Source: an optimization exercise on an open RTL-to-GDS flow (aim: a short achievable clock period and few clock cycles). Production flows keep margins and buffers that such runs may drop.
Only simulation tests tie the RTL to the original design; equivalence was not proved.
Some runs may be left out. An edit can pass the tests and still lose a function that they never use.

$ cat design/flow/design.v
module alu(input  logic [31:0] a,
			  input  logic [31:0] b, 
			  input  logic [2:0]  control,
			  output logic [31:0] out, 
			  output logic zero);
		logic [31:0]tmp;
		always_comb
        begin
				tmp = a - b;
				out = 32'h00000000;
				if (control == 3'b010)     
					out = a & b;
				else if( control == 3'b011)    
					out = a | b;
				else if( control == 3'b000)    
					out = a + b;
				else if( control == 3'b001)    
					out = a - b;
				else if( control == 3'b101)    
				begin
					out[31:1] = 31'h0;
					out[0] = (tmp[31] ==  1'b1);
				end
				if (out == 32'h00000000)
					zero = 1;
				else
					zero = 0;
		end
endmodule
module alu_dec(input  logic [1:0] aluop,
					input  logic       op5,
					input  logic [2:0] func3,
					input  logic       func7b5,
					output logic [2:0] alucontrol);
	logic RtypeSub;
	assign RtypeSub = func7b5 & op5;  
	always_comb
		case(aluop)
			2'b00: 
			alucontrol = 3'b000;  
			2'b01: 
			alucontrol = 3'b001;  
			default:
				case(func3)  
					3'b000: 
						if (RtypeSub)
							alucontrol = 3'b001;  
						else
							alucontrol = 3'b000;  
					3'b010: 
						alucontrol = 3'b101;  
					3'b110: 
						alucontrol = 3'b011;  
					3'b111: 
						alucontrol = 3'b010;  
					default: 
						alucontrol = 3'b000;
				endcase
		endcase
	endmodule 
module extend(input  logic [31:7] instr,
				  input  logic [1:0]  immsrc,
				  output logic [31:0] immext);
	always_comb
		case(immsrc)
			3'b00: immext = {{20{instr[31]}}, instr[31:20]};
			3'b01: immext = {{20{instr[31]}}, instr[31:25], instr[11:7]};
			3'b10: immext = {{20{instr[31]}}, instr[7], instr[30:25], instr[11:8], 1'b0};
			3'b11: immext = {{12{instr[31]}}, instr[19:12], instr[20], instr[30:21], 1'b0};
			default: immext = 32'b0;  
		endcase
endmodule
module flopenr #(parameter WIDTH = 8)
		  	       (input  logic               clk,
				     input  logic               reset,
					  input  logic               en,
				     input  logic [WIDTH - 1:0] d,
				     output logic [WIDTH - 1:0] q);
		always_ff @(posedge clk, posedge reset)
			if(reset)
				q <= 0;
			else if(en)
				q <= d;
endmodule 
module flopr #(parameter WIDTH = 8)
				  (input  logic        clk,
				   input  logic        reset,
				   input  logic [WIDTH - 1: 0] d,
				   output logic [WIDTH - 1: 0] q);
		always_ff @(posedge clk, posedge reset)
			if(reset)
				q <= 0;
			else 
				q <= d;
endmodule 
module instr_dec(input  logic [6:0] op,
					  output logic [1:0] immsrc);
	always_comb
		case(op)
			7'b0110011: 
				immsrc = 2'b00;  
			7'b0010011: 
				immsrc = 2'b00;  
			7'b0000011: 
				immsrc = 2'b00;  
			7'b0100011: 
				immsrc = 2'b01;  
			7'b1100011: 
				immsrc = 2'b10;  
			7'b1101111: 
				immsrc = 2'b11;  
			default: 
				immsrc = 2'b00;
		endcase
endmodule 
module main_FSM(input  logic       clk,
					 input  logic       rst,
					 input  logic [6:0] op,
					 output logic       branch,
					 output logic       pcupdate,
					 output logic       regwrite,
					 output logic       memwrite,
					 output logic       irwrite,
					 output logic [1:0] resultsrc,
					 output logic [1:0] alusrca,
					 output logic [1:0] alusrcb,
					 output logic       adrsrc,
					 output logic [1:0] aluop);
	logic [3:0] current_state, next_state;
	always_ff @(posedge clk, posedge rst)
		if(rst)
			current_state <= 0;
		else
			current_state <= next_state;
		always_comb
			begin
				case(current_state)
					0:
					begin
						next_state = 1;
					end
					1:
					begin
						if     (op == 7'b0000011 | op == 7'b0100011) next_state = 2;
						else if(op == 7'b0110011)                    next_state = 6;
						else if(op == 7'b0010011)                    next_state = 8;
						else if(op == 7'b1101111)                    next_state = 9;
						else if(op == 7'b1100011)                    next_state = 10;
						else                                         next_state = 2;
					end
					2:
					begin
						if     (op == 7'b0000011) next_state = 3;
						else if(op == 7'b0100011) next_state = 5;
						else                      next_state = 2;
					end
					3:
					begin
						next_state = 4;
					end
					4:
					begin
						next_state = 0;
					end
					5:
					begin
						next_state = 0;
					end
					6:
					begin
						next_state = 7;
					end
					7:
					begin
						next_state = 0;
					end
					8:
					begin
						next_state = 7;
					end
					9:
					begin
						next_state = 7;
					end
					10:
					begin
						next_state = 0;
					end
					default:
					begin
						next_state = 0;
					end
				endcase
			end
		always_comb
		begin
			case(current_state)
		0:
			begin
				adrsrc = 0;
				irwrite = 1;
				alusrca = 2'b00;
				alusrcb = 2'b10;
				aluop = 2'b00;
				resultsrc = 2'b10;
				pcupdate = 1;
				regwrite = 0;
				memwrite = 0;
				branch = 0;
			end
		1:
			begin
				alusrca = 2'b01;
				alusrcb = 2'b01;
				aluop = 2'b00;
				regwrite = 0;
				memwrite = 0;
				irwrite = 0;
				resultsrc = 0;
				adrsrc = 0;
				pcupdate = 0;
				branch = 0;
			end
		2:
			begin
				alusrca = 2'b10;
				alusrcb = 2'b01;
				aluop = 2'b00;
				regwrite = 0;
				memwrite = 0;
				irwrite = 0;
				resultsrc = 0;
				adrsrc = 0;
				pcupdate = 0;
				branch = 0;
			end
		3:
			begin
				resultsrc = 2'b00;
				adrsrc = 1'b1;
				regwrite = 0;
				memwrite = 0;
				irwrite = 0;
				alusrca = 0;
				alusrcb = 0;
				aluop = 0;
				pcupdate = 0;
				branch = 0;
			end
		4:
			begin
				resultsrc = 2'b01;
				regwrite = 1;
				memwrite = 0;
				irwrite = 0;
				alusrca = 0;
				alusrcb = 0;
				adrsrc = 0;
				aluop = 0;
				pcupdate = 0;
				branch = 0;
			end
		5:
			begin
				resultsrc = 2'b00;
				adrsrc = 1;
				memwrite = 1;
				regwrite = 0;
				irwrite = 0;
				alusrca = 0;
				alusrcb = 0;
				aluop = 0;
				pcupdate = 0;
				branch = 0;
			end
			6:
				begin
					alusrca = 2'b10;
					alusrcb = 2'b00;
					aluop = 2'b10;
					regwrite = 0;
					memwrite = 0;
					irwrite = 0;
					resultsrc = 0;
					adrsrc = 0;
					pcupdate = 0;
					branch = 0;
				end
			7:
				begin
					resultsrc = 2'b00;
					regwrite = 1;
					memwrite = 0;
					irwrite = 0;
					alusrca = 0;
					alusrcb = 0;
					adrsrc = 0;
					aluop = 0;
					pcupdate = 0;
					branch = 0;
				end
			8:
				begin
					alusrca = 2'b10;
					alusrcb = 2'b01;
					aluop = 2'b10;
					regwrite = 0;
					memwrite = 0;
					irwrite = 0;
					resultsrc = 0;
					adrsrc = 0;
					pcupdate = 0;
					branch = 0;
				end
			9:
				begin
					alusrca = 2'b01;
					alusrcb = 2'b10;
					aluop = 2'b00;
					resultsrc = 2'b00;
					pcupdate = 1;
					regwrite = 0;
					memwrite = 0;
					irwrite = 0;
					adrsrc = 0;
					branch = 0;
				end
			10:
				begin
					alusrca = 2'b10;
					alusrcb = 2'b00;
					aluop = 2'b01;
					resultsrc = 2'b00;
					branch = 1;
					regwrite = 0;
					memwrite = 0;
					irwrite = 0;
					adrsrc = 0;
					pcupdate = 0;
					branch = 1;
				end
			default:
				begin
					adrsrc = 0;
					irwrite = 1;
					alusrca = 2'b00;
					alusrcb = 2'b10;
					aluop = 2'b00;
					resultsrc = 2'b10;
					pcupdate = 1;
					regwrite = 0;
					memwrite = 0;
					branch = 0;
				end
			endcase
		end
endmodule						
module mux2(input  logic [31:0] d0,
				input  logic [31:0] d1,
				input  logic        s,
				output logic [31:0] y);
		assign y = s ? d1 : d0;
endmodule 
module mux3(input  logic [31:0] d0,
				input  logic [31:0] d1,
				input  logic [31:0] d2,
				input  logic [1:0]  s,
				output logic [31:0] y);
		assign y = s[1] ? d2 : (s[0] ? d1 : d0);
endmodule 
module reg_file(input  logic        clk,
					 input  logic        we3,
					 input  logic [4:0]  a1, a2, a3,
					 input  logic [31:0] wd3,
					 output logic [31:0] rd1, rd2);
	logic [31:0] rf[31:0];
	always_ff @(posedge clk)
		if (we3) rf[a3] <= wd3;
			assign rd1 = (a1 != 0) ? rf[a1] : 0;
			assign rd2 = (a2 != 0) ? rf[a2] : 0;
endmodule
module controller(input  logic       clk,
						input  logic       reset,
						input  logic [6:0] op,
						input  logic [2:0] func3,
						input  logic       func7b5,
						input  logic       zero,
						output logic [1:0] immsrc,
						output logic [1:0] alusrca,
						output logic [1:0] alusrcb,
						output logic [1:0] resultsrc,
						output logic       adrsrc,
						output logic [2:0] alucontrol,
						output logic       irwrite,
						output logic       pcwrite,
						output logic       regwrite,
						output logic       memwrite);
		logic pcupdate;
		logic branch;
		logic [1:0] aluop ;
		assign pcwrite = ((zero&branch)|pcupdate);
		alu_dec aludec(aluop, op[5], func3, func7b5, alucontrol);
		main_FSM fsm(clk, reset, op, branch, pcupdate, regwrite, memwrite, irwrite, resultsrc, alusrca, alusrcb, adrsrc, aluop);
		instr_dec instrdec(op, immsrc);
endmodule
module datapath(input  logic        clk,
					 input  logic        reset,
					 input  logic        MemWrite,
					 input  logic        RegWrite,
					 input  logic        IRWrite,
					 input  logic        PCWrite,
					 input  logic        AdrSrc,
					 input  logic [1:0]  ALUSrcA,
					 input  logic [1:0]  ALUSrcB,
					 input  logic [1:0]  ImmSrc,
					 input  logic [1:0]  ResultSrc,
					 input  logic [2:0]  ALUControl,
					 input  logic [31:0] rd,
					 output logic        Zero,
					 output logic [31:0] instr,
					 output logic [31:0] Adr,
					 output logic [31:0] WriteData);
			logic [31:0] Result;
			logic [31:0] SrcA, SrcB;
			logic [31:0] ALUOut;
			logic [31:0] OldPC, A;
			logic [31:0] PC;
			logic [31:0] ImmExt;
			logic [31:0] data;
			logic [31:0] rd1, rd2;
			logic [31:0] ALUResult;
			flopenr #(32) PCReg(clk, reset, PCWrite,Result, PC);
			mux2          PCmux(PC, Result, AdrSrc, Adr);
			flopenr #(64) pc_instr(clk, reset, IRWrite, {rd, PC}, {instr, OldPC});
			flopr   #(32) Data(clk, reset, rd, data);
			reg_file      regfile(clk, RegWrite, instr[19:15], instr[24:20],
										 instr[11:7], Result, rd1, rd2);
			flopr   #(64) wrA(clk, reset, {rd1, rd2}, {A, WriteData});
			extend        ext(instr[31:7], ImmSrc, ImmExt);
			mux3          a(PC, OldPC, A, ALUSrcA, SrcA);
			mux3          b(WriteData, ImmExt, 32'd4, ALUSrcB, SrcB);
			alu           ALU1(SrcA, SrcB, ALUControl, ALUResult, Zero);
			flopr   #(32) aluflop(clk, reset, ALUResult, ALUOut);
			mux3          resmux(ALUOut, data, ALUResult, ResultSrc, Result);
endmodule 
module riscvmulti(input  logic        clk, reset,
                  output logic        MemWrite,
                  output logic [31:0] Adr, WriteData,
                  input  logic [31:0] ReadData);
		logic RegWrite, IRWrite, PCWrite, AdrSrc, Zero;
		logic [1:0] ALUSrcA, ALUSrcB, ImmSrc, ResultSrc;
		logic [2:0] ALUControl;
		logic [31:0] instr;
		controller c (clk, reset, instr[6:0], instr[14:12], instr[30], Zero, ImmSrc, ALUSrcA, ALUSrcB, ResultSrc, AdrSrc, ALUControl, IRWrite, PCWrite, RegWrite, MemWrite);
		datapath   dp(clk, reset, MemWrite, RegWrite, IRWrite, PCWrite, AdrSrc, ALUSrcA, ALUSrcB, ImmSrc, ResultSrc, ALUControl, ReadData, Zero, instr, Adr, WriteData);
endmodule 
$ cat design/flow/run.sh
#!/bin/bash
# synth_recipe.tcl (not shown) runs the flow's synth.tcl, then flattens the netlist and writes it again
# the make line also repeats each setting of config.mk as NAME=value (left out here)
make -C /OpenROAD-flow-scripts/flow DESIGN_CONFIG=/design/flow/config.mk WORK_HOME=/design/flow/orfs CLKGATE_MAP_FILE= SYNTH_SCRIPT=/design/flow/synth_recipe.tcl finish
$ cat design/flow/config.mk
export PLATFORM = sky130hd
export DESIGN_NAME = riscvmulti
export DESIGN_NICKNAME = riscvmulti
export VERILOG_FILES = /design/flow/design.v
export SDC_FILE = /design/flow/constraint.sdc
export NUM_CORES = 4
export LEC_CHECK = 0
export CAP_MARGIN = 20
export CORE_MARGIN = 2
export CORE_UTILIZATION = 40
export SLEW_MARGIN = 20
$ cat design/flow/constraint.sdc
create_clock -name core_clock -period 9.0 [get_ports {clk}]
set_input_delay 1.8000 -clock core_clock [delete_from_list [all_inputs] [get_ports {clk}]]
set_output_delay 1.8000 -clock core_clock [all_outputs]
set_load 0.01 [all_outputs]
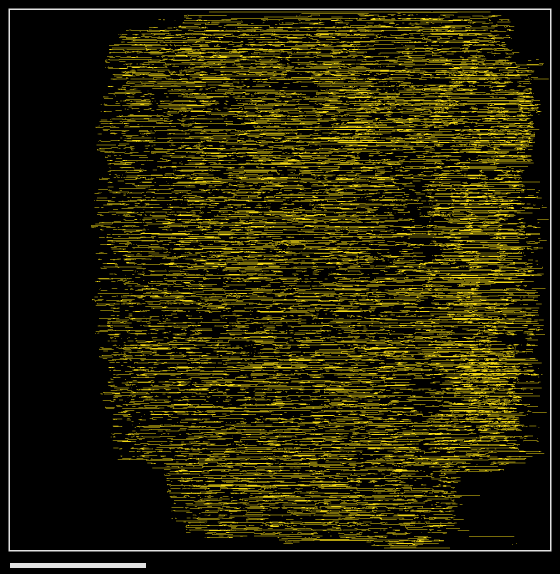
run_1/m1.png
Bar = 100 um.
The longest straight run is 163 um. The wires run mostly horizontal.
Routed WL: 194000 um
met1 GRT Util: 33.1%
via count: 36700

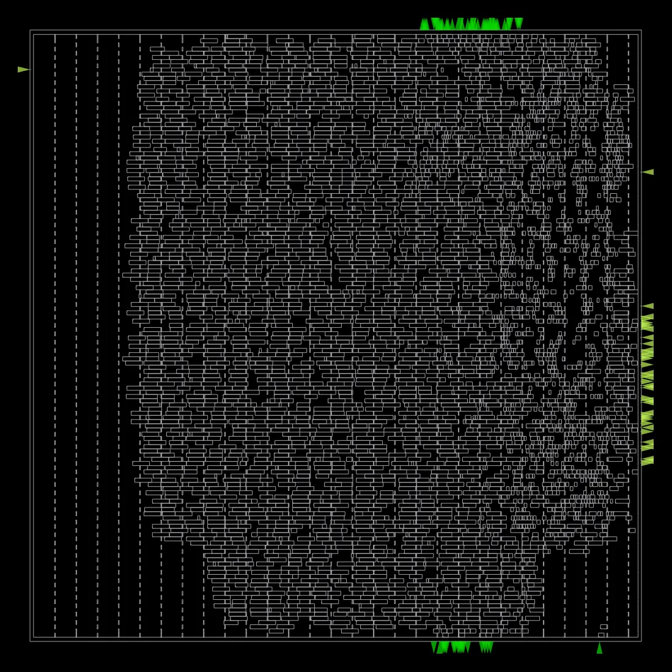
run_1/placed.png
Core ar.: 154000 um2
Filler Cells Inserted: 13200
sequential cell area share: 51.9%

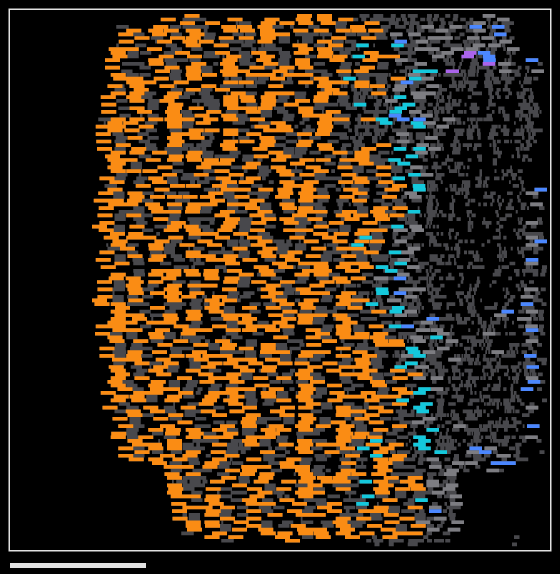
run_1/ff_map.png
Bar = 100 um.
Purple is `c.fsm.current_state`, sequential cells 4, where upper right. Blue is `dp.Data.q`, sequential cells 32, where a vertical strip on the right. Orange is `dp.regfile.rf`, sequential cells 1024. Cyan is `dp.wrA.q`, sequential cells 64, where a vertical strip on the right.
Another 128 sequential cells are not coloured.
Util after Layout: 45.7%
Reg area: 36500 um2

==> flow_summary.yaml, run 1 <==
critical_path:
  critical_path_depth: 19
  critPathLaunchType: "flip-flop"
  slowest_stage: "a211oi_1"
  timing.rr.end: "dp.PCReg.q[12]$_DFFE_PP0P_"
  cp.arrival_ns: 6.89
  rr_worst_depth: 24
drt:
  drt_iter0_drc: 4000
  dr.pass1.iters: 5
synthesis:
  ys_seq_area_share_pct: 58.9
  synth_top_family_by_area: "multiplexers"
  synth_area_um2: 61900
cells_and_area:
  num-multi-input-gates: 2001
  instances_no_fill: 5874
  diodes: 3
  nNonClkBuffers: 226
min_path:
  min_from: "dp.pc_instr.q[19]$_DFFE_PP0N_"
  hold_path.class: "flip-flop to flip-flop"
  min_to: "dp.pc_instr.q[19]$_DFFE_PP0N_"
clock_network:
  root_buffer: "clkbuf_16"
  clk_path_buf_depth: 3
floorplanning:
  num_rows: 144
  io-pin-count: 99
  dieHeight_um: 397
  start_util_pct: 40.2
timing:
  worst_pin_slew_ns: 1.19
  period_minus_slack_ns: 8.69
  relSlewSlack_pct: 19.5
  fmax_ghz: 0.115
status:
  status: "timing/DRC/antenna clean"
Testbench counts for the RTL of run 1, summed over its fixed seeds: cycles 141,991.
==> run 2: a larger rewrite; changed files in full <==
==> design/flow/design.v <==
module riscvmulti(input  logic        clk, reset,
                  output logic        MemWrite,
                  output logic [31:0] Adr, WriteData,
                  input  logic [31:0] ReadData);
  localparam logic [6:0] OP_R = 7'b0110011, OP_I = 7'b0010011, OP_LW = 7'b0000011,
                         OP_SW = 7'b0100011, OP_BEQ = 7'b1100011, OP_JAL = 7'b1101111;
  localparam int NC = 16;    
  logic [11:2] fa;                  
  logic        id_v;                
  logic [31:0] ir, id_pc;
  logic [31:0] pcn;                 
  logic        ex_v;                
  logic [31:0] ex_a, ex_b, ex_sd, ex_tgt;    
  logic [4:0]  ex_rd;
  logic        ex_wr, ex_sub, ex_and, ex_or, ex_slt, ex_ld, ex_st, ex_br;
  logic        m_v;                 
  logic [31:0] m_adr;
  logic        mm_wr, mm_ld;        
  logic [4:0]  mm_rd;
  logic [31:0] mm_res;
  logic        w_v;                 
  logic [4:0]  w_rd;
  logic [31:0] w_d;
  logic [31:1][31:0] rf;
  logic [NC-1:0]       ic_v;
  logic [NC-1:0][11:6] ic_tag;
  logic [NC-1:0][31:0] ic_dat;
  logic          cs_hit, cf_hit, fa_seq, fa_same;
  logic [31:0]   cs_dat, cf_dat;
  logic [31:0] ex_sum, ex_res;
  logic        ex_eq, ex_taken;
  assign ex_sum = ex_a + ex_b + {31'b0, ex_sub};
  always_comb begin
    if (ex_and)      ex_res = ex_a & ex_b;
    else if (ex_or)  ex_res = ex_a | ex_b;
    else if (ex_slt) ex_res = {31'b0, ex_sum[31]};
    else             ex_res = ex_sum;
  end
  assign ex_eq    = (ex_a == ex_b);
  assign ex_taken = ex_v & ex_br & ex_eq;
  logic [6:0]  op;
  logic [4:0]  rs1, rs2, rd;
  logic [2:0]  f3;
  logic        is_r, is_i, is_lw, is_sw, is_beq, is_jal, is_jmp, is_alu;
  logic        d_sub, d_and, d_or, d_slt;
  logic [31:0] imm_i, imm_s, imm_b, imm_j, tgt_b, tgt_j, pc4, succ;
  logic [31:0] rv1, rv2o, rv2, bo;
  logic        stall, id_go;
  assign op  = ir[6:0];
  assign rd  = ir[11:7];
  assign f3  = ir[14:12];
  assign rs1 = ir[19:15];
  assign rs2 = ir[24:20];
  assign is_r   = (op == OP_R);
  assign is_i   = (op == OP_I);
  assign is_lw  = (op == OP_LW);
  assign is_sw  = (op == OP_SW);
  assign is_beq = (op == OP_BEQ);
  assign is_jal = (op == OP_JAL);
  assign is_jmp = is_jal | (is_beq & (rs1 == rs2));    
  assign is_alu = is_r | is_i;
  assign d_slt  = is_alu & (f3 == 3'b010);
  assign d_sub  = (is_r & ir[30] & (f3 == 3'b000)) | d_slt;
  assign d_and  = is_alu & (f3 == 3'b111);
  assign d_or   = is_alu & (f3 == 3'b110);
  assign imm_i = {{20{ir[31]}}, ir[31:20]};
  assign imm_s = {{20{ir[31]}}, ir[31:25], ir[11:7]};
  assign imm_b = {{20{ir[31]}}, ir[7], ir[30:25], ir[11:8], 1'b0};
  assign imm_j = {{12{ir[31]}}, ir[19:12], ir[20], ir[30:21], 1'b0};
  assign tgt_b = id_pc + imm_b;
  assign tgt_j = id_pc + imm_j;
  assign pc4   = id_pc + 32'd4;
  assign succ  = ~is_jmp ? pc4 : is_jal ? tgt_j : tgt_b;    
  logic byp1_ex, byp2_ex, byp1_mm, byp2_mm, byp1_w, byp2_w;
  assign byp1_ex = ex_v & ex_wr & (ex_rd == rs1);
  assign byp2_ex = ex_v & ex_wr & (ex_rd == rs2);
  assign byp1_mm = mm_wr & (mm_rd == rs1);
  assign byp2_mm = mm_wr & (mm_rd == rs2);
  assign byp1_w  = w_v & (w_rd == rs1);
  assign byp2_w  = w_v & (w_rd == rs2);
  always_comb begin
    if (rs1 == 5'd0)  rv1 = 32'b0;
    else if (byp1_ex) rv1 = ex_res;
    else if (byp1_mm) rv1 = mm_res;
    else if (byp1_w)  rv1 = w_d;
    else              rv1 = rf[rs1];
    if (rs2 == 5'd0)  rv2o = 32'b0;
    else if (byp2_mm) rv2o = mm_res;
    else if (byp2_w)  rv2o = w_d;
    else              rv2o = rf[rs2];
    rv2 = byp2_ex ? ex_res : rv2o;
    if (is_jal)             bo = 32'd4;
    else if (is_sw)         bo = imm_s;
    else if (is_i | is_lw)  bo = d_sub ? ~imm_i : imm_i;
    else if (byp2_ex)       bo = d_sub ? ~ex_res : ex_res;
    else                    bo = d_sub ? ~rv2o : rv2o;
  end
  logic use1, use2;
  assign use1  = is_alu | is_lw | is_sw | (is_beq & ~is_jmp);
  assign use2  = is_r | is_sw | (is_beq & ~is_jmp);
  assign stall = id_v & (((ex_v & ex_ld & (ex_rd != 5'd0)) &
                          ((use1 & (ex_rd == rs1)) | (use2 & (ex_rd == rs2)))) |
                         (mm_ld & ((use1 & (mm_rd == rs1)) | (use2 & (mm_rd == rs2)))));
  assign id_go = id_v & ~stall & ~ex_taken;            
  logic        m_next, c_hit, fetch, take, f_jal, f_jmp;
  logic [31:0] fw;
  logic [11:2] fa_nx;
  assign m_next = ex_v & (ex_ld | ex_st);              
  assign c_hit  = (fa_seq & cs_hit) | (fa_same & cf_hit);
  assign fetch  = (~m_v | c_hit) & ~stall;
  assign fw     = ~m_v ? ReadData : fa_seq ? cs_dat : cf_dat;
  assign take   = fetch & ~ex_taken;                   
  assign f_jal  = (fw[6:0] == OP_JAL);
  assign f_jmp  = f_jal | ((fw[6:0] == OP_BEQ) & (fw[19:15] == fw[24:20]));
  logic [11:2] f_tj, f_tb;
  assign f_tj   = fa + {fw[20], fw[30:22]};
  assign f_tb   = fa + {fw[7], fw[30:25], fw[11:9]};
  logic s_br, s_j, s_b, s_seq, s_hold;
  assign s_br   = ex_taken;
  assign s_j    = take & f_jal;
  assign s_b    = take & ~f_jal & f_jmp;
  assign s_seq  = take & ~f_jmp;
  assign s_hold = ~take & ~ex_taken;
  assign fa_nx  = ({10{s_br}} & ex_tgt[11:2]) | ({10{s_j}} & f_tj) | ({10{s_b}} & f_tb) |
                  ({10{s_seq}} & (fa + 10'd1)) | ({10{s_hold}} & fa);
  assign Adr = m_v ? m_adr : {20'b0, fa, 2'b0};
  logic [11:2] s;
  logic        cs_h, cf_h;
  assign s    = fa + 10'd1;
  assign cs_h = ic_v[s[5:2]] & (ic_tag[s[5:2]] == s[11:6]) & ~(MemWrite & (m_adr[11:2] == s));
  assign cf_h = ic_v[fa[5:2]] & (ic_tag[fa[5:2]] == fa[11:6]) & ~(MemWrite & (m_adr[11:2] == fa));
  always_ff @(posedge clk, posedge reset)
    if (reset) begin
      fa       <= '0;
      mm_wr    <= 1'b0;
      mm_ld    <= 1'b0;
      w_v      <= 1'b0;
      id_v     <= 1'b0;
      ex_v     <= 1'b0;
      m_v      <= 1'b0;
      MemWrite <= 1'b0;
      ic_v     <= '0;
      fa_seq   <= 1'b0;
      fa_same  <= 1'b0;
      pcn      <= 32'b0;
    end else begin
      fa    <= fa_nx;
      mm_wr <= ex_v & ex_wr;
      mm_ld <= ex_v & ex_ld & (ex_rd != 5'd0);
      w_v   <= mm_wr | mm_ld;
      if (ex_taken)   id_v <= 1'b0;
      else if (take)  id_v <= 1'b1;
      else if (id_go) id_v <= 1'b0;
      ex_v     <= id_go & (is_alu | is_lw | is_sw | (is_beq & ~is_jmp) | is_jal);
      m_v      <= m_next;
      MemWrite <= ex_v & ex_st;
      fa_seq   <= take & ~f_jmp;
      fa_same  <= ~take & ~ex_taken;
      if (ex_taken)  pcn <= ex_tgt;
      else if (id_v) pcn <= succ;
      if (~m_v)
        ic_v[fa[5:2]] <= 1'b1;
      else if (MemWrite & (ic_tag[m_adr[5:2]] == m_adr[11:6]))
        ic_v[m_adr[5:2]] <= 1'b0;
    end
  always_ff @(posedge clk) begin
    if (take) begin
      ir    <= fw;
      id_pc <= id_v ? succ : pcn;
    end
    if (~m_v) begin
      ic_tag[fa[5:2]] <= fa[11:6];
      ic_dat[fa[5:2]] <= ReadData;
    end
    cs_hit <= cs_h;
    cs_dat <= ic_dat[s[5:2]];
    cf_hit <= cf_h | ~m_v;                  
    cf_dat <= ~m_v ? ReadData : ic_dat[fa[5:2]];
    begin
      ex_a   <= is_jal ? id_pc : rv1;
      ex_b   <= bo;
      ex_sd  <= rv2;
      ex_tgt <= tgt_b;
      ex_rd  <= rd;
      ex_wr  <= (is_alu | is_jal) & (rd != 5'd0);
      ex_sub <= d_sub;
      ex_and <= d_and;
      ex_or  <= d_or;
      ex_slt <= d_slt;
      ex_ld  <= is_lw;
      ex_st  <= is_sw;
      ex_br  <= is_beq & ~is_jmp;
    end
    m_adr     <= ex_sum;
    WriteData <= ex_sd;
    mm_rd     <= ex_rd;
    mm_res    <= ex_res;
    w_rd      <= mm_rd;
    w_d       <= mm_ld ? ReadData : mm_res;
  end
  always_ff @(posedge clk)
    for (int r = 1; r < 32; r++)
      if (w_v & (w_rd == 5'(r))) rf[r] <= w_d;
endmodule
==> design/flow/config.mk <==
export PLATFORM = sky130hd
export DESIGN_NAME = riscvmulti
export DESIGN_NICKNAME = riscvmulti
export VERILOG_FILES = /design/flow/design.v
export SDC_FILE = /design/flow/constraint.sdc
export NUM_CORES = 4
export LEC_CHECK = 0
export ABC_CLOCK_PERIOD_IN_PS = 2500
export CAP_MARGIN = 20
export CORE_MARGIN = 2
export CORE_UTILIZATION = 30
export PLACE_DENSITY = 0.45
export SETUP_SLACK_MARGIN = 5
export SLEW_MARGIN = 20
==> run 2 against run 1 <==
Compared with the run above: still clean; final area is 79% higher; count of clock-buffer cells in the layout rose by 137; maximum frequency rose by 110%; wire length grew 130%; worst setup slack better by 4.5 ns; critical endpoint is now Adr[7].
==> flow_summary.yaml, run 2 <==
status:
  status: "timing/DRC/antenna clean"
drt:
  dr.pass1.iters: 6
  drt_iter0_drc: 9352
timing:
  fmax_ghz: 0.240
  worst_pin_slew_ns: 1.22
  relSlewSlack_pct: 18.1
  setup_viol: 0
  period_minus_slack_ns: 4.17
floorplanning:
  io-pin-count: 99
  num_rows: 220
  start_util_pct: 30.1
  core_area_um2: 359000
  dieHeight_um: 604
critical_path:
  critical_path_depth: 6
  slowest_stage: "dfrtp_4"
  cp.arrival_ns: 2.37
  cp.required_ns: 7.20
  rr_worst_depth: 14
  timing.rr.end: "ex_b[26]$_SDFF_PP0_"
  critPathLaunchType: "flip-flop"
min_path:
  min_to: "WriteData[20]$_DFF_P_"
  min_from: "ex_sd[20]$_DFF_P_"
  hold_path.class: "flip-flop to flip-flop"
cells_and_area:
  final-seq-area_um2: 58600
  seq-cell-share_pct: 46.5
  diodes: 9
  top_register: "rf"
  num-multi-input-gates: 4699
  n_fill_cell: 34200
  postLayoutCoreUtil_pct: 35.1
  instances_no_fill: 12600
  nNonClkBuffers: 465
synthesis:
  ys_seq_area_share_pct: 54.3
  synthTopCellsByCount: "edfxtp_1 (1664), mux4_2 (901), nand2_1 (661)"
  syn_area_per_cell_um2: 14.2
  yosysMostFrequentCell: "edfxtp_1"
  synth_compound_area_share_pct: 10.6
  synth_top_family_by_area: "multiplexers"
  synth_area_um2: 108000
  synth_cell_types: 99
placement:
  gp_congestion: 0.905
  io_buffer_count: 98
grt:
  met3_usage_pct: 4.09
  use_met2_pct: 37.0
clock_network:
  clk_path_buf_depth: 4
Testbench counts for the RTL of run 2, summed over its fixed seeds: cycles 45,481.
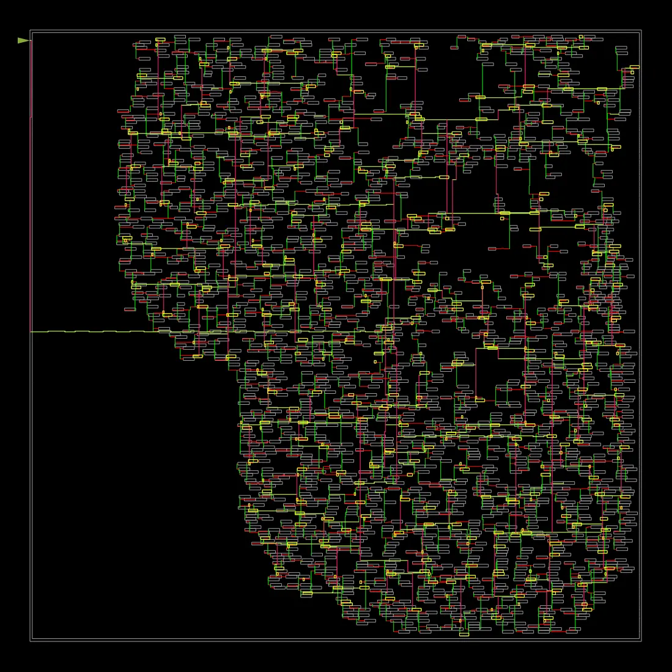
run_2/clock_nets.png
seq_cells: 2076
Clock Sinks: 2076
# clk buffers: 319

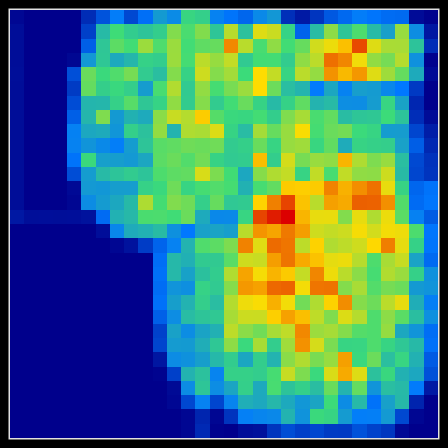
run_2/route_heat.png
The die is cut into 30 by 30 equal tiles; dark blue is low, red is high, scaled to the fullest tile. Values are wire area over tile area, all layers added.
24% of the tiles are nearly empty. The emptiest ninth of the die: lower left. The fullest tile reaches 0.56.
gr usage total: 23.5%
Routed WL: 441000 um
via count: 75800

==> run 3, diff against run 2 <==
--- a/design/flow/design.v
+++ b/design/flow/design.v
@@ -6,9 +6,12 @@
                          OP_SW = 7'b0100011, OP_BEQ = 7'b1100011, OP_JAL = 7'b1101111;
   localparam int NC = 16;    
   logic [11:2] fa;                  
+  logic [31:0] adr_q;               
   logic        id_v;                
   logic [31:0] ir, id_pc;
   logic [31:0] pcn;                 
+  logic [31:1] s1_oh, s2_oh;
+  logic        b1_ex, b1_mm, b1_w, b2_ex, b2_mm, b2_w;
   logic        ex_v;                
   logic [31:0] ex_a, ex_b, ex_sd, ex_tgt;    
   logic [4:0]  ex_rd;
@@ -71,23 +74,25 @@
   assign tgt_j = id_pc + imm_j;
   assign pc4   = id_pc + 32'd4;
   assign succ  = ~is_jmp ? pc4 : is_jal ? tgt_j : tgt_b;    
-  logic byp1_ex, byp2_ex, byp1_mm, byp2_mm, byp1_w, byp2_w;
-  assign byp1_ex = ex_v & ex_wr & (ex_rd == rs1);
-  assign byp2_ex = ex_v & ex_wr & (ex_rd == rs2);
-  assign byp1_mm = mm_wr & (mm_rd == rs1);
-  assign byp2_mm = mm_wr & (mm_rd == rs2);
-  assign byp1_w  = w_v & (w_rd == rs1);
-  assign byp2_w  = w_v & (w_rd == rs2);
+  logic [31:0] rf1, rf2;
   always_comb begin
-    if (rs1 == 5'd0)  rv1 = 32'b0;
-    else if (byp1_ex) rv1 = ex_res;
-    else if (byp1_mm) rv1 = mm_res;
-    else if (byp1_w)  rv1 = w_d;
-    else              rv1 = rf[rs1];
-    if (rs2 == 5'd0)  rv2o = 32'b0;
-    else if (byp2_mm) rv2o = mm_res;
-    else if (byp2_w)  rv2o = w_d;
-    else              rv2o = rf[rs2];
+    rf1 = 32'b0;
+    rf2 = 32'b0;
+    for (int k = 1; k < 32; k++) begin
+      rf1 = rf1 | ({32{s1_oh[k]}} & rf[k]);
+      rf2 = rf2 | ({32{s2_oh[k]}} & rf[k]);
+    end
+  end
+  logic byp2_ex;
+  assign byp2_ex = b2_ex;
+  always_comb begin
+    if (b1_ex)        rv1 = ex_res;
+    else if (b1_mm)   rv1 = mm_res;
+    else if (b1_w)    rv1 = w_d;
+    else              rv1 = rf1;
+    if (b2_mm)        rv2o = mm_res;
+    else if (b2_w)    rv2o = w_d;
+    else              rv2o = rf2;
     rv2 = byp2_ex ? ex_res : rv2o;
     if (is_jal)             bo = 32'd4;
     else if (is_sw)         bo = imm_s;
@@ -110,11 +115,23 @@
   assign fetch  = (~m_v | c_hit) & ~stall;
   assign fw     = ~m_v ? ReadData : fa_seq ? cs_dat : cf_dat;
   assign take   = fetch & ~ex_taken;                   
-  assign f_jal  = (fw[6:0] == OP_JAL);
-  assign f_jmp  = f_jal | ((fw[6:0] == OP_BEQ) & (fw[19:15] == fw[24:20]));
+  logic [31:0] cw;
+  logic        r_jal, r_jmp, c_jal, c_jmp;
+  logic [11:2] r_tj, r_tb, c_tj, c_tb;
+  assign cw     = fa_seq ? cs_dat : cf_dat;
+  assign r_jal  = (ReadData[6:0] == OP_JAL);
+  assign r_jmp  = r_jal | ((ReadData[6:0] == OP_BEQ) & (ReadData[19:15] == ReadData[24:20]));
+  assign c_jal  = (cw[6:0] == OP_JAL);
+  assign c_jmp  = c_jal | ((cw[6:0] == OP_BEQ) & (cw[19:15] == cw[24:20]));
+  assign r_tj   = fa + {ReadData[20], ReadData[30:22]};
+  assign r_tb   = fa + {ReadData[7], ReadData[30:25], ReadData[11:9]};
+  assign c_tj   = fa + {cw[20], cw[30:22]};
+  assign c_tb   = fa + {cw[7], cw[30:25], cw[11:9]};
+  assign f_jal  = m_v ? c_jal : r_jal;
+  assign f_jmp  = m_v ? c_jmp : r_jmp;
   logic [11:2] f_tj, f_tb;
-  assign f_tj   = fa + {fw[20], fw[30:22]};
-  assign f_tb   = fa + {fw[7], fw[30:25], fw[11:9]};
+  assign f_tj   = m_v ? c_tj : r_tj;
+  assign f_tb   = m_v ? c_tb : r_tb;
   logic s_br, s_j, s_b, s_seq, s_hold;
   assign s_br   = ex_taken;
   assign s_j    = take & f_jal;
@@ -123,7 +140,18 @@
   assign s_hold = ~take & ~ex_taken;
   assign fa_nx  = ({10{s_br}} & ex_tgt[11:2]) | ({10{s_j}} & f_tj) | ({10{s_b}} & f_tb) |
                   ({10{s_seq}} & (fa + 10'd1)) | ({10{s_hold}} & fa);
-  assign Adr = m_v ? m_adr : {20'b0, fa, 2'b0};
+  assign Adr = adr_q;
+  logic [4:0]  n1, n2;
+  logic        id_wr;
+  logic [31:1] n1_oh, n2_oh;
+  assign n1    = take ? fw[19:15] : rs1;
+  assign n2    = take ? fw[24:20] : rs2;
+  assign id_wr = (is_alu | is_jal) & (rd != 5'd0);
+  always_comb
+    for (int k = 1; k < 32; k++) begin
+      n1_oh[k] = (n1 == 5'(k));
+      n2_oh[k] = (n2 == 5'(k));
+    end
   logic [11:2] s;
   logic        cs_h, cf_h;
   assign s    = fa + 10'd1;
@@ -132,6 +160,7 @@
   always_ff @(posedge clk, posedge reset)
     if (reset) begin
       fa       <= '0;
+      adr_q    <= 32'b0;
       mm_wr    <= 1'b0;
       mm_ld    <= 1'b0;
       w_v      <= 1'b0;
@@ -145,6 +174,7 @@
       pcn      <= 32'b0;
     end else begin
       fa    <= fa_nx;
+      adr_q <= m_next ? ex_sum : {20'b0, fa_nx, 2'b0};
       mm_wr <= ex_v & ex_wr;
       mm_ld <= ex_v & ex_ld & (ex_rd != 5'd0);
       w_v   <= mm_wr | mm_ld;
@@ -164,6 +194,14 @@
         ic_v[m_adr[5:2]] <= 1'b0;
     end
   always_ff @(posedge clk) begin
+    s1_oh <= n1_oh;
+    s2_oh <= n2_oh;
+    b1_ex <= id_go & id_wr & (rd == n1);
+    b2_ex <= id_go & id_wr & (rd == n2);
+    b1_mm <= ex_v & ex_wr & (ex_rd == n1);
+    b2_mm <= ex_v & ex_wr & (ex_rd == n2);
+    b1_w  <= (mm_wr | mm_ld) & (mm_rd == n1);
+    b2_w  <= (mm_wr | mm_ld) & (mm_rd == n2);
     if (take) begin
       ir    <= fw;
       id_pc <= id_v ? succ : pcn;
==> design/flow/flow/run.sh (new file) <==
#!/bin/bash
set -euo pipefail
bash standard.sh SETUP_SLACK_MARGIN=6.5 finish > standard.log 2>&1
==> design/flow/standard.sh (new file) <==
#!/bin/bash
# synth_recipe.tcl (not shown) runs the flow's synth.tcl, then flattens the netlist and writes it again
# the make line also repeats each setting of config.mk as NAME=value (left out here)
make -C /OpenROAD-flow-scripts/flow DESIGN_CONFIG=/design/flow/config.mk WORK_HOME=/design/flow/orfs CLKGATE_MAP_FILE= SYNTH_SCRIPT=/design/flow/synth_recipe.tcl "${@:-finish}"
--- a/design/flow/config.mk
+++ b/design/flow/config.mk
@@ -10,5 +10,4 @@
 export CORE_MARGIN = 2
 export CORE_UTILIZATION = 30
 export PLACE_DENSITY = 0.45
-export SETUP_SLACK_MARGIN = 5
 export SLEW_MARGIN = 20
removed: design/flow/run.sh
==> run 3 against run 2 <==
Compared with the run above: sequential cell count grew 78; critical path depth up 9; worst hold slack got worse by 0.0020 ns; final area rose by 16%; register-to-register slack better by 0.43 ns; clock skew up 0.078 ns; highest routed layer unchanged.
==> flow_summary.yaml, run 3 <==
synthesis:
  ys_seq_area_share_pct: 57.4
  synthTopCellsByCount: "edfxtp_1 (1664), a22o_1 (602), clkbuf_1 (491)"
  synthMuxAreaShare_pct: 13.3
  syn_area_per_cell_um2: 13.3
  yosysMostFrequentCell: "edfxtp_1"
  synth_cell_types: 99
  syn_inst: 7861
  synth-simple-area-share_pct: 6.25
  synth_compound_area_share_pct: 16.5
  synth_area_um2: 105000
critical_path:
  critPathLaunchType: "flip-flop"
  cp.arrival_ns: 4.51
  slowest_stage: "fa_2"
  timing.rr.end: "ex_b[28]$_SDFF_PP0_"
floorplanning:
  dieHeight_um: 595
  core_area_um2: 349000
  io-pin-count: 99
grt:
  track_usage_pct: 30.4
  grt_max_degree: 178
  met3_usage_pct: 8.88
  use_met2_pct: 44.2
min_path:
  hold_path.class: "flip-flop to flip-flop"
  min_to: "WriteData[22]$_DFF_P_"
  min_from: "ex_sd[22]$_DFF_P_"
drt:
  dr.pass1.iters: 9
  drt_iter0_drc: 15300
clock_network:
  root_buffer: "clkbuf_16"
  clk_path_buf_depth: 4
timing:
  worst_pin_slew_ns: 1.22
  period_minus_slack_ns: 3.63
  relSlewSlack_pct: 18.9
  fmax_ghz: 0.275
  setup_viol: 0
cells_and_area:
  n_fill_cell: 31300
  final_cell_mix: "edfxtp_1 (1664), buf_4 (668), a22o_1 (602)"
  final-seq-area_um2: 60600
  flops_and_latches: 2154
  top_register: "rf"
  nNonClkBuffers: 1537
  instances_no_fill: 13800
placement:
  gp_congestion: 0.906
status:
  status: "timing/DRC/antenna clean"
Testbench counts for the RTL of run 3, summed over its fixed seeds: cycles 45,481.
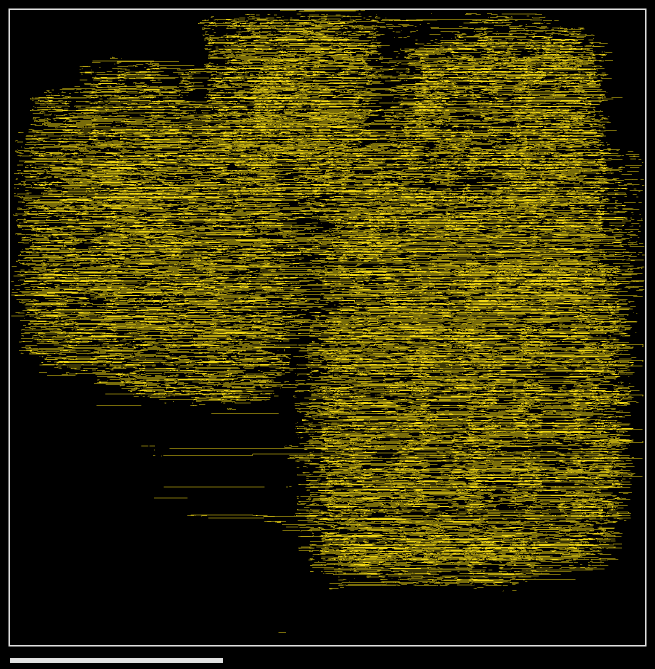
run_3/m1.png
Bar = 200 um.
The layer holds 37% of the routed length. 8822 nets have wire on it. The layer carries 211 mm of wire. The wires run mostly horizontal. The longest straight run is 190 um.
met1 GRT Util: 39.5%
Routed WL: 569000 um
via count: 90600

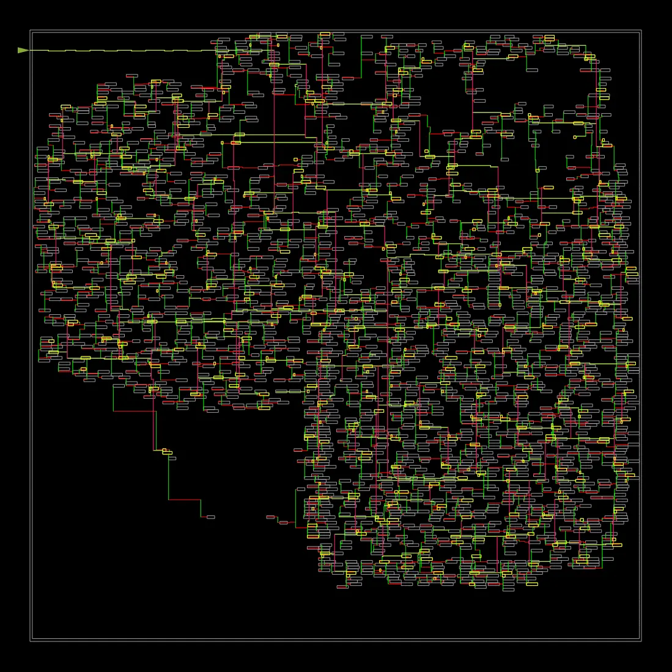
run_3/clock_nets.png
Clk Latency, worst-skew pair: 1.01 ns
# clk buffers: 315
Setup Skew: 0.145 ns
number of buffers created by CTS: 240

==> run 4, diff against run 3 <==
==> design/flow/run.sh (new file) <==
#!/bin/bash
# synth_recipe.tcl (not shown) runs the flow's synth.tcl, then flattens the netlist and writes it again
# the make line also repeats each setting of config.mk as NAME=value (left out here)
make -C /OpenROAD-flow-scripts/flow DESIGN_CONFIG=/design/flow/config.mk WORK_HOME=/design/flow/orfs CLKGATE_MAP_FILE= SYNTH_SCRIPT=/design/flow/synth_recipe.tcl finish
--- a/design/flow/config.mk
+++ b/design/flow/config.mk
@@ -10,4 +10,5 @@
 export CORE_MARGIN = 2
 export CORE_UTILIZATION = 30
 export PLACE_DENSITY = 0.45
+export SETUP_SLACK_MARGIN = 5
 export SLEW_MARGIN = 20
removed: design/flow/flow/run.sh
removed: design/flow/standard.sh
==> run 4 against run 3 <==
Compared with the run above: largest cell class unchanged; register-to-register slack got worse by 0.44 ns; area after synthesis did not move; global-route usage fell by 3.3 points.
==> flow_summary.yaml, run 4 <==
critical_path:
  cp.required_ns: 9.77
  rr_worst_depth: 11
  critical_path_depth: 11
  critPathLaunchType: "flip-flop"
  cp.arrival_ns: 4.84
  slowest_stage: "dfxtp_2"
synthesis:
  synth-simple-area-share_pct: 6.25
  synth_top_family_by_area: "compound AO/OA/AOI/OAI gates"
  synthMuxAreaShare_pct: 13.3
  syn_area_per_cell_um2: 13.3
  ys_seq_area_share_pct: 57.4
  yosysMostFrequentCell: "edfxtp_1"
  synth_top_area_share_pct: 47.6
  synthAdderAreaFrac_pct: 1.77
  synth_cell_types: 99
  synth_compound_area_share_pct: 16.5
cells_and_area:
  nNonClkBuffers: 438
  postLayoutCoreUtil_pct: 35.0
  flops_and_latches: 2154
  diodes: 31
  final-seq-area_um2: 60400
  drive_gt1_share_pct: 22.4
  seq-cell-share_pct: 49.5
  final_cell_mix: "edfxtp_1 (1664), a22o_1 (602), mux4_2 (408)"
  instances_no_fill: 12700
  num-multi-input-gates: 4912
  n_fill_cell: 33500
drt:
  vias: 82100
  drt_iter0_drc: 12700
  dr.pass1.iters: 8
  routed_wl_um: 499000
timing:
  period_minus_slack_ns: 4.07
  fmax_ghz: 0.246
  relSlewSlack_pct: 8.52
  worst_pin_slew_ns: 1.37
  setup_viol: 0
grt:
  track_usage_pct: 27.1
  use_met2_pct: 40.5
floorplanning:
  start_util_pct: 30.1
  tapCellCount: 4599
  io-pin-count: 99
  core_area_um2: 349000
  num_rows: 217
min_path:
  min_from: "ex_sd[9]$_DFF_P_"
  min_to: "WriteData[9]$_DFF_P_"
placement:
  io_buffer_count: 98
  gp_congestion: 0.905
clock_network:
  numCtsBuffers: 243
  root_buffer: "clkbuf_16"
  cts_tree: "built"
  clk_path_buf_depth: 4
status:
  status: "timing/DRC/antenna clean"
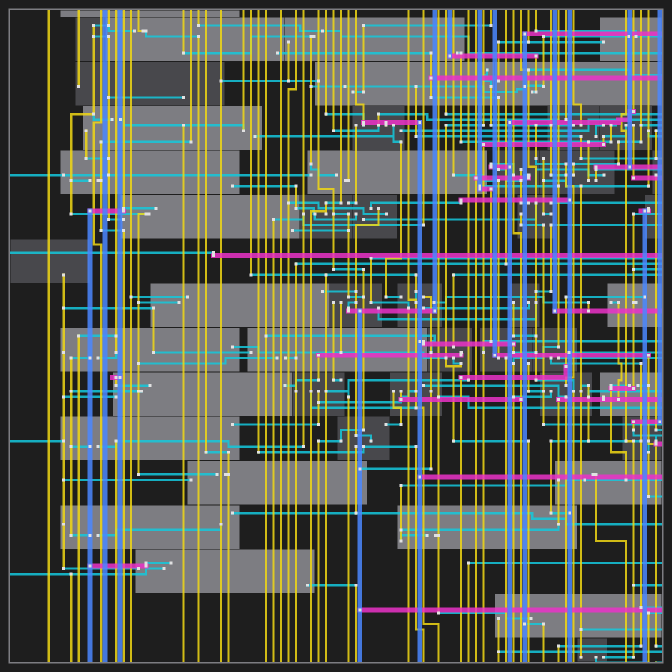
run_4/closeup.png
Region (278, 159) to (318, 199) um. Cells in grey, sequential cells in the stronger grey; small squares are vias.
Magenta is M3. Cyan is M1. Yellow is M2. Blue is M4.
Sequential cells in the window: 19. Most frequent: edfxtp_1 (19), a22oi_1 (6), a22o_1 (6). Netlist names of flops here include `rf` (19). 43 logic cells have their middle in the window.

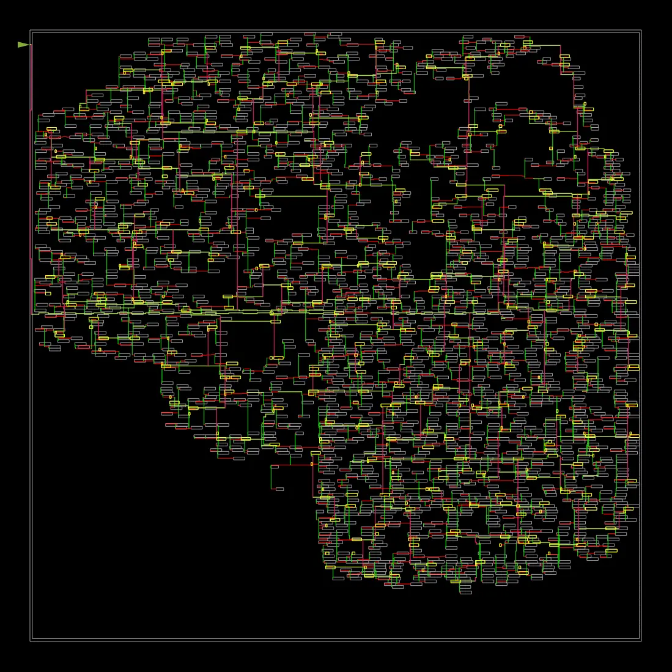
run_4/clock_nets.png
Setup Skew: 0.169 ns
# clk buffers: 328
Clock Sinks: 2154
Clk Latency, worst-skew pair: 1.02 ns

==> run 5, diff against run 4 <==
--- a/design/flow/design.v
+++ b/design/flow/design.v
@@ -129,17 +129,22 @@
   assign c_tb   = fa + {cw[7], cw[30:25], cw[11:9]};
   assign f_jal  = m_v ? c_jal : r_jal;
   assign f_jmp  = m_v ? c_jmp : r_jmp;
-  logic [11:2] f_tj, f_tb;
-  assign f_tj   = m_v ? c_tj : r_tj;
-  assign f_tb   = m_v ? c_tb : r_tb;
-  logic s_br, s_j, s_b, s_seq, s_hold;
-  assign s_br   = ex_taken;
-  assign s_j    = take & f_jal;
-  assign s_b    = take & ~f_jal & f_jmp;
-  assign s_seq  = take & ~f_jmp;
-  assign s_hold = ~take & ~ex_taken;
-  assign fa_nx  = ({10{s_br}} & ex_tgt[11:2]) | ({10{s_j}} & f_tj) | ({10{s_b}} & f_tb) |
-                  ({10{s_seq}} & (fa + 10'd1)) | ({10{s_hold}} & fa);
+  logic        tr, tc;
+  logic [11:2] fa1, early_nx, late_nx, late_a;
+  assign tr       = take & ~m_v;                       
+  assign tc       = take & m_v;                        
+  assign fa1      = fa + 10'd1;
+  assign early_nx = ({10{ex_taken}} & ex_tgt[11:2]) |
+                    ({10{tc & c_jal}} & c_tj) | ({10{tc & ~c_jal & c_jmp}} & c_tb) |
+                    ({10{tc & ~c_jmp}} & fa1) | ({10{~take & ~ex_taken}} & fa);
+  assign late_nx  = ({10{tr & r_jal}} & r_tj) | ({10{tr & ~r_jal & r_jmp}} & r_tb) |
+                    ({10{tr & ~r_jmp}} & fa1);
+  assign late_a   = ({10{~m_next & tr & r_jal}} & r_tj) | ({10{~m_next & tr & ~r_jal & r_jmp}} & r_tb) |
+                    ({10{~m_next & tr & ~r_jmp}} & fa1);
+  assign fa_nx    = early_nx | late_nx;
+  logic [31:0] adr_nx;
+  assign adr_nx   = ({32{m_next}} & ex_sum) |
+                    {20'b0, ({10{~m_next}} & early_nx) | late_a, 2'b0};
   assign Adr = adr_q;
   logic [4:0]  n1, n2;
   logic        id_wr;
@@ -174,7 +179,7 @@
       pcn      <= 32'b0;
     end else begin
       fa    <= fa_nx;
-      adr_q <= m_next ? ex_sum : {20'b0, fa_nx, 2'b0};
+      adr_q <= adr_nx;
       mm_wr <= ex_v & ex_wr;
       mm_ld <= ex_v & ex_ld & (ex_rd != 5'd0);
       w_v   <= mm_wr | mm_ld;
==> design/flow/flow/run.sh (new file) <==
#!/bin/bash
set -euo pipefail
bash standard.sh SETUP_SLACK_MARGIN=6.5 finish > standard.log 2>&1
==> design/flow/standard.sh (new file) <==
#!/bin/bash
# synth_recipe.tcl (not shown) runs the flow's synth.tcl, then flattens the netlist and writes it again
# the make line also repeats each setting of config.mk as NAME=value (left out here)
make -C /OpenROAD-flow-scripts/flow DESIGN_CONFIG=/design/flow/config.mk WORK_HOME=/design/flow/orfs CLKGATE_MAP_FILE= SYNTH_SCRIPT=/design/flow/synth_recipe.tcl "${@:-finish}"
--- a/design/flow/config.mk
+++ b/design/flow/config.mk
@@ -10,5 +10,4 @@
 export CORE_MARGIN = 2
 export CORE_UTILIZATION = 30
 export PLACE_DENSITY = 0.45
-export SETUP_SLACK_MARGIN = 5
 export SLEW_MARGIN = 20
removed: design/flow/run.sh
==> run 5 against run 4 <==
Compared with the run above: die area increased by 1.1%; critical path depth is the same; still clean; maximum frequency grew 12%; worst hold slack worse by 0.029 ns; largest cell class unchanged.
==> flow_summary.yaml, run 5 <==
status:
  status: "timing/DRC/antenna clean"
synthesis:
  synthMuxAreaShare_pct: 15.9
  synth_top_area_share_pct: 47.1
  yosysMostFrequentCell: "edfxtp_1"
  synth-simple-area-share_pct: 6.37
  synthAdderAreaFrac_pct: 1.93
  syn_area_per_cell_um2: 13.4
critical_path:
  critical_path_depth: 11
  slowest_stage: "dfrtp_4"
  timing.rr.end: "ic_tag[32]$_DFFE_PN_"
drt:
  drt_iter0_drc: 14100
clock_network:
  clk_path_buf_depth: 4
  cts.sinks: 2154
  numCtsBuffers: 238
  cts_tree: "built"
  clkLatencyLatePin_ns: 1.03
timing:
  period_minus_slack_ns: 3.62
  fmax_ghz: 0.276
  relSlewSlack_pct: 17.3
  fin_worst_skew_ns: 0.125
min_path:
  min_to: "WriteData[26]$_DFF_P_"
  hold_path.class: "flip-flop to flip-flop"
cells_and_area:
  nNonClkBuffers: 1511
  final-seq-area_um2: 60600
  num-multi-input-gates: 4992
  n_clock_buffer: 305
placement:
  io_buffer_count: 98
floorplanning:
  start_util_pct: 30.1
grt:
  met3_usage_pct: 9.03
  grt_max_degree: 107
Testbench counts for the RTL of run 5, summed over its fixed seeds: cycles 45,481.
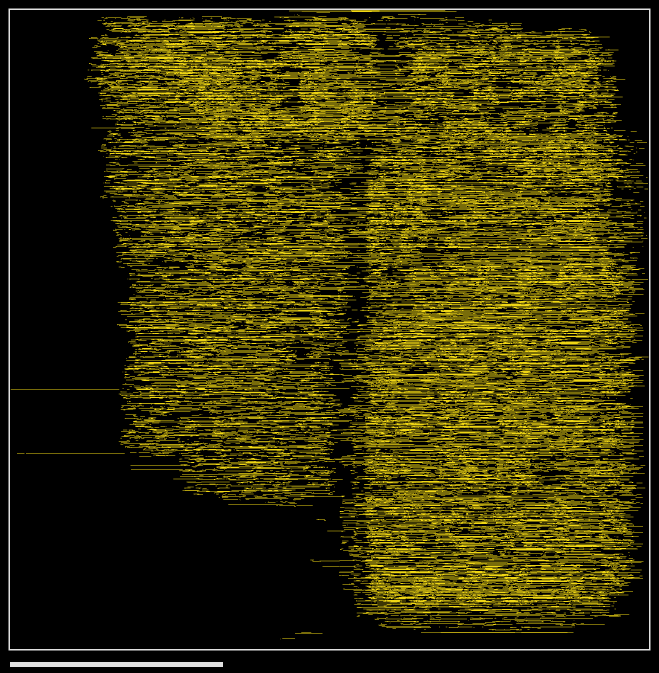
run_5/m1.png
Bar = 200 um.
The layer holds 36% of the routed length. The wires run mostly horizontal. 8848 nets have wire on it. The layer carries 204 mm of wire. The longest straight run is 143 um.
met1 GRT Util: 36.8%
Routed WL: 571000 um
via count: 90000

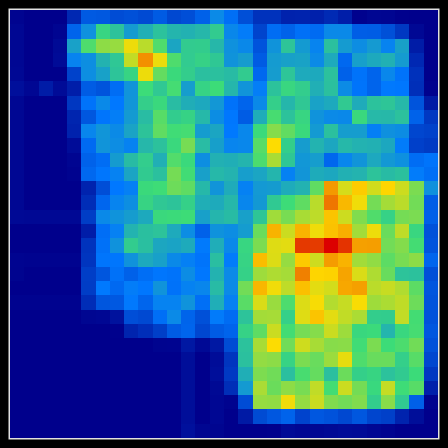
run_5/route_heat.png
The die is cut into 30 by 30 equal tiles; dark blue is low, red is high, scaled to the fullest tile. Values are wire area over tile area, all layers added.
22% of the tiles are over half the peak. The emptiest ninth of the die: lower left. The mean over all tiles is 0.29. The densest ninth of the die: middle right.
gr usage total: 30.2%
routed length per instance: 40.6 um

==> run 6, diff against run 5 <==
--- a/design/flow/design.v
+++ b/design/flow/design.v
@@ -15,7 +15,8 @@
   logic        ex_v;                
   logic [31:0] ex_a, ex_b, ex_sd, ex_tgt;    
   logic [4:0]  ex_rd;
-  logic        ex_wr, ex_sub, ex_and, ex_or, ex_slt, ex_ld, ex_st, ex_br;
+  logic        ex_wr, ex_sub, ex_and, ex_or, ex_slt, ex_ld, ex_st, ex_br, ex_jal, ex_ar;
+  logic [31:0] ex_link;             
   logic        m_v;                 
   logic [31:0] m_adr;
   logic        mm_wr, mm_ld;        
@@ -32,13 +33,12 @@
   logic [31:0]   cs_dat, cf_dat;
   logic [31:0] ex_sum, ex_res;
   logic        ex_eq, ex_taken;
-  assign ex_sum = ex_a + ex_b + {31'b0, ex_sub};
-  always_comb begin
-    if (ex_and)      ex_res = ex_a & ex_b;
-    else if (ex_or)  ex_res = ex_a | ex_b;
-    else if (ex_slt) ex_res = {31'b0, ex_sum[31]};
-    else             ex_res = ex_sum;
-  end
+  logic [32:0] ex_s33;
+  assign ex_s33 = {ex_a, 1'b1} + {ex_b, ex_sub};
+  assign ex_sum = ex_s33[32:1];
+  assign ex_res = ({32{ex_ar}} & ex_sum) | ({32{ex_and}} & (ex_a & ex_b)) |
+                  ({32{ex_or}} & (ex_a | ex_b)) | {31'b0, ex_slt & ex_sum[31]} |
+                  ({32{ex_jal}} & ex_link);
   assign ex_eq    = (ex_a == ex_b);
   assign ex_taken = ex_v & ex_br & ex_eq;
   logic [6:0]  op;
@@ -94,8 +94,7 @@
     else if (b2_w)    rv2o = w_d;
     else              rv2o = rf2;
     rv2 = byp2_ex ? ex_res : rv2o;
-    if (is_jal)             bo = 32'd4;
-    else if (is_sw)         bo = imm_s;
+    if (is_sw)         bo = imm_s;
     else if (is_i | is_lw)  bo = d_sub ? ~imm_i : imm_i;
     else if (byp2_ex)       bo = d_sub ? ~ex_res : ex_res;
     else                    bo = d_sub ? ~rv2o : rv2o;
@@ -220,7 +219,10 @@
     cf_hit <= cf_h | ~m_v;                  
     cf_dat <= ~m_v ? ReadData : ic_dat[fa[5:2]];
     begin
-      ex_a   <= is_jal ? id_pc : rv1;
+      ex_a   <= rv1;
+      ex_link <= pc4;
+      ex_jal <= is_jal;
+      ex_ar  <= ~d_and & ~d_or & ~d_slt & ~is_jal;
       ex_b   <= bo;
       ex_sd  <= rv2;
       ex_tgt <= tgt_b;
==> run 6 against run 5 <==
Compared with the run above: maximum frequency up 4.3%; clock skew fell by 0.0018 ns; still clean; area after synthesis is 0.32% lower; critical path depth grew 1; via count increased by 4.8%; sequential cell count grew 33; first-iteration DRC count grew 14%; register-to-register slack better by 0.15 ns; count of clock-buffer cells in the layout grew 38; highest routed layer unchanged.
==> flow_summary.yaml, run 6 <==
critical_path:
  critPathLaunchType: "flip-flop"
  rr_worst_depth: 12
  cp.arrival_ns: 4.27
  timing.rr.end: "adr_q[8]$_DFF_PP0_"
synthesis:
  synth_area_um2: 106000
  ys_seq_area_share_pct: 57.6
  synth_top_family_by_area: "compound AO/OA/AOI/OAI gates"
  yosysMostFrequentCell: "edfxtp_1"
  synthMuxAreaShare_pct: 12.0
  syn_inst: 8283
cells_and_area:
  postLayoutCoreUtil_pct: 42.7
  instances_no_fill: 14400
  diodes: 49
  seq-cell-share_pct: 40.7
  drive_gt1_share_pct: 45.2
  top_register: "rf"
  n_fill_cell: 31500
drt:
  drt_iter0_drc: 16200
  vias: 94300
  wl_per_cell_um: 41.0
  dr.pass1.iters: 9
timing:
  relSlewSlack_pct: 19.6
  fmax_ghz: 0.288
floorplanning:
  dieHeight_um: 598
  io-pin-count: 99
clock_network:
  cts.sinks: 2187
  root_buffer: "clkbuf_16"
status:
  status: "timing/DRC/antenna clean"
Testbench counts for the RTL of run 6, summed over its fixed seeds: cycles 45,481.
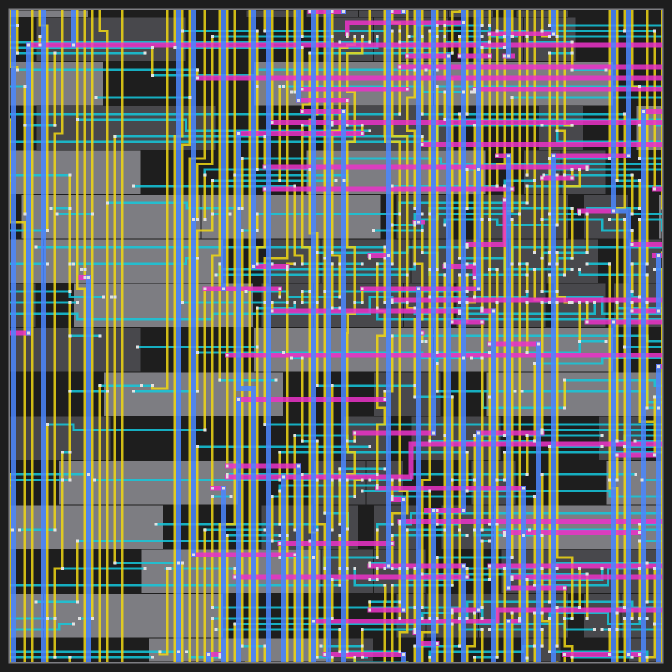
run_6/closeup.png
Region (279, 159) to (319, 199) um. Cells in grey, sequential cells in the stronger grey; small squares are vias.
Magenta is M3. Yellow is M2. Blue is M4. Cyan is M1.
Netlist names of flops here include `rf` (19). 70 logic cells have their middle in the window. Most frequent: edfxtp_1 (19), a22o_1 (10), buf_4 (9). Sequential cells in the window: 19.

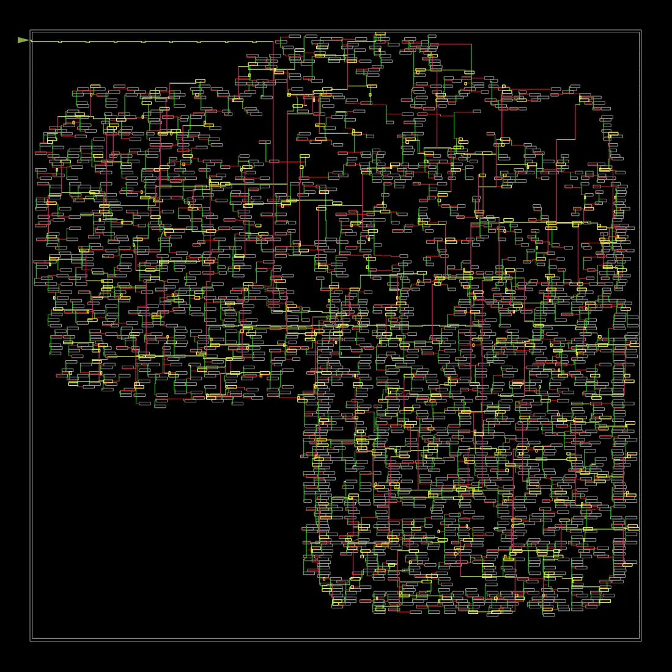
run_6/clock_nets.png
# clk buffers: 343
number of buffers created by CTS: 263

==> run 7, diff against run 6 <==
--- a/design/flow/design.v
+++ b/design/flow/design.v
@@ -120,12 +120,22 @@
   assign cw     = fa_seq ? cs_dat : cf_dat;
   assign r_jal  = (ReadData[6:0] == OP_JAL);
   assign r_jmp  = r_jal | ((ReadData[6:0] == OP_BEQ) & (ReadData[19:15] == ReadData[24:20]));
-  assign c_jal  = (cw[6:0] == OP_JAL);
-  assign c_jmp  = c_jal | ((cw[6:0] == OP_BEQ) & (cw[19:15] == cw[24:20]));
+  logic        cs_jal, cs_jmp, cf_jal, cf_jmp;
+  logic [11:2] cs_tj, cs_tb, cf_tj, cf_tb;
+  assign cs_jal = (cs_dat[6:0] == OP_JAL);
+  assign cs_jmp = cs_jal | ((cs_dat[6:0] == OP_BEQ) & (cs_dat[19:15] == cs_dat[24:20]));
+  assign cf_jal = (cf_dat[6:0] == OP_JAL);
+  assign cf_jmp = cf_jal | ((cf_dat[6:0] == OP_BEQ) & (cf_dat[19:15] == cf_dat[24:20]));
+  assign cs_tj  = fa + {cs_dat[20], cs_dat[30:22]};
+  assign cs_tb  = fa + {cs_dat[7], cs_dat[30:25], cs_dat[11:9]};
+  assign cf_tj  = fa + {cf_dat[20], cf_dat[30:22]};
+  assign cf_tb  = fa + {cf_dat[7], cf_dat[30:25], cf_dat[11:9]};
+  assign c_jal  = fa_seq ? cs_jal : cf_jal;
+  assign c_jmp  = fa_seq ? cs_jmp : cf_jmp;
   assign r_tj   = fa + {ReadData[20], ReadData[30:22]};
   assign r_tb   = fa + {ReadData[7], ReadData[30:25], ReadData[11:9]};
-  assign c_tj   = fa + {cw[20], cw[30:22]};
-  assign c_tb   = fa + {cw[7], cw[30:25], cw[11:9]};
+  assign c_tj   = ({10{fa_seq}} & cs_tj) | ({10{~fa_seq}} & cf_tj);
+  assign c_tb   = ({10{fa_seq}} & cs_tb) | ({10{~fa_seq}} & cf_tb);
   assign f_jal  = m_v ? c_jal : r_jal;
   assign f_jmp  = m_v ? c_jmp : r_jmp;
   logic        tr, tc;
==> run 7 against run 6 <==
Compared with the run above: via count fell by 1.3%; area after synthesis rose by 0.93%; utilization fell by 0.56 points; critical path depth fell by 11; worst setup slack improved by 0.024 ns; count of clock-buffer cells in the layout fell by 2; die area rose by 0.92%; highest routed layer unchanged.
==> flow_summary.yaml, run 7 <==
cells_and_area:
  drive_gt1_share_pct: 42.6
  num-multi-input-gates: 5058
  diodes: 75
  n_clock_buffer: 341
  flops_and_latches: 2187
  instances_no_fill: 14300
  final_cell_mix: "edfxtp_1 (1664), buf_4 (647), a22o_1 (592)"
  n_fill_cell: 32100
synthesis:
  synth_top_family_by_area: "compound AO/OA/AOI/OAI gates"
  synthMuxAreaShare_pct: 13.2
  synth-simple-area-share_pct: 6.30
  synthTopCellsByCount: "edfxtp_1 (1664), a22o_1 (592), clkbuf_1 (537)"
  synthAdderAreaFrac_pct: 2.07
  ys_seq_area_share_pct: 57.1
  syn_area_per_cell_um2: 13.3
  synth_area_um2: 107000
  syn_inst: 8050
  synth_top_area_share_pct: 46.8
  synth_cell_types: 91
min_path:
  hold_path.class: "flip-flop to flip-flop"
  min_from: "ex_sd[0]$_DFF_P_"
  min_to: "WriteData[0]$_DFF_P_"
timing:
  setup_viol: 0
  fin_worst_skew_ns: 0.0771
floorplanning:
  num_rows: 219
  io-pin-count: 99
  core_area_um2: 355000
  start_util_pct: 30.1
  dieHeight_um: 601
critical_path:
  cp.required_ns: 7.20
  slowest_stage: "dfrtp_4"
  critical_path_depth: 1
  timing.rr.end: "cs_dat[17]$_DFF_P_"
  cp.arrival_ns: 1.65
  rr_worst_depth: 14
clock_network:
  clkLatencyLatePin_ns: 0.95
  cts.sinks: 2187
  cts_tree: "built"
  root_buffer: "clkbuf_16"
  clk_path_buf_depth: 4
  numCtsBuffers: 264
drt:
  dr.pass1.iters: 7
  wl_per_cell_um: 41.8
placement:
  io_buffer_count: 98
  gp_congestion: 0.911
status:
  status: "timing/DRC/antenna clean"
grt:
  grt_max_degree: 149
Testbench counts for the RTL of run 7, summed over its fixed seeds: cycles 45,481.
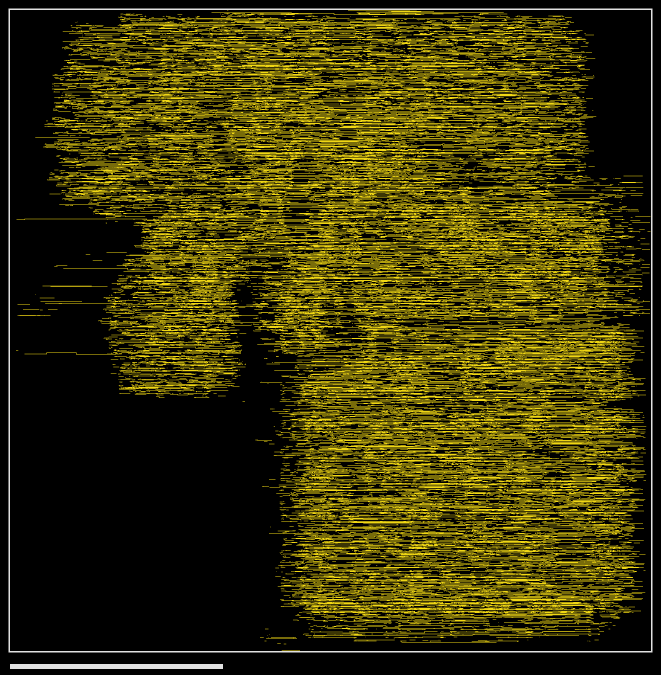
run_7/m1.png
Bar = 200 um.
The layer holds 37% of the routed length. The longest straight run is 138 um. 9071 nets have wire on it. The layer carries 220 mm of wire. The wires run mostly horizontal.
via count: 93100
met1 GRT Util: 40.5%
Routed WL: 597000 um

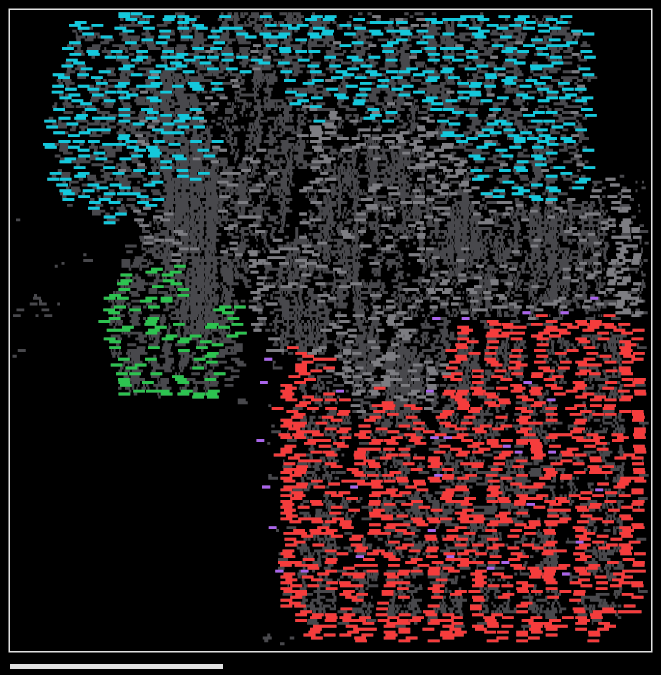
run_7/ff_map.png
Bar = 200 um.
Purple is `w_d`, sequential cells 32. Red is `rf`, sequential cells 992. Green is `ic_tag`, sequential cells 96, where middle left. Cyan is `ic_dat`, sequential cells 512, where a horizontal strip, top.
Another 555 sequential cells are not coloured.
Util after Layout: 42.2%
sequential cell area share: 40.9%

==> run 8, diff against run 7 <==
--- a/design/flow/config.mk
+++ b/design/flow/config.mk
@@ -8,6 +8,6 @@
 export ABC_CLOCK_PERIOD_IN_PS = 2500
 export CAP_MARGIN = 20
 export CORE_MARGIN = 2
-export CORE_UTILIZATION = 30
-export PLACE_DENSITY = 0.45
+export CORE_UTILIZATION = 35
+export PLACE_DENSITY = 0.5
 export SLEW_MARGIN = 20
==> run 8 against run 7 <==
Compared with the run above: still clean; via count grew 0.17%; non-clock buffer count shrank 41; die area shrank 14%; critical path depth grew 14; final area shrank 1.5%; wire length shrank 5.3%; critical path type is now flip-flop to flip-flop; largest cell class unchanged.
==> flow_summary.yaml, run 8 <==
cells_and_area:
  num-multi-input-gates: 5058
  instances_no_fill: 13400
  seq-cell-share_pct: 41.5
  n_fill_cell: 25400
  final-seq-area_um2: 61300
timing:
  fin_worst_skew_ns: 0.151
  worst_pin_slew_ns: 1.26
synthesis:
  synth_top_area_share_pct: 46.8
  yosysMostFrequentCell: "edfxtp_1"
  synthMuxAreaShare_pct: 13.2
  synth_compound_area_share_pct: 16.4
  syn_inst: 8050
clock_network:
  cts.sinks: 2187
  cts_tree: "built"
  clk_path_buf_depth: 4
floorplanning:
  io-pin-count: 99
drt:
  dr.pass1.iters: 8
critical_path:
  rr_worst_depth: 15
status:
  status: "timing/DRC/antenna clean"
placement:
  io_buffer_count: 98
grt:
  use_met2_pct: 50.3
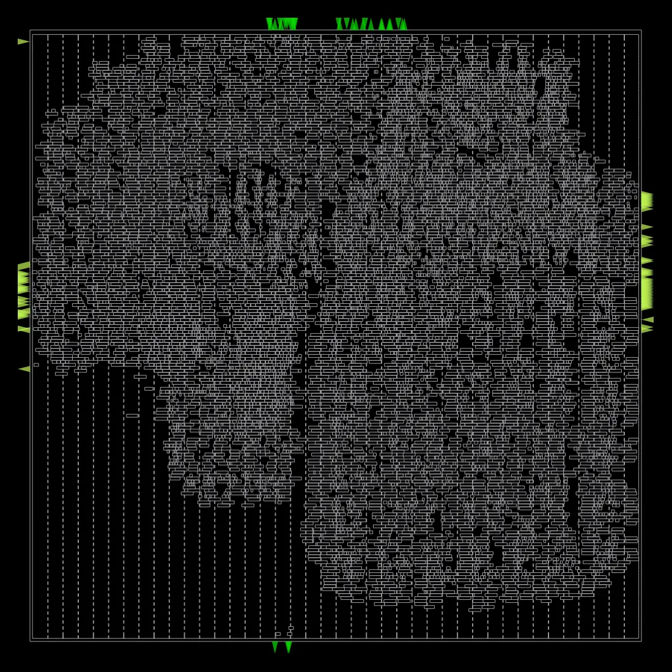
run_8/placed.png
tap cell count: 3978
Util after Layout: 48.7%

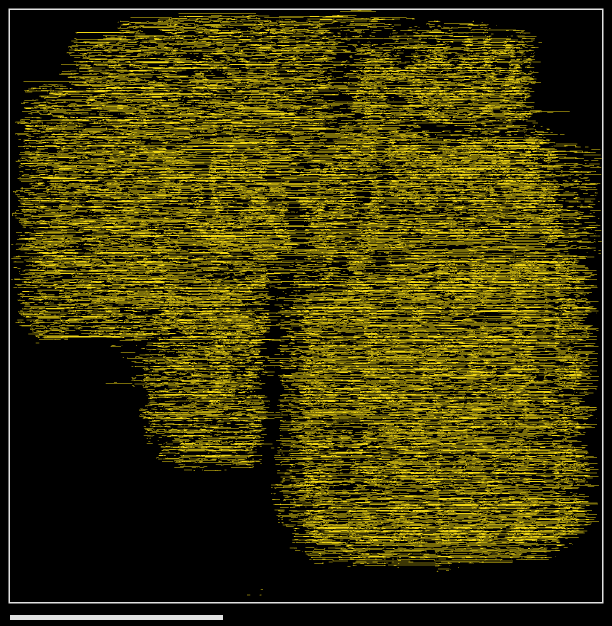
run_8/m1.png
Bar = 200 um.
The wires run mostly horizontal. 8977 nets have wire on it. The layer holds 35% of the routed length.
via count: 93200
met1 GRT Util: 43.6%
Routed WL: 565000 um

==> run 9, diff against run 8 <==
--- a/design/flow/design.v
+++ b/design/flow/design.v
@@ -19,6 +19,7 @@
   logic [31:0] ex_link;             
   logic        m_v;                 
   logic [31:0] m_adr;
+  logic        m_st;                
   logic        mm_wr, mm_ld;        
   logic [4:0]  mm_rd;
   logic [31:0] mm_res;
@@ -169,8 +170,10 @@
   logic [11:2] s;
   logic        cs_h, cf_h;
   assign s    = fa + 10'd1;
-  assign cs_h = ic_v[s[5:2]] & (ic_tag[s[5:2]] == s[11:6]) & ~(MemWrite & (m_adr[11:2] == s));
-  assign cf_h = ic_v[fa[5:2]] & (ic_tag[fa[5:2]] == fa[11:6]) & ~(MemWrite & (m_adr[11:2] == fa));
+  logic m_wr;
+  assign m_wr = m_v & m_st;
+  assign cs_h = ic_v[s[5:2]] & (ic_tag[s[5:2]] == s[11:6]) & ~(m_wr & (m_adr[11:2] == s));
+  assign cf_h = ic_v[fa[5:2]] & (ic_tag[fa[5:2]] == fa[11:6]) & ~(m_wr & (m_adr[11:2] == fa));
   always_ff @(posedge clk, posedge reset)
     if (reset) begin
       fa       <= '0;
@@ -204,7 +207,7 @@
       else if (id_v) pcn <= succ;
       if (~m_v)
         ic_v[fa[5:2]] <= 1'b1;
-      else if (MemWrite & (ic_tag[m_adr[5:2]] == m_adr[11:6]))
+      else if (m_wr & (ic_tag[m_adr[5:2]] == m_adr[11:6]))
         ic_v[m_adr[5:2]] <= 1'b0;
     end
   always_ff @(posedge clk) begin
@@ -247,6 +250,7 @@
       ex_br  <= is_beq & ~is_jmp;
     end
     m_adr     <= ex_sum;
+    m_st      <= ex_st;
     WriteData <= ex_sd;
     mm_rd     <= ex_rd;
     mm_res    <= ex_res;
--- a/design/flow/config.mk
+++ b/design/flow/config.mk
@@ -8,6 +8,6 @@
 export ABC_CLOCK_PERIOD_IN_PS = 2500
 export CAP_MARGIN = 20
 export CORE_MARGIN = 2
-export CORE_UTILIZATION = 35
-export PLACE_DENSITY = 0.5
+export CORE_UTILIZATION = 30
+export PLACE_DENSITY = 0.45
 export SLEW_MARGIN = 20
==> run 9 against run 8 <==
Compared with the run above: clock skew fell by 0.028 ns; sequential cell count rose by 1; die area rose by 17%; register-to-register slack got worse by 0.09 ns; area after synthesis rose by 0.25%; final area fell by 0.63%; count of clock-buffer cells in the layout rose by 48; still clean; critical endpoint is now ic_tag[34]$_DFFE_PN_.
==> flow_summary.yaml, run 9 <==
status:
  status: "timing/DRC/antenna clean"
critical_path:
  critical_path_depth: 14
  timing.rr.end: "ic_tag[34]$_DFFE_PN_"
drt:
  wl_per_cell_um: 41.0
  vias: 91700
grt:
  track_usage_pct: 29.9
floorplanning:
  num_rows: 219
  tapCellCount: 4751
  start_util_pct: 30.1
  io-pin-count: 99
cells_and_area:
  seq-cell-share_pct: 41.8
  final_cell_mix: "edfxtp_1 (1664), a22o_1 (590), buf_4 (530)"
  flops_and_latches: 2188
  n_fill_cell: 32200
synthesis:
  synthMuxAreaShare_pct: 13.1
  synthAdderAreaFrac_pct: 2.07
  synth_cell_types: 100
  yosysMostFrequentCell: "edfxtp_1"
  syn_inst: 8040
placement:
  gp_congestion: 0.897
timing:
  relSlewSlack_pct: 17.2
Testbench counts for the RTL of run 9, summed over its fixed seeds: cycles 45,481.
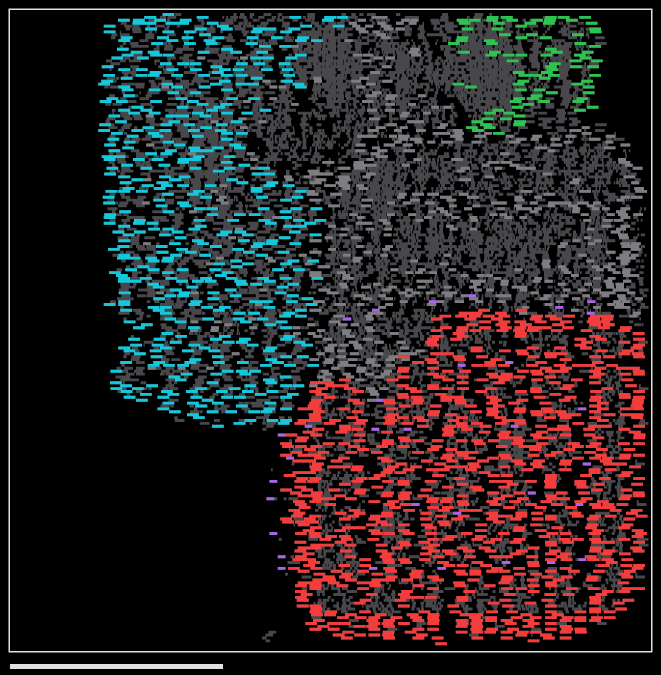
run_9/ff_map.png
Bar = 200 um.
Green is `ic_tag`, sequential cells 96, where upper right. Cyan is `ic_dat`, sequential cells 512. Purple is `w_d`, sequential cells 32. Red is `rf`, sequential cells 992.
Another 556 sequential cells are not coloured.
Reg area: 61300 um2
Util after Layout: 41.3%

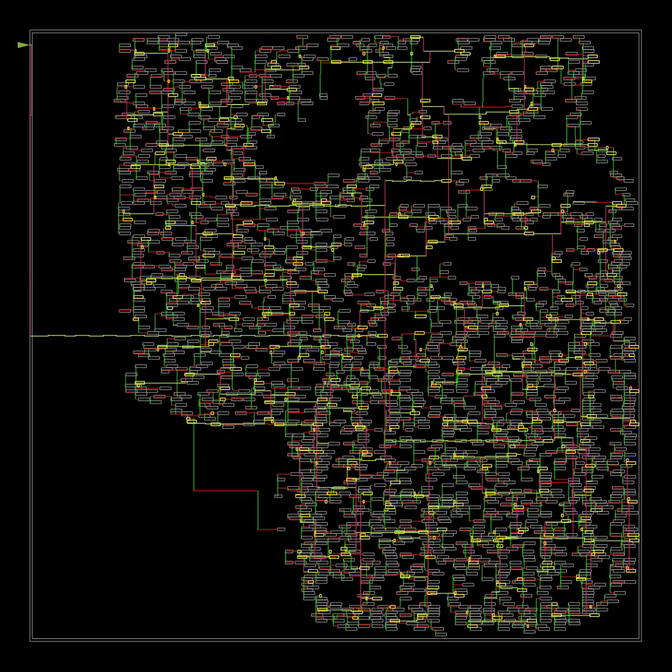
run_9/clock_nets.png
# clk buffers: 348
Clock Sinks: 2188
number of buffers created by CTS: 241

==> run 10, diff against run 9 <==
--- a/design/flow/design.v
+++ b/design/flow/design.v
@@ -19,7 +19,6 @@
   logic [31:0] ex_link;             
   logic        m_v;                 
   logic [31:0] m_adr;
-  logic        m_st;                
   logic        mm_wr, mm_ld;        
   logic [4:0]  mm_rd;
   logic [31:0] mm_res;
@@ -114,29 +113,19 @@
   assign c_hit  = (fa_seq & cs_hit) | (fa_same & cf_hit);
   assign fetch  = (~m_v | c_hit) & ~stall;
   assign fw     = ~m_v ? ReadData : fa_seq ? cs_dat : cf_dat;
-  assign take   = fetch & ~ex_taken;                   
+  logic        id_redir;
+  assign id_redir = id_v & is_beq & is_jmp & ~ex_taken;
+  assign take   = fetch & ~ex_taken & ~id_redir;       
   logic [31:0] cw;
   logic        r_jal, r_jmp, c_jal, c_jmp;
-  logic [11:2] r_tj, r_tb, c_tj, c_tb;
+  logic [11:2] r_tj, c_tj;
   assign cw     = fa_seq ? cs_dat : cf_dat;
   assign r_jal  = (ReadData[6:0] == OP_JAL);
-  assign r_jmp  = r_jal | ((ReadData[6:0] == OP_BEQ) & (ReadData[19:15] == ReadData[24:20]));
-  logic        cs_jal, cs_jmp, cf_jal, cf_jmp;
-  logic [11:2] cs_tj, cs_tb, cf_tj, cf_tb;
-  assign cs_jal = (cs_dat[6:0] == OP_JAL);
-  assign cs_jmp = cs_jal | ((cs_dat[6:0] == OP_BEQ) & (cs_dat[19:15] == cs_dat[24:20]));
-  assign cf_jal = (cf_dat[6:0] == OP_JAL);
-  assign cf_jmp = cf_jal | ((cf_dat[6:0] == OP_BEQ) & (cf_dat[19:15] == cf_dat[24:20]));
-  assign cs_tj  = fa + {cs_dat[20], cs_dat[30:22]};
-  assign cs_tb  = fa + {cs_dat[7], cs_dat[30:25], cs_dat[11:9]};
-  assign cf_tj  = fa + {cf_dat[20], cf_dat[30:22]};
-  assign cf_tb  = fa + {cf_dat[7], cf_dat[30:25], cf_dat[11:9]};
-  assign c_jal  = fa_seq ? cs_jal : cf_jal;
-  assign c_jmp  = fa_seq ? cs_jmp : cf_jmp;
+  assign r_jmp  = r_jal;
+  assign c_jal  = (cw[6:0] == OP_JAL);
+  assign c_jmp  = c_jal;
   assign r_tj   = fa + {ReadData[20], ReadData[30:22]};
-  assign r_tb   = fa + {ReadData[7], ReadData[30:25], ReadData[11:9]};
-  assign c_tj   = ({10{fa_seq}} & cs_tj) | ({10{~fa_seq}} & cf_tj);
-  assign c_tb   = ({10{fa_seq}} & cs_tb) | ({10{~fa_seq}} & cf_tb);
+  assign c_tj   = fa + {cw[20], cw[30:22]};
   assign f_jal  = m_v ? c_jal : r_jal;
   assign f_jmp  = m_v ? c_jmp : r_jmp;
   logic        tr, tc;
@@ -144,13 +133,11 @@
   assign tr       = take & ~m_v;                       
   assign tc       = take & m_v;                        
   assign fa1      = fa + 10'd1;
-  assign early_nx = ({10{ex_taken}} & ex_tgt[11:2]) |
-                    ({10{tc & c_jal}} & c_tj) | ({10{tc & ~c_jal & c_jmp}} & c_tb) |
-                    ({10{tc & ~c_jmp}} & fa1) | ({10{~take & ~ex_taken}} & fa);
-  assign late_nx  = ({10{tr & r_jal}} & r_tj) | ({10{tr & ~r_jal & r_jmp}} & r_tb) |
-                    ({10{tr & ~r_jmp}} & fa1);
-  assign late_a   = ({10{~m_next & tr & r_jal}} & r_tj) | ({10{~m_next & tr & ~r_jal & r_jmp}} & r_tb) |
-                    ({10{~m_next & tr & ~r_jmp}} & fa1);
+  assign early_nx = ({10{ex_taken}} & ex_tgt[11:2]) | ({10{id_redir}} & tgt_b[11:2]) |
+                    ({10{tc & c_jal}} & c_tj) | ({10{tc & ~c_jal}} & fa1) |
+                    ({10{~take & ~ex_taken & ~id_redir}} & fa);
+  assign late_nx  = ({10{tr & r_jal}} & r_tj) | ({10{tr & ~r_jal}} & fa1);
+  assign late_a   = ({10{~m_next & tr & r_jal}} & r_tj) | ({10{~m_next & tr & ~r_jal}} & fa1);
   assign fa_nx    = early_nx | late_nx;
   logic [31:0] adr_nx;
   assign adr_nx   = ({32{m_next}} & ex_sum) |
@@ -170,10 +157,8 @@
   logic [11:2] s;
   logic        cs_h, cf_h;
   assign s    = fa + 10'd1;
-  logic m_wr;
-  assign m_wr = m_v & m_st;
-  assign cs_h = ic_v[s[5:2]] & (ic_tag[s[5:2]] == s[11:6]) & ~(m_wr & (m_adr[11:2] == s));
-  assign cf_h = ic_v[fa[5:2]] & (ic_tag[fa[5:2]] == fa[11:6]) & ~(m_wr & (m_adr[11:2] == fa));
+  assign cs_h = ic_v[s[5:2]] & (ic_tag[s[5:2]] == s[11:6]) & ~(MemWrite & (m_adr[11:2] == s));
+  assign cf_h = ic_v[fa[5:2]] & (ic_tag[fa[5:2]] == fa[11:6]) & ~(MemWrite & (m_adr[11:2] == fa));
   always_ff @(posedge clk, posedge reset)
     if (reset) begin
       fa       <= '0;
@@ -195,19 +180,19 @@
       mm_wr <= ex_v & ex_wr;
       mm_ld <= ex_v & ex_ld & (ex_rd != 5'd0);
       w_v   <= mm_wr | mm_ld;
-      if (ex_taken)   id_v <= 1'b0;
+      if (ex_taken | id_redir) id_v <= 1'b0;
       else if (take)  id_v <= 1'b1;
       else if (id_go) id_v <= 1'b0;
       ex_v     <= id_go & (is_alu | is_lw | is_sw | (is_beq & ~is_jmp) | is_jal);
       m_v      <= m_next;
       MemWrite <= ex_v & ex_st;
       fa_seq   <= take & ~f_jmp;
-      fa_same  <= ~take & ~ex_taken;
+      fa_same  <= ~take & ~ex_taken & ~id_redir;
       if (ex_taken)  pcn <= ex_tgt;
       else if (id_v) pcn <= succ;
       if (~m_v)
         ic_v[fa[5:2]] <= 1'b1;
-      else if (m_wr & (ic_tag[m_adr[5:2]] == m_adr[11:6]))
+      else if (MemWrite & (ic_tag[m_adr[5:2]] == m_adr[11:6]))
         ic_v[m_adr[5:2]] <= 1'b0;
     end
   always_ff @(posedge clk) begin
@@ -250,7 +235,6 @@
       ex_br  <= is_beq & ~is_jmp;
     end
     m_adr     <= ex_sum;
-    m_st      <= ex_st;
     WriteData <= ex_sd;
     mm_rd     <= ex_rd;
     mm_res    <= ex_res;
==> run 10 against run 9 <==
Compared with the run above: synthesized cell count decreased by 3.3%; first-iteration DRC count increased by 6.7%; critical endpoint is now adr_q[11]$_DFF_PP0_; critical path depth unchanged; utilization decreased by 0.34 points; worst hold slack improved by 0.082 ns; global-route usage decreased by 0.60 points; die area decreased by 1.6%; still clean; final area decreased by 2.5%; final cell count decreased by 3.2%.
==> flow_summary.yaml, run 10 <==
synthesis:
  synth_compound_area_share_pct: 16.5
  synthTopCellsByCount: "edfxtp_1 (1664), a22o_1 (643), clkbuf_1 (470)"
  ys_seq_area_share_pct: 57.9
  synth-simple-area-share_pct: 5.73
  synthAdderAreaFrac_pct: 1.81
  syn_area_per_cell_um2: 13.5
  synth_top_area_share_pct: 47.5
min_path:
  min_from: "ex_sd[10]$_DFF_P_"
  min_to: "WriteData[10]$_DFF_P_"
floorplanning:
  tapCellCount: 4599
  num_rows: 217
  dieHeight_um: 596
  start_util_pct: 30.1
cells_and_area:
  final_cell_mix: "edfxtp_1 (1664), a22o_1 (643), buf_4 (483)"
  drive_gt1_share_pct: 40.0
  top_register: "rf"
  n_clock_buffer: 332
  postLayoutCoreUtil_pct: 40.9
  n_fill_cell: 31700
  nNonClkBuffers: 1348
  num-multi-input-gates: 4778
drt:
  wl_per_cell_um: 40.4
  vias: 88200
  drt_iter0_drc: 15300
status:
  status: "timing/DRC/antenna clean"
grt:
  grtUsageMet1_pct: 39.0
  met3_usage_pct: 7.89
clock_network:
  clk_path_buf_depth: 4
timing:
  period_minus_slack_ns: 3.55
  setup_viol: 0
  relSlewSlack_pct: 14.8
placement:
  gp_congestion: 0.911
critical_path:
  critPathLaunchType: "flip-flop"
  rr_worst_depth: 14
Testbench counts for the RTL of run 10, summed over its fixed seeds: cycles 45,994.
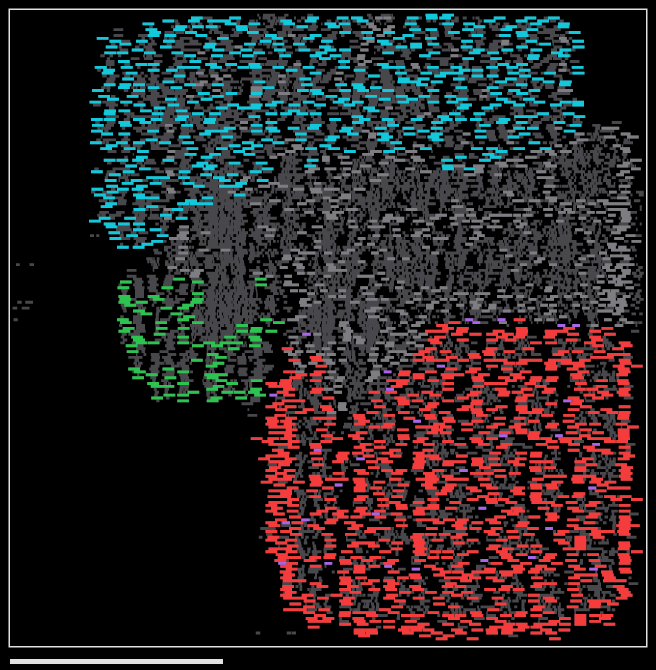
run_10/ff_map.png
Bar = 200 um.
Green is `ic_tag`, sequential cells 96, where middle left. Purple is `w_d`, sequential cells 32. Cyan is `ic_dat`, sequential cells 512, where a horizontal strip, top. Red is `rf`, sequential cells 992.
Another 555 sequential cells are not coloured.
Reg area: 61200 um2

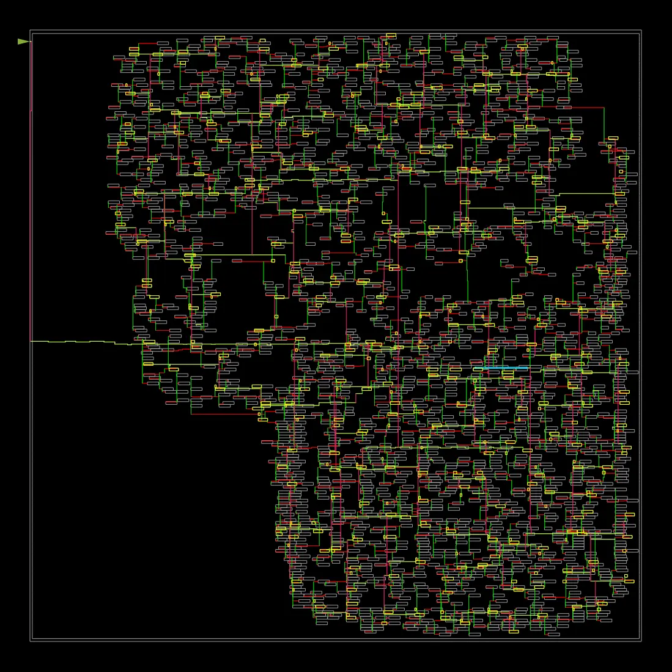
run_10/clock_nets.png
Clk Latency, worst-skew pair: 0.99 ns
seq_cells: 2187
Setup Skew: 0.0960 ns

re-timing with driven ports:
The flow's constraints put no driver on any port. The routed layouts listed below were extracted and timed again, unchanged, in two steps. Step 1, drivers: a clkbuf_16 drives clk and a buf_2 each remaining input, both assumed. Step 2 also shifts input and output timing later by t, the mid clock arrival at the registers, as if the neighbouring blocks saw the same clock. Three values: ideal ports, drivers, drivers and shift; two values: the first two.
| run | t (ns) | setup slack, ns | latest minus earliest clock arrival (ns) | worst register clock-pin slew, ns | pins driven straight from the clock port |
|---|---|---|---|---|---|
| run 1 | 0.845 | 0.311 / 0.232 / 1.076 | 0.031 / 0.031 | 0.07 / 0.07 | 1 |
| run 2 | 1.011 | 4.835 / 4.731 / 4.032 | 0.071 / 0.071 | 0.07 / 0.07 | 1 |
| run 3 | 1.053 | 5.369 / 5.369 / 4.442 | 0.148 / 0.149 | 0.07 / 0.07 | 1 |
| run 4 | 1.035 | 4.934 / 4.934 / 4.106 | 0.184 / 0.185 | 0.07 / 0.07 | 1 |
| run 5 | 1.067 | 5.378 / 5.378 / 4.533 | 0.136 / 0.136 | 0.07 / 0.07 | 1 |
| run 6 | 1.019 | 5.528 / 5.528 / 4.679 | 0.144 / 0.144 | 0.07 / 0.07 | 1 |
| run 7 | 1.010 | 5.553 / 5.448 / 4.776 | 0.091 / 0.091 | 0.07 / 0.07 | 1 |
| run 8 | 1.047 | 5.617 / 5.515 / 4.643 | 0.171 / 0.171 | 0.07 / 0.07 | 1 |
| run 9 | 1.043 | 5.523 / 5.523 / 4.481 | 0.123 / 0.123 | 0.07 / 0.07 | 1 |
| run 10 | 1.059 | 5.455 / 5.381 / 4.511 | 0.097 / 0.097 | 0.07 / 0.07 | 1 |
After both steps setup and hold are still met in every run listed. The setup slack of run 9, which loses most, moves by 0.000 ns with the drivers and by -1.042 ns with both steps.
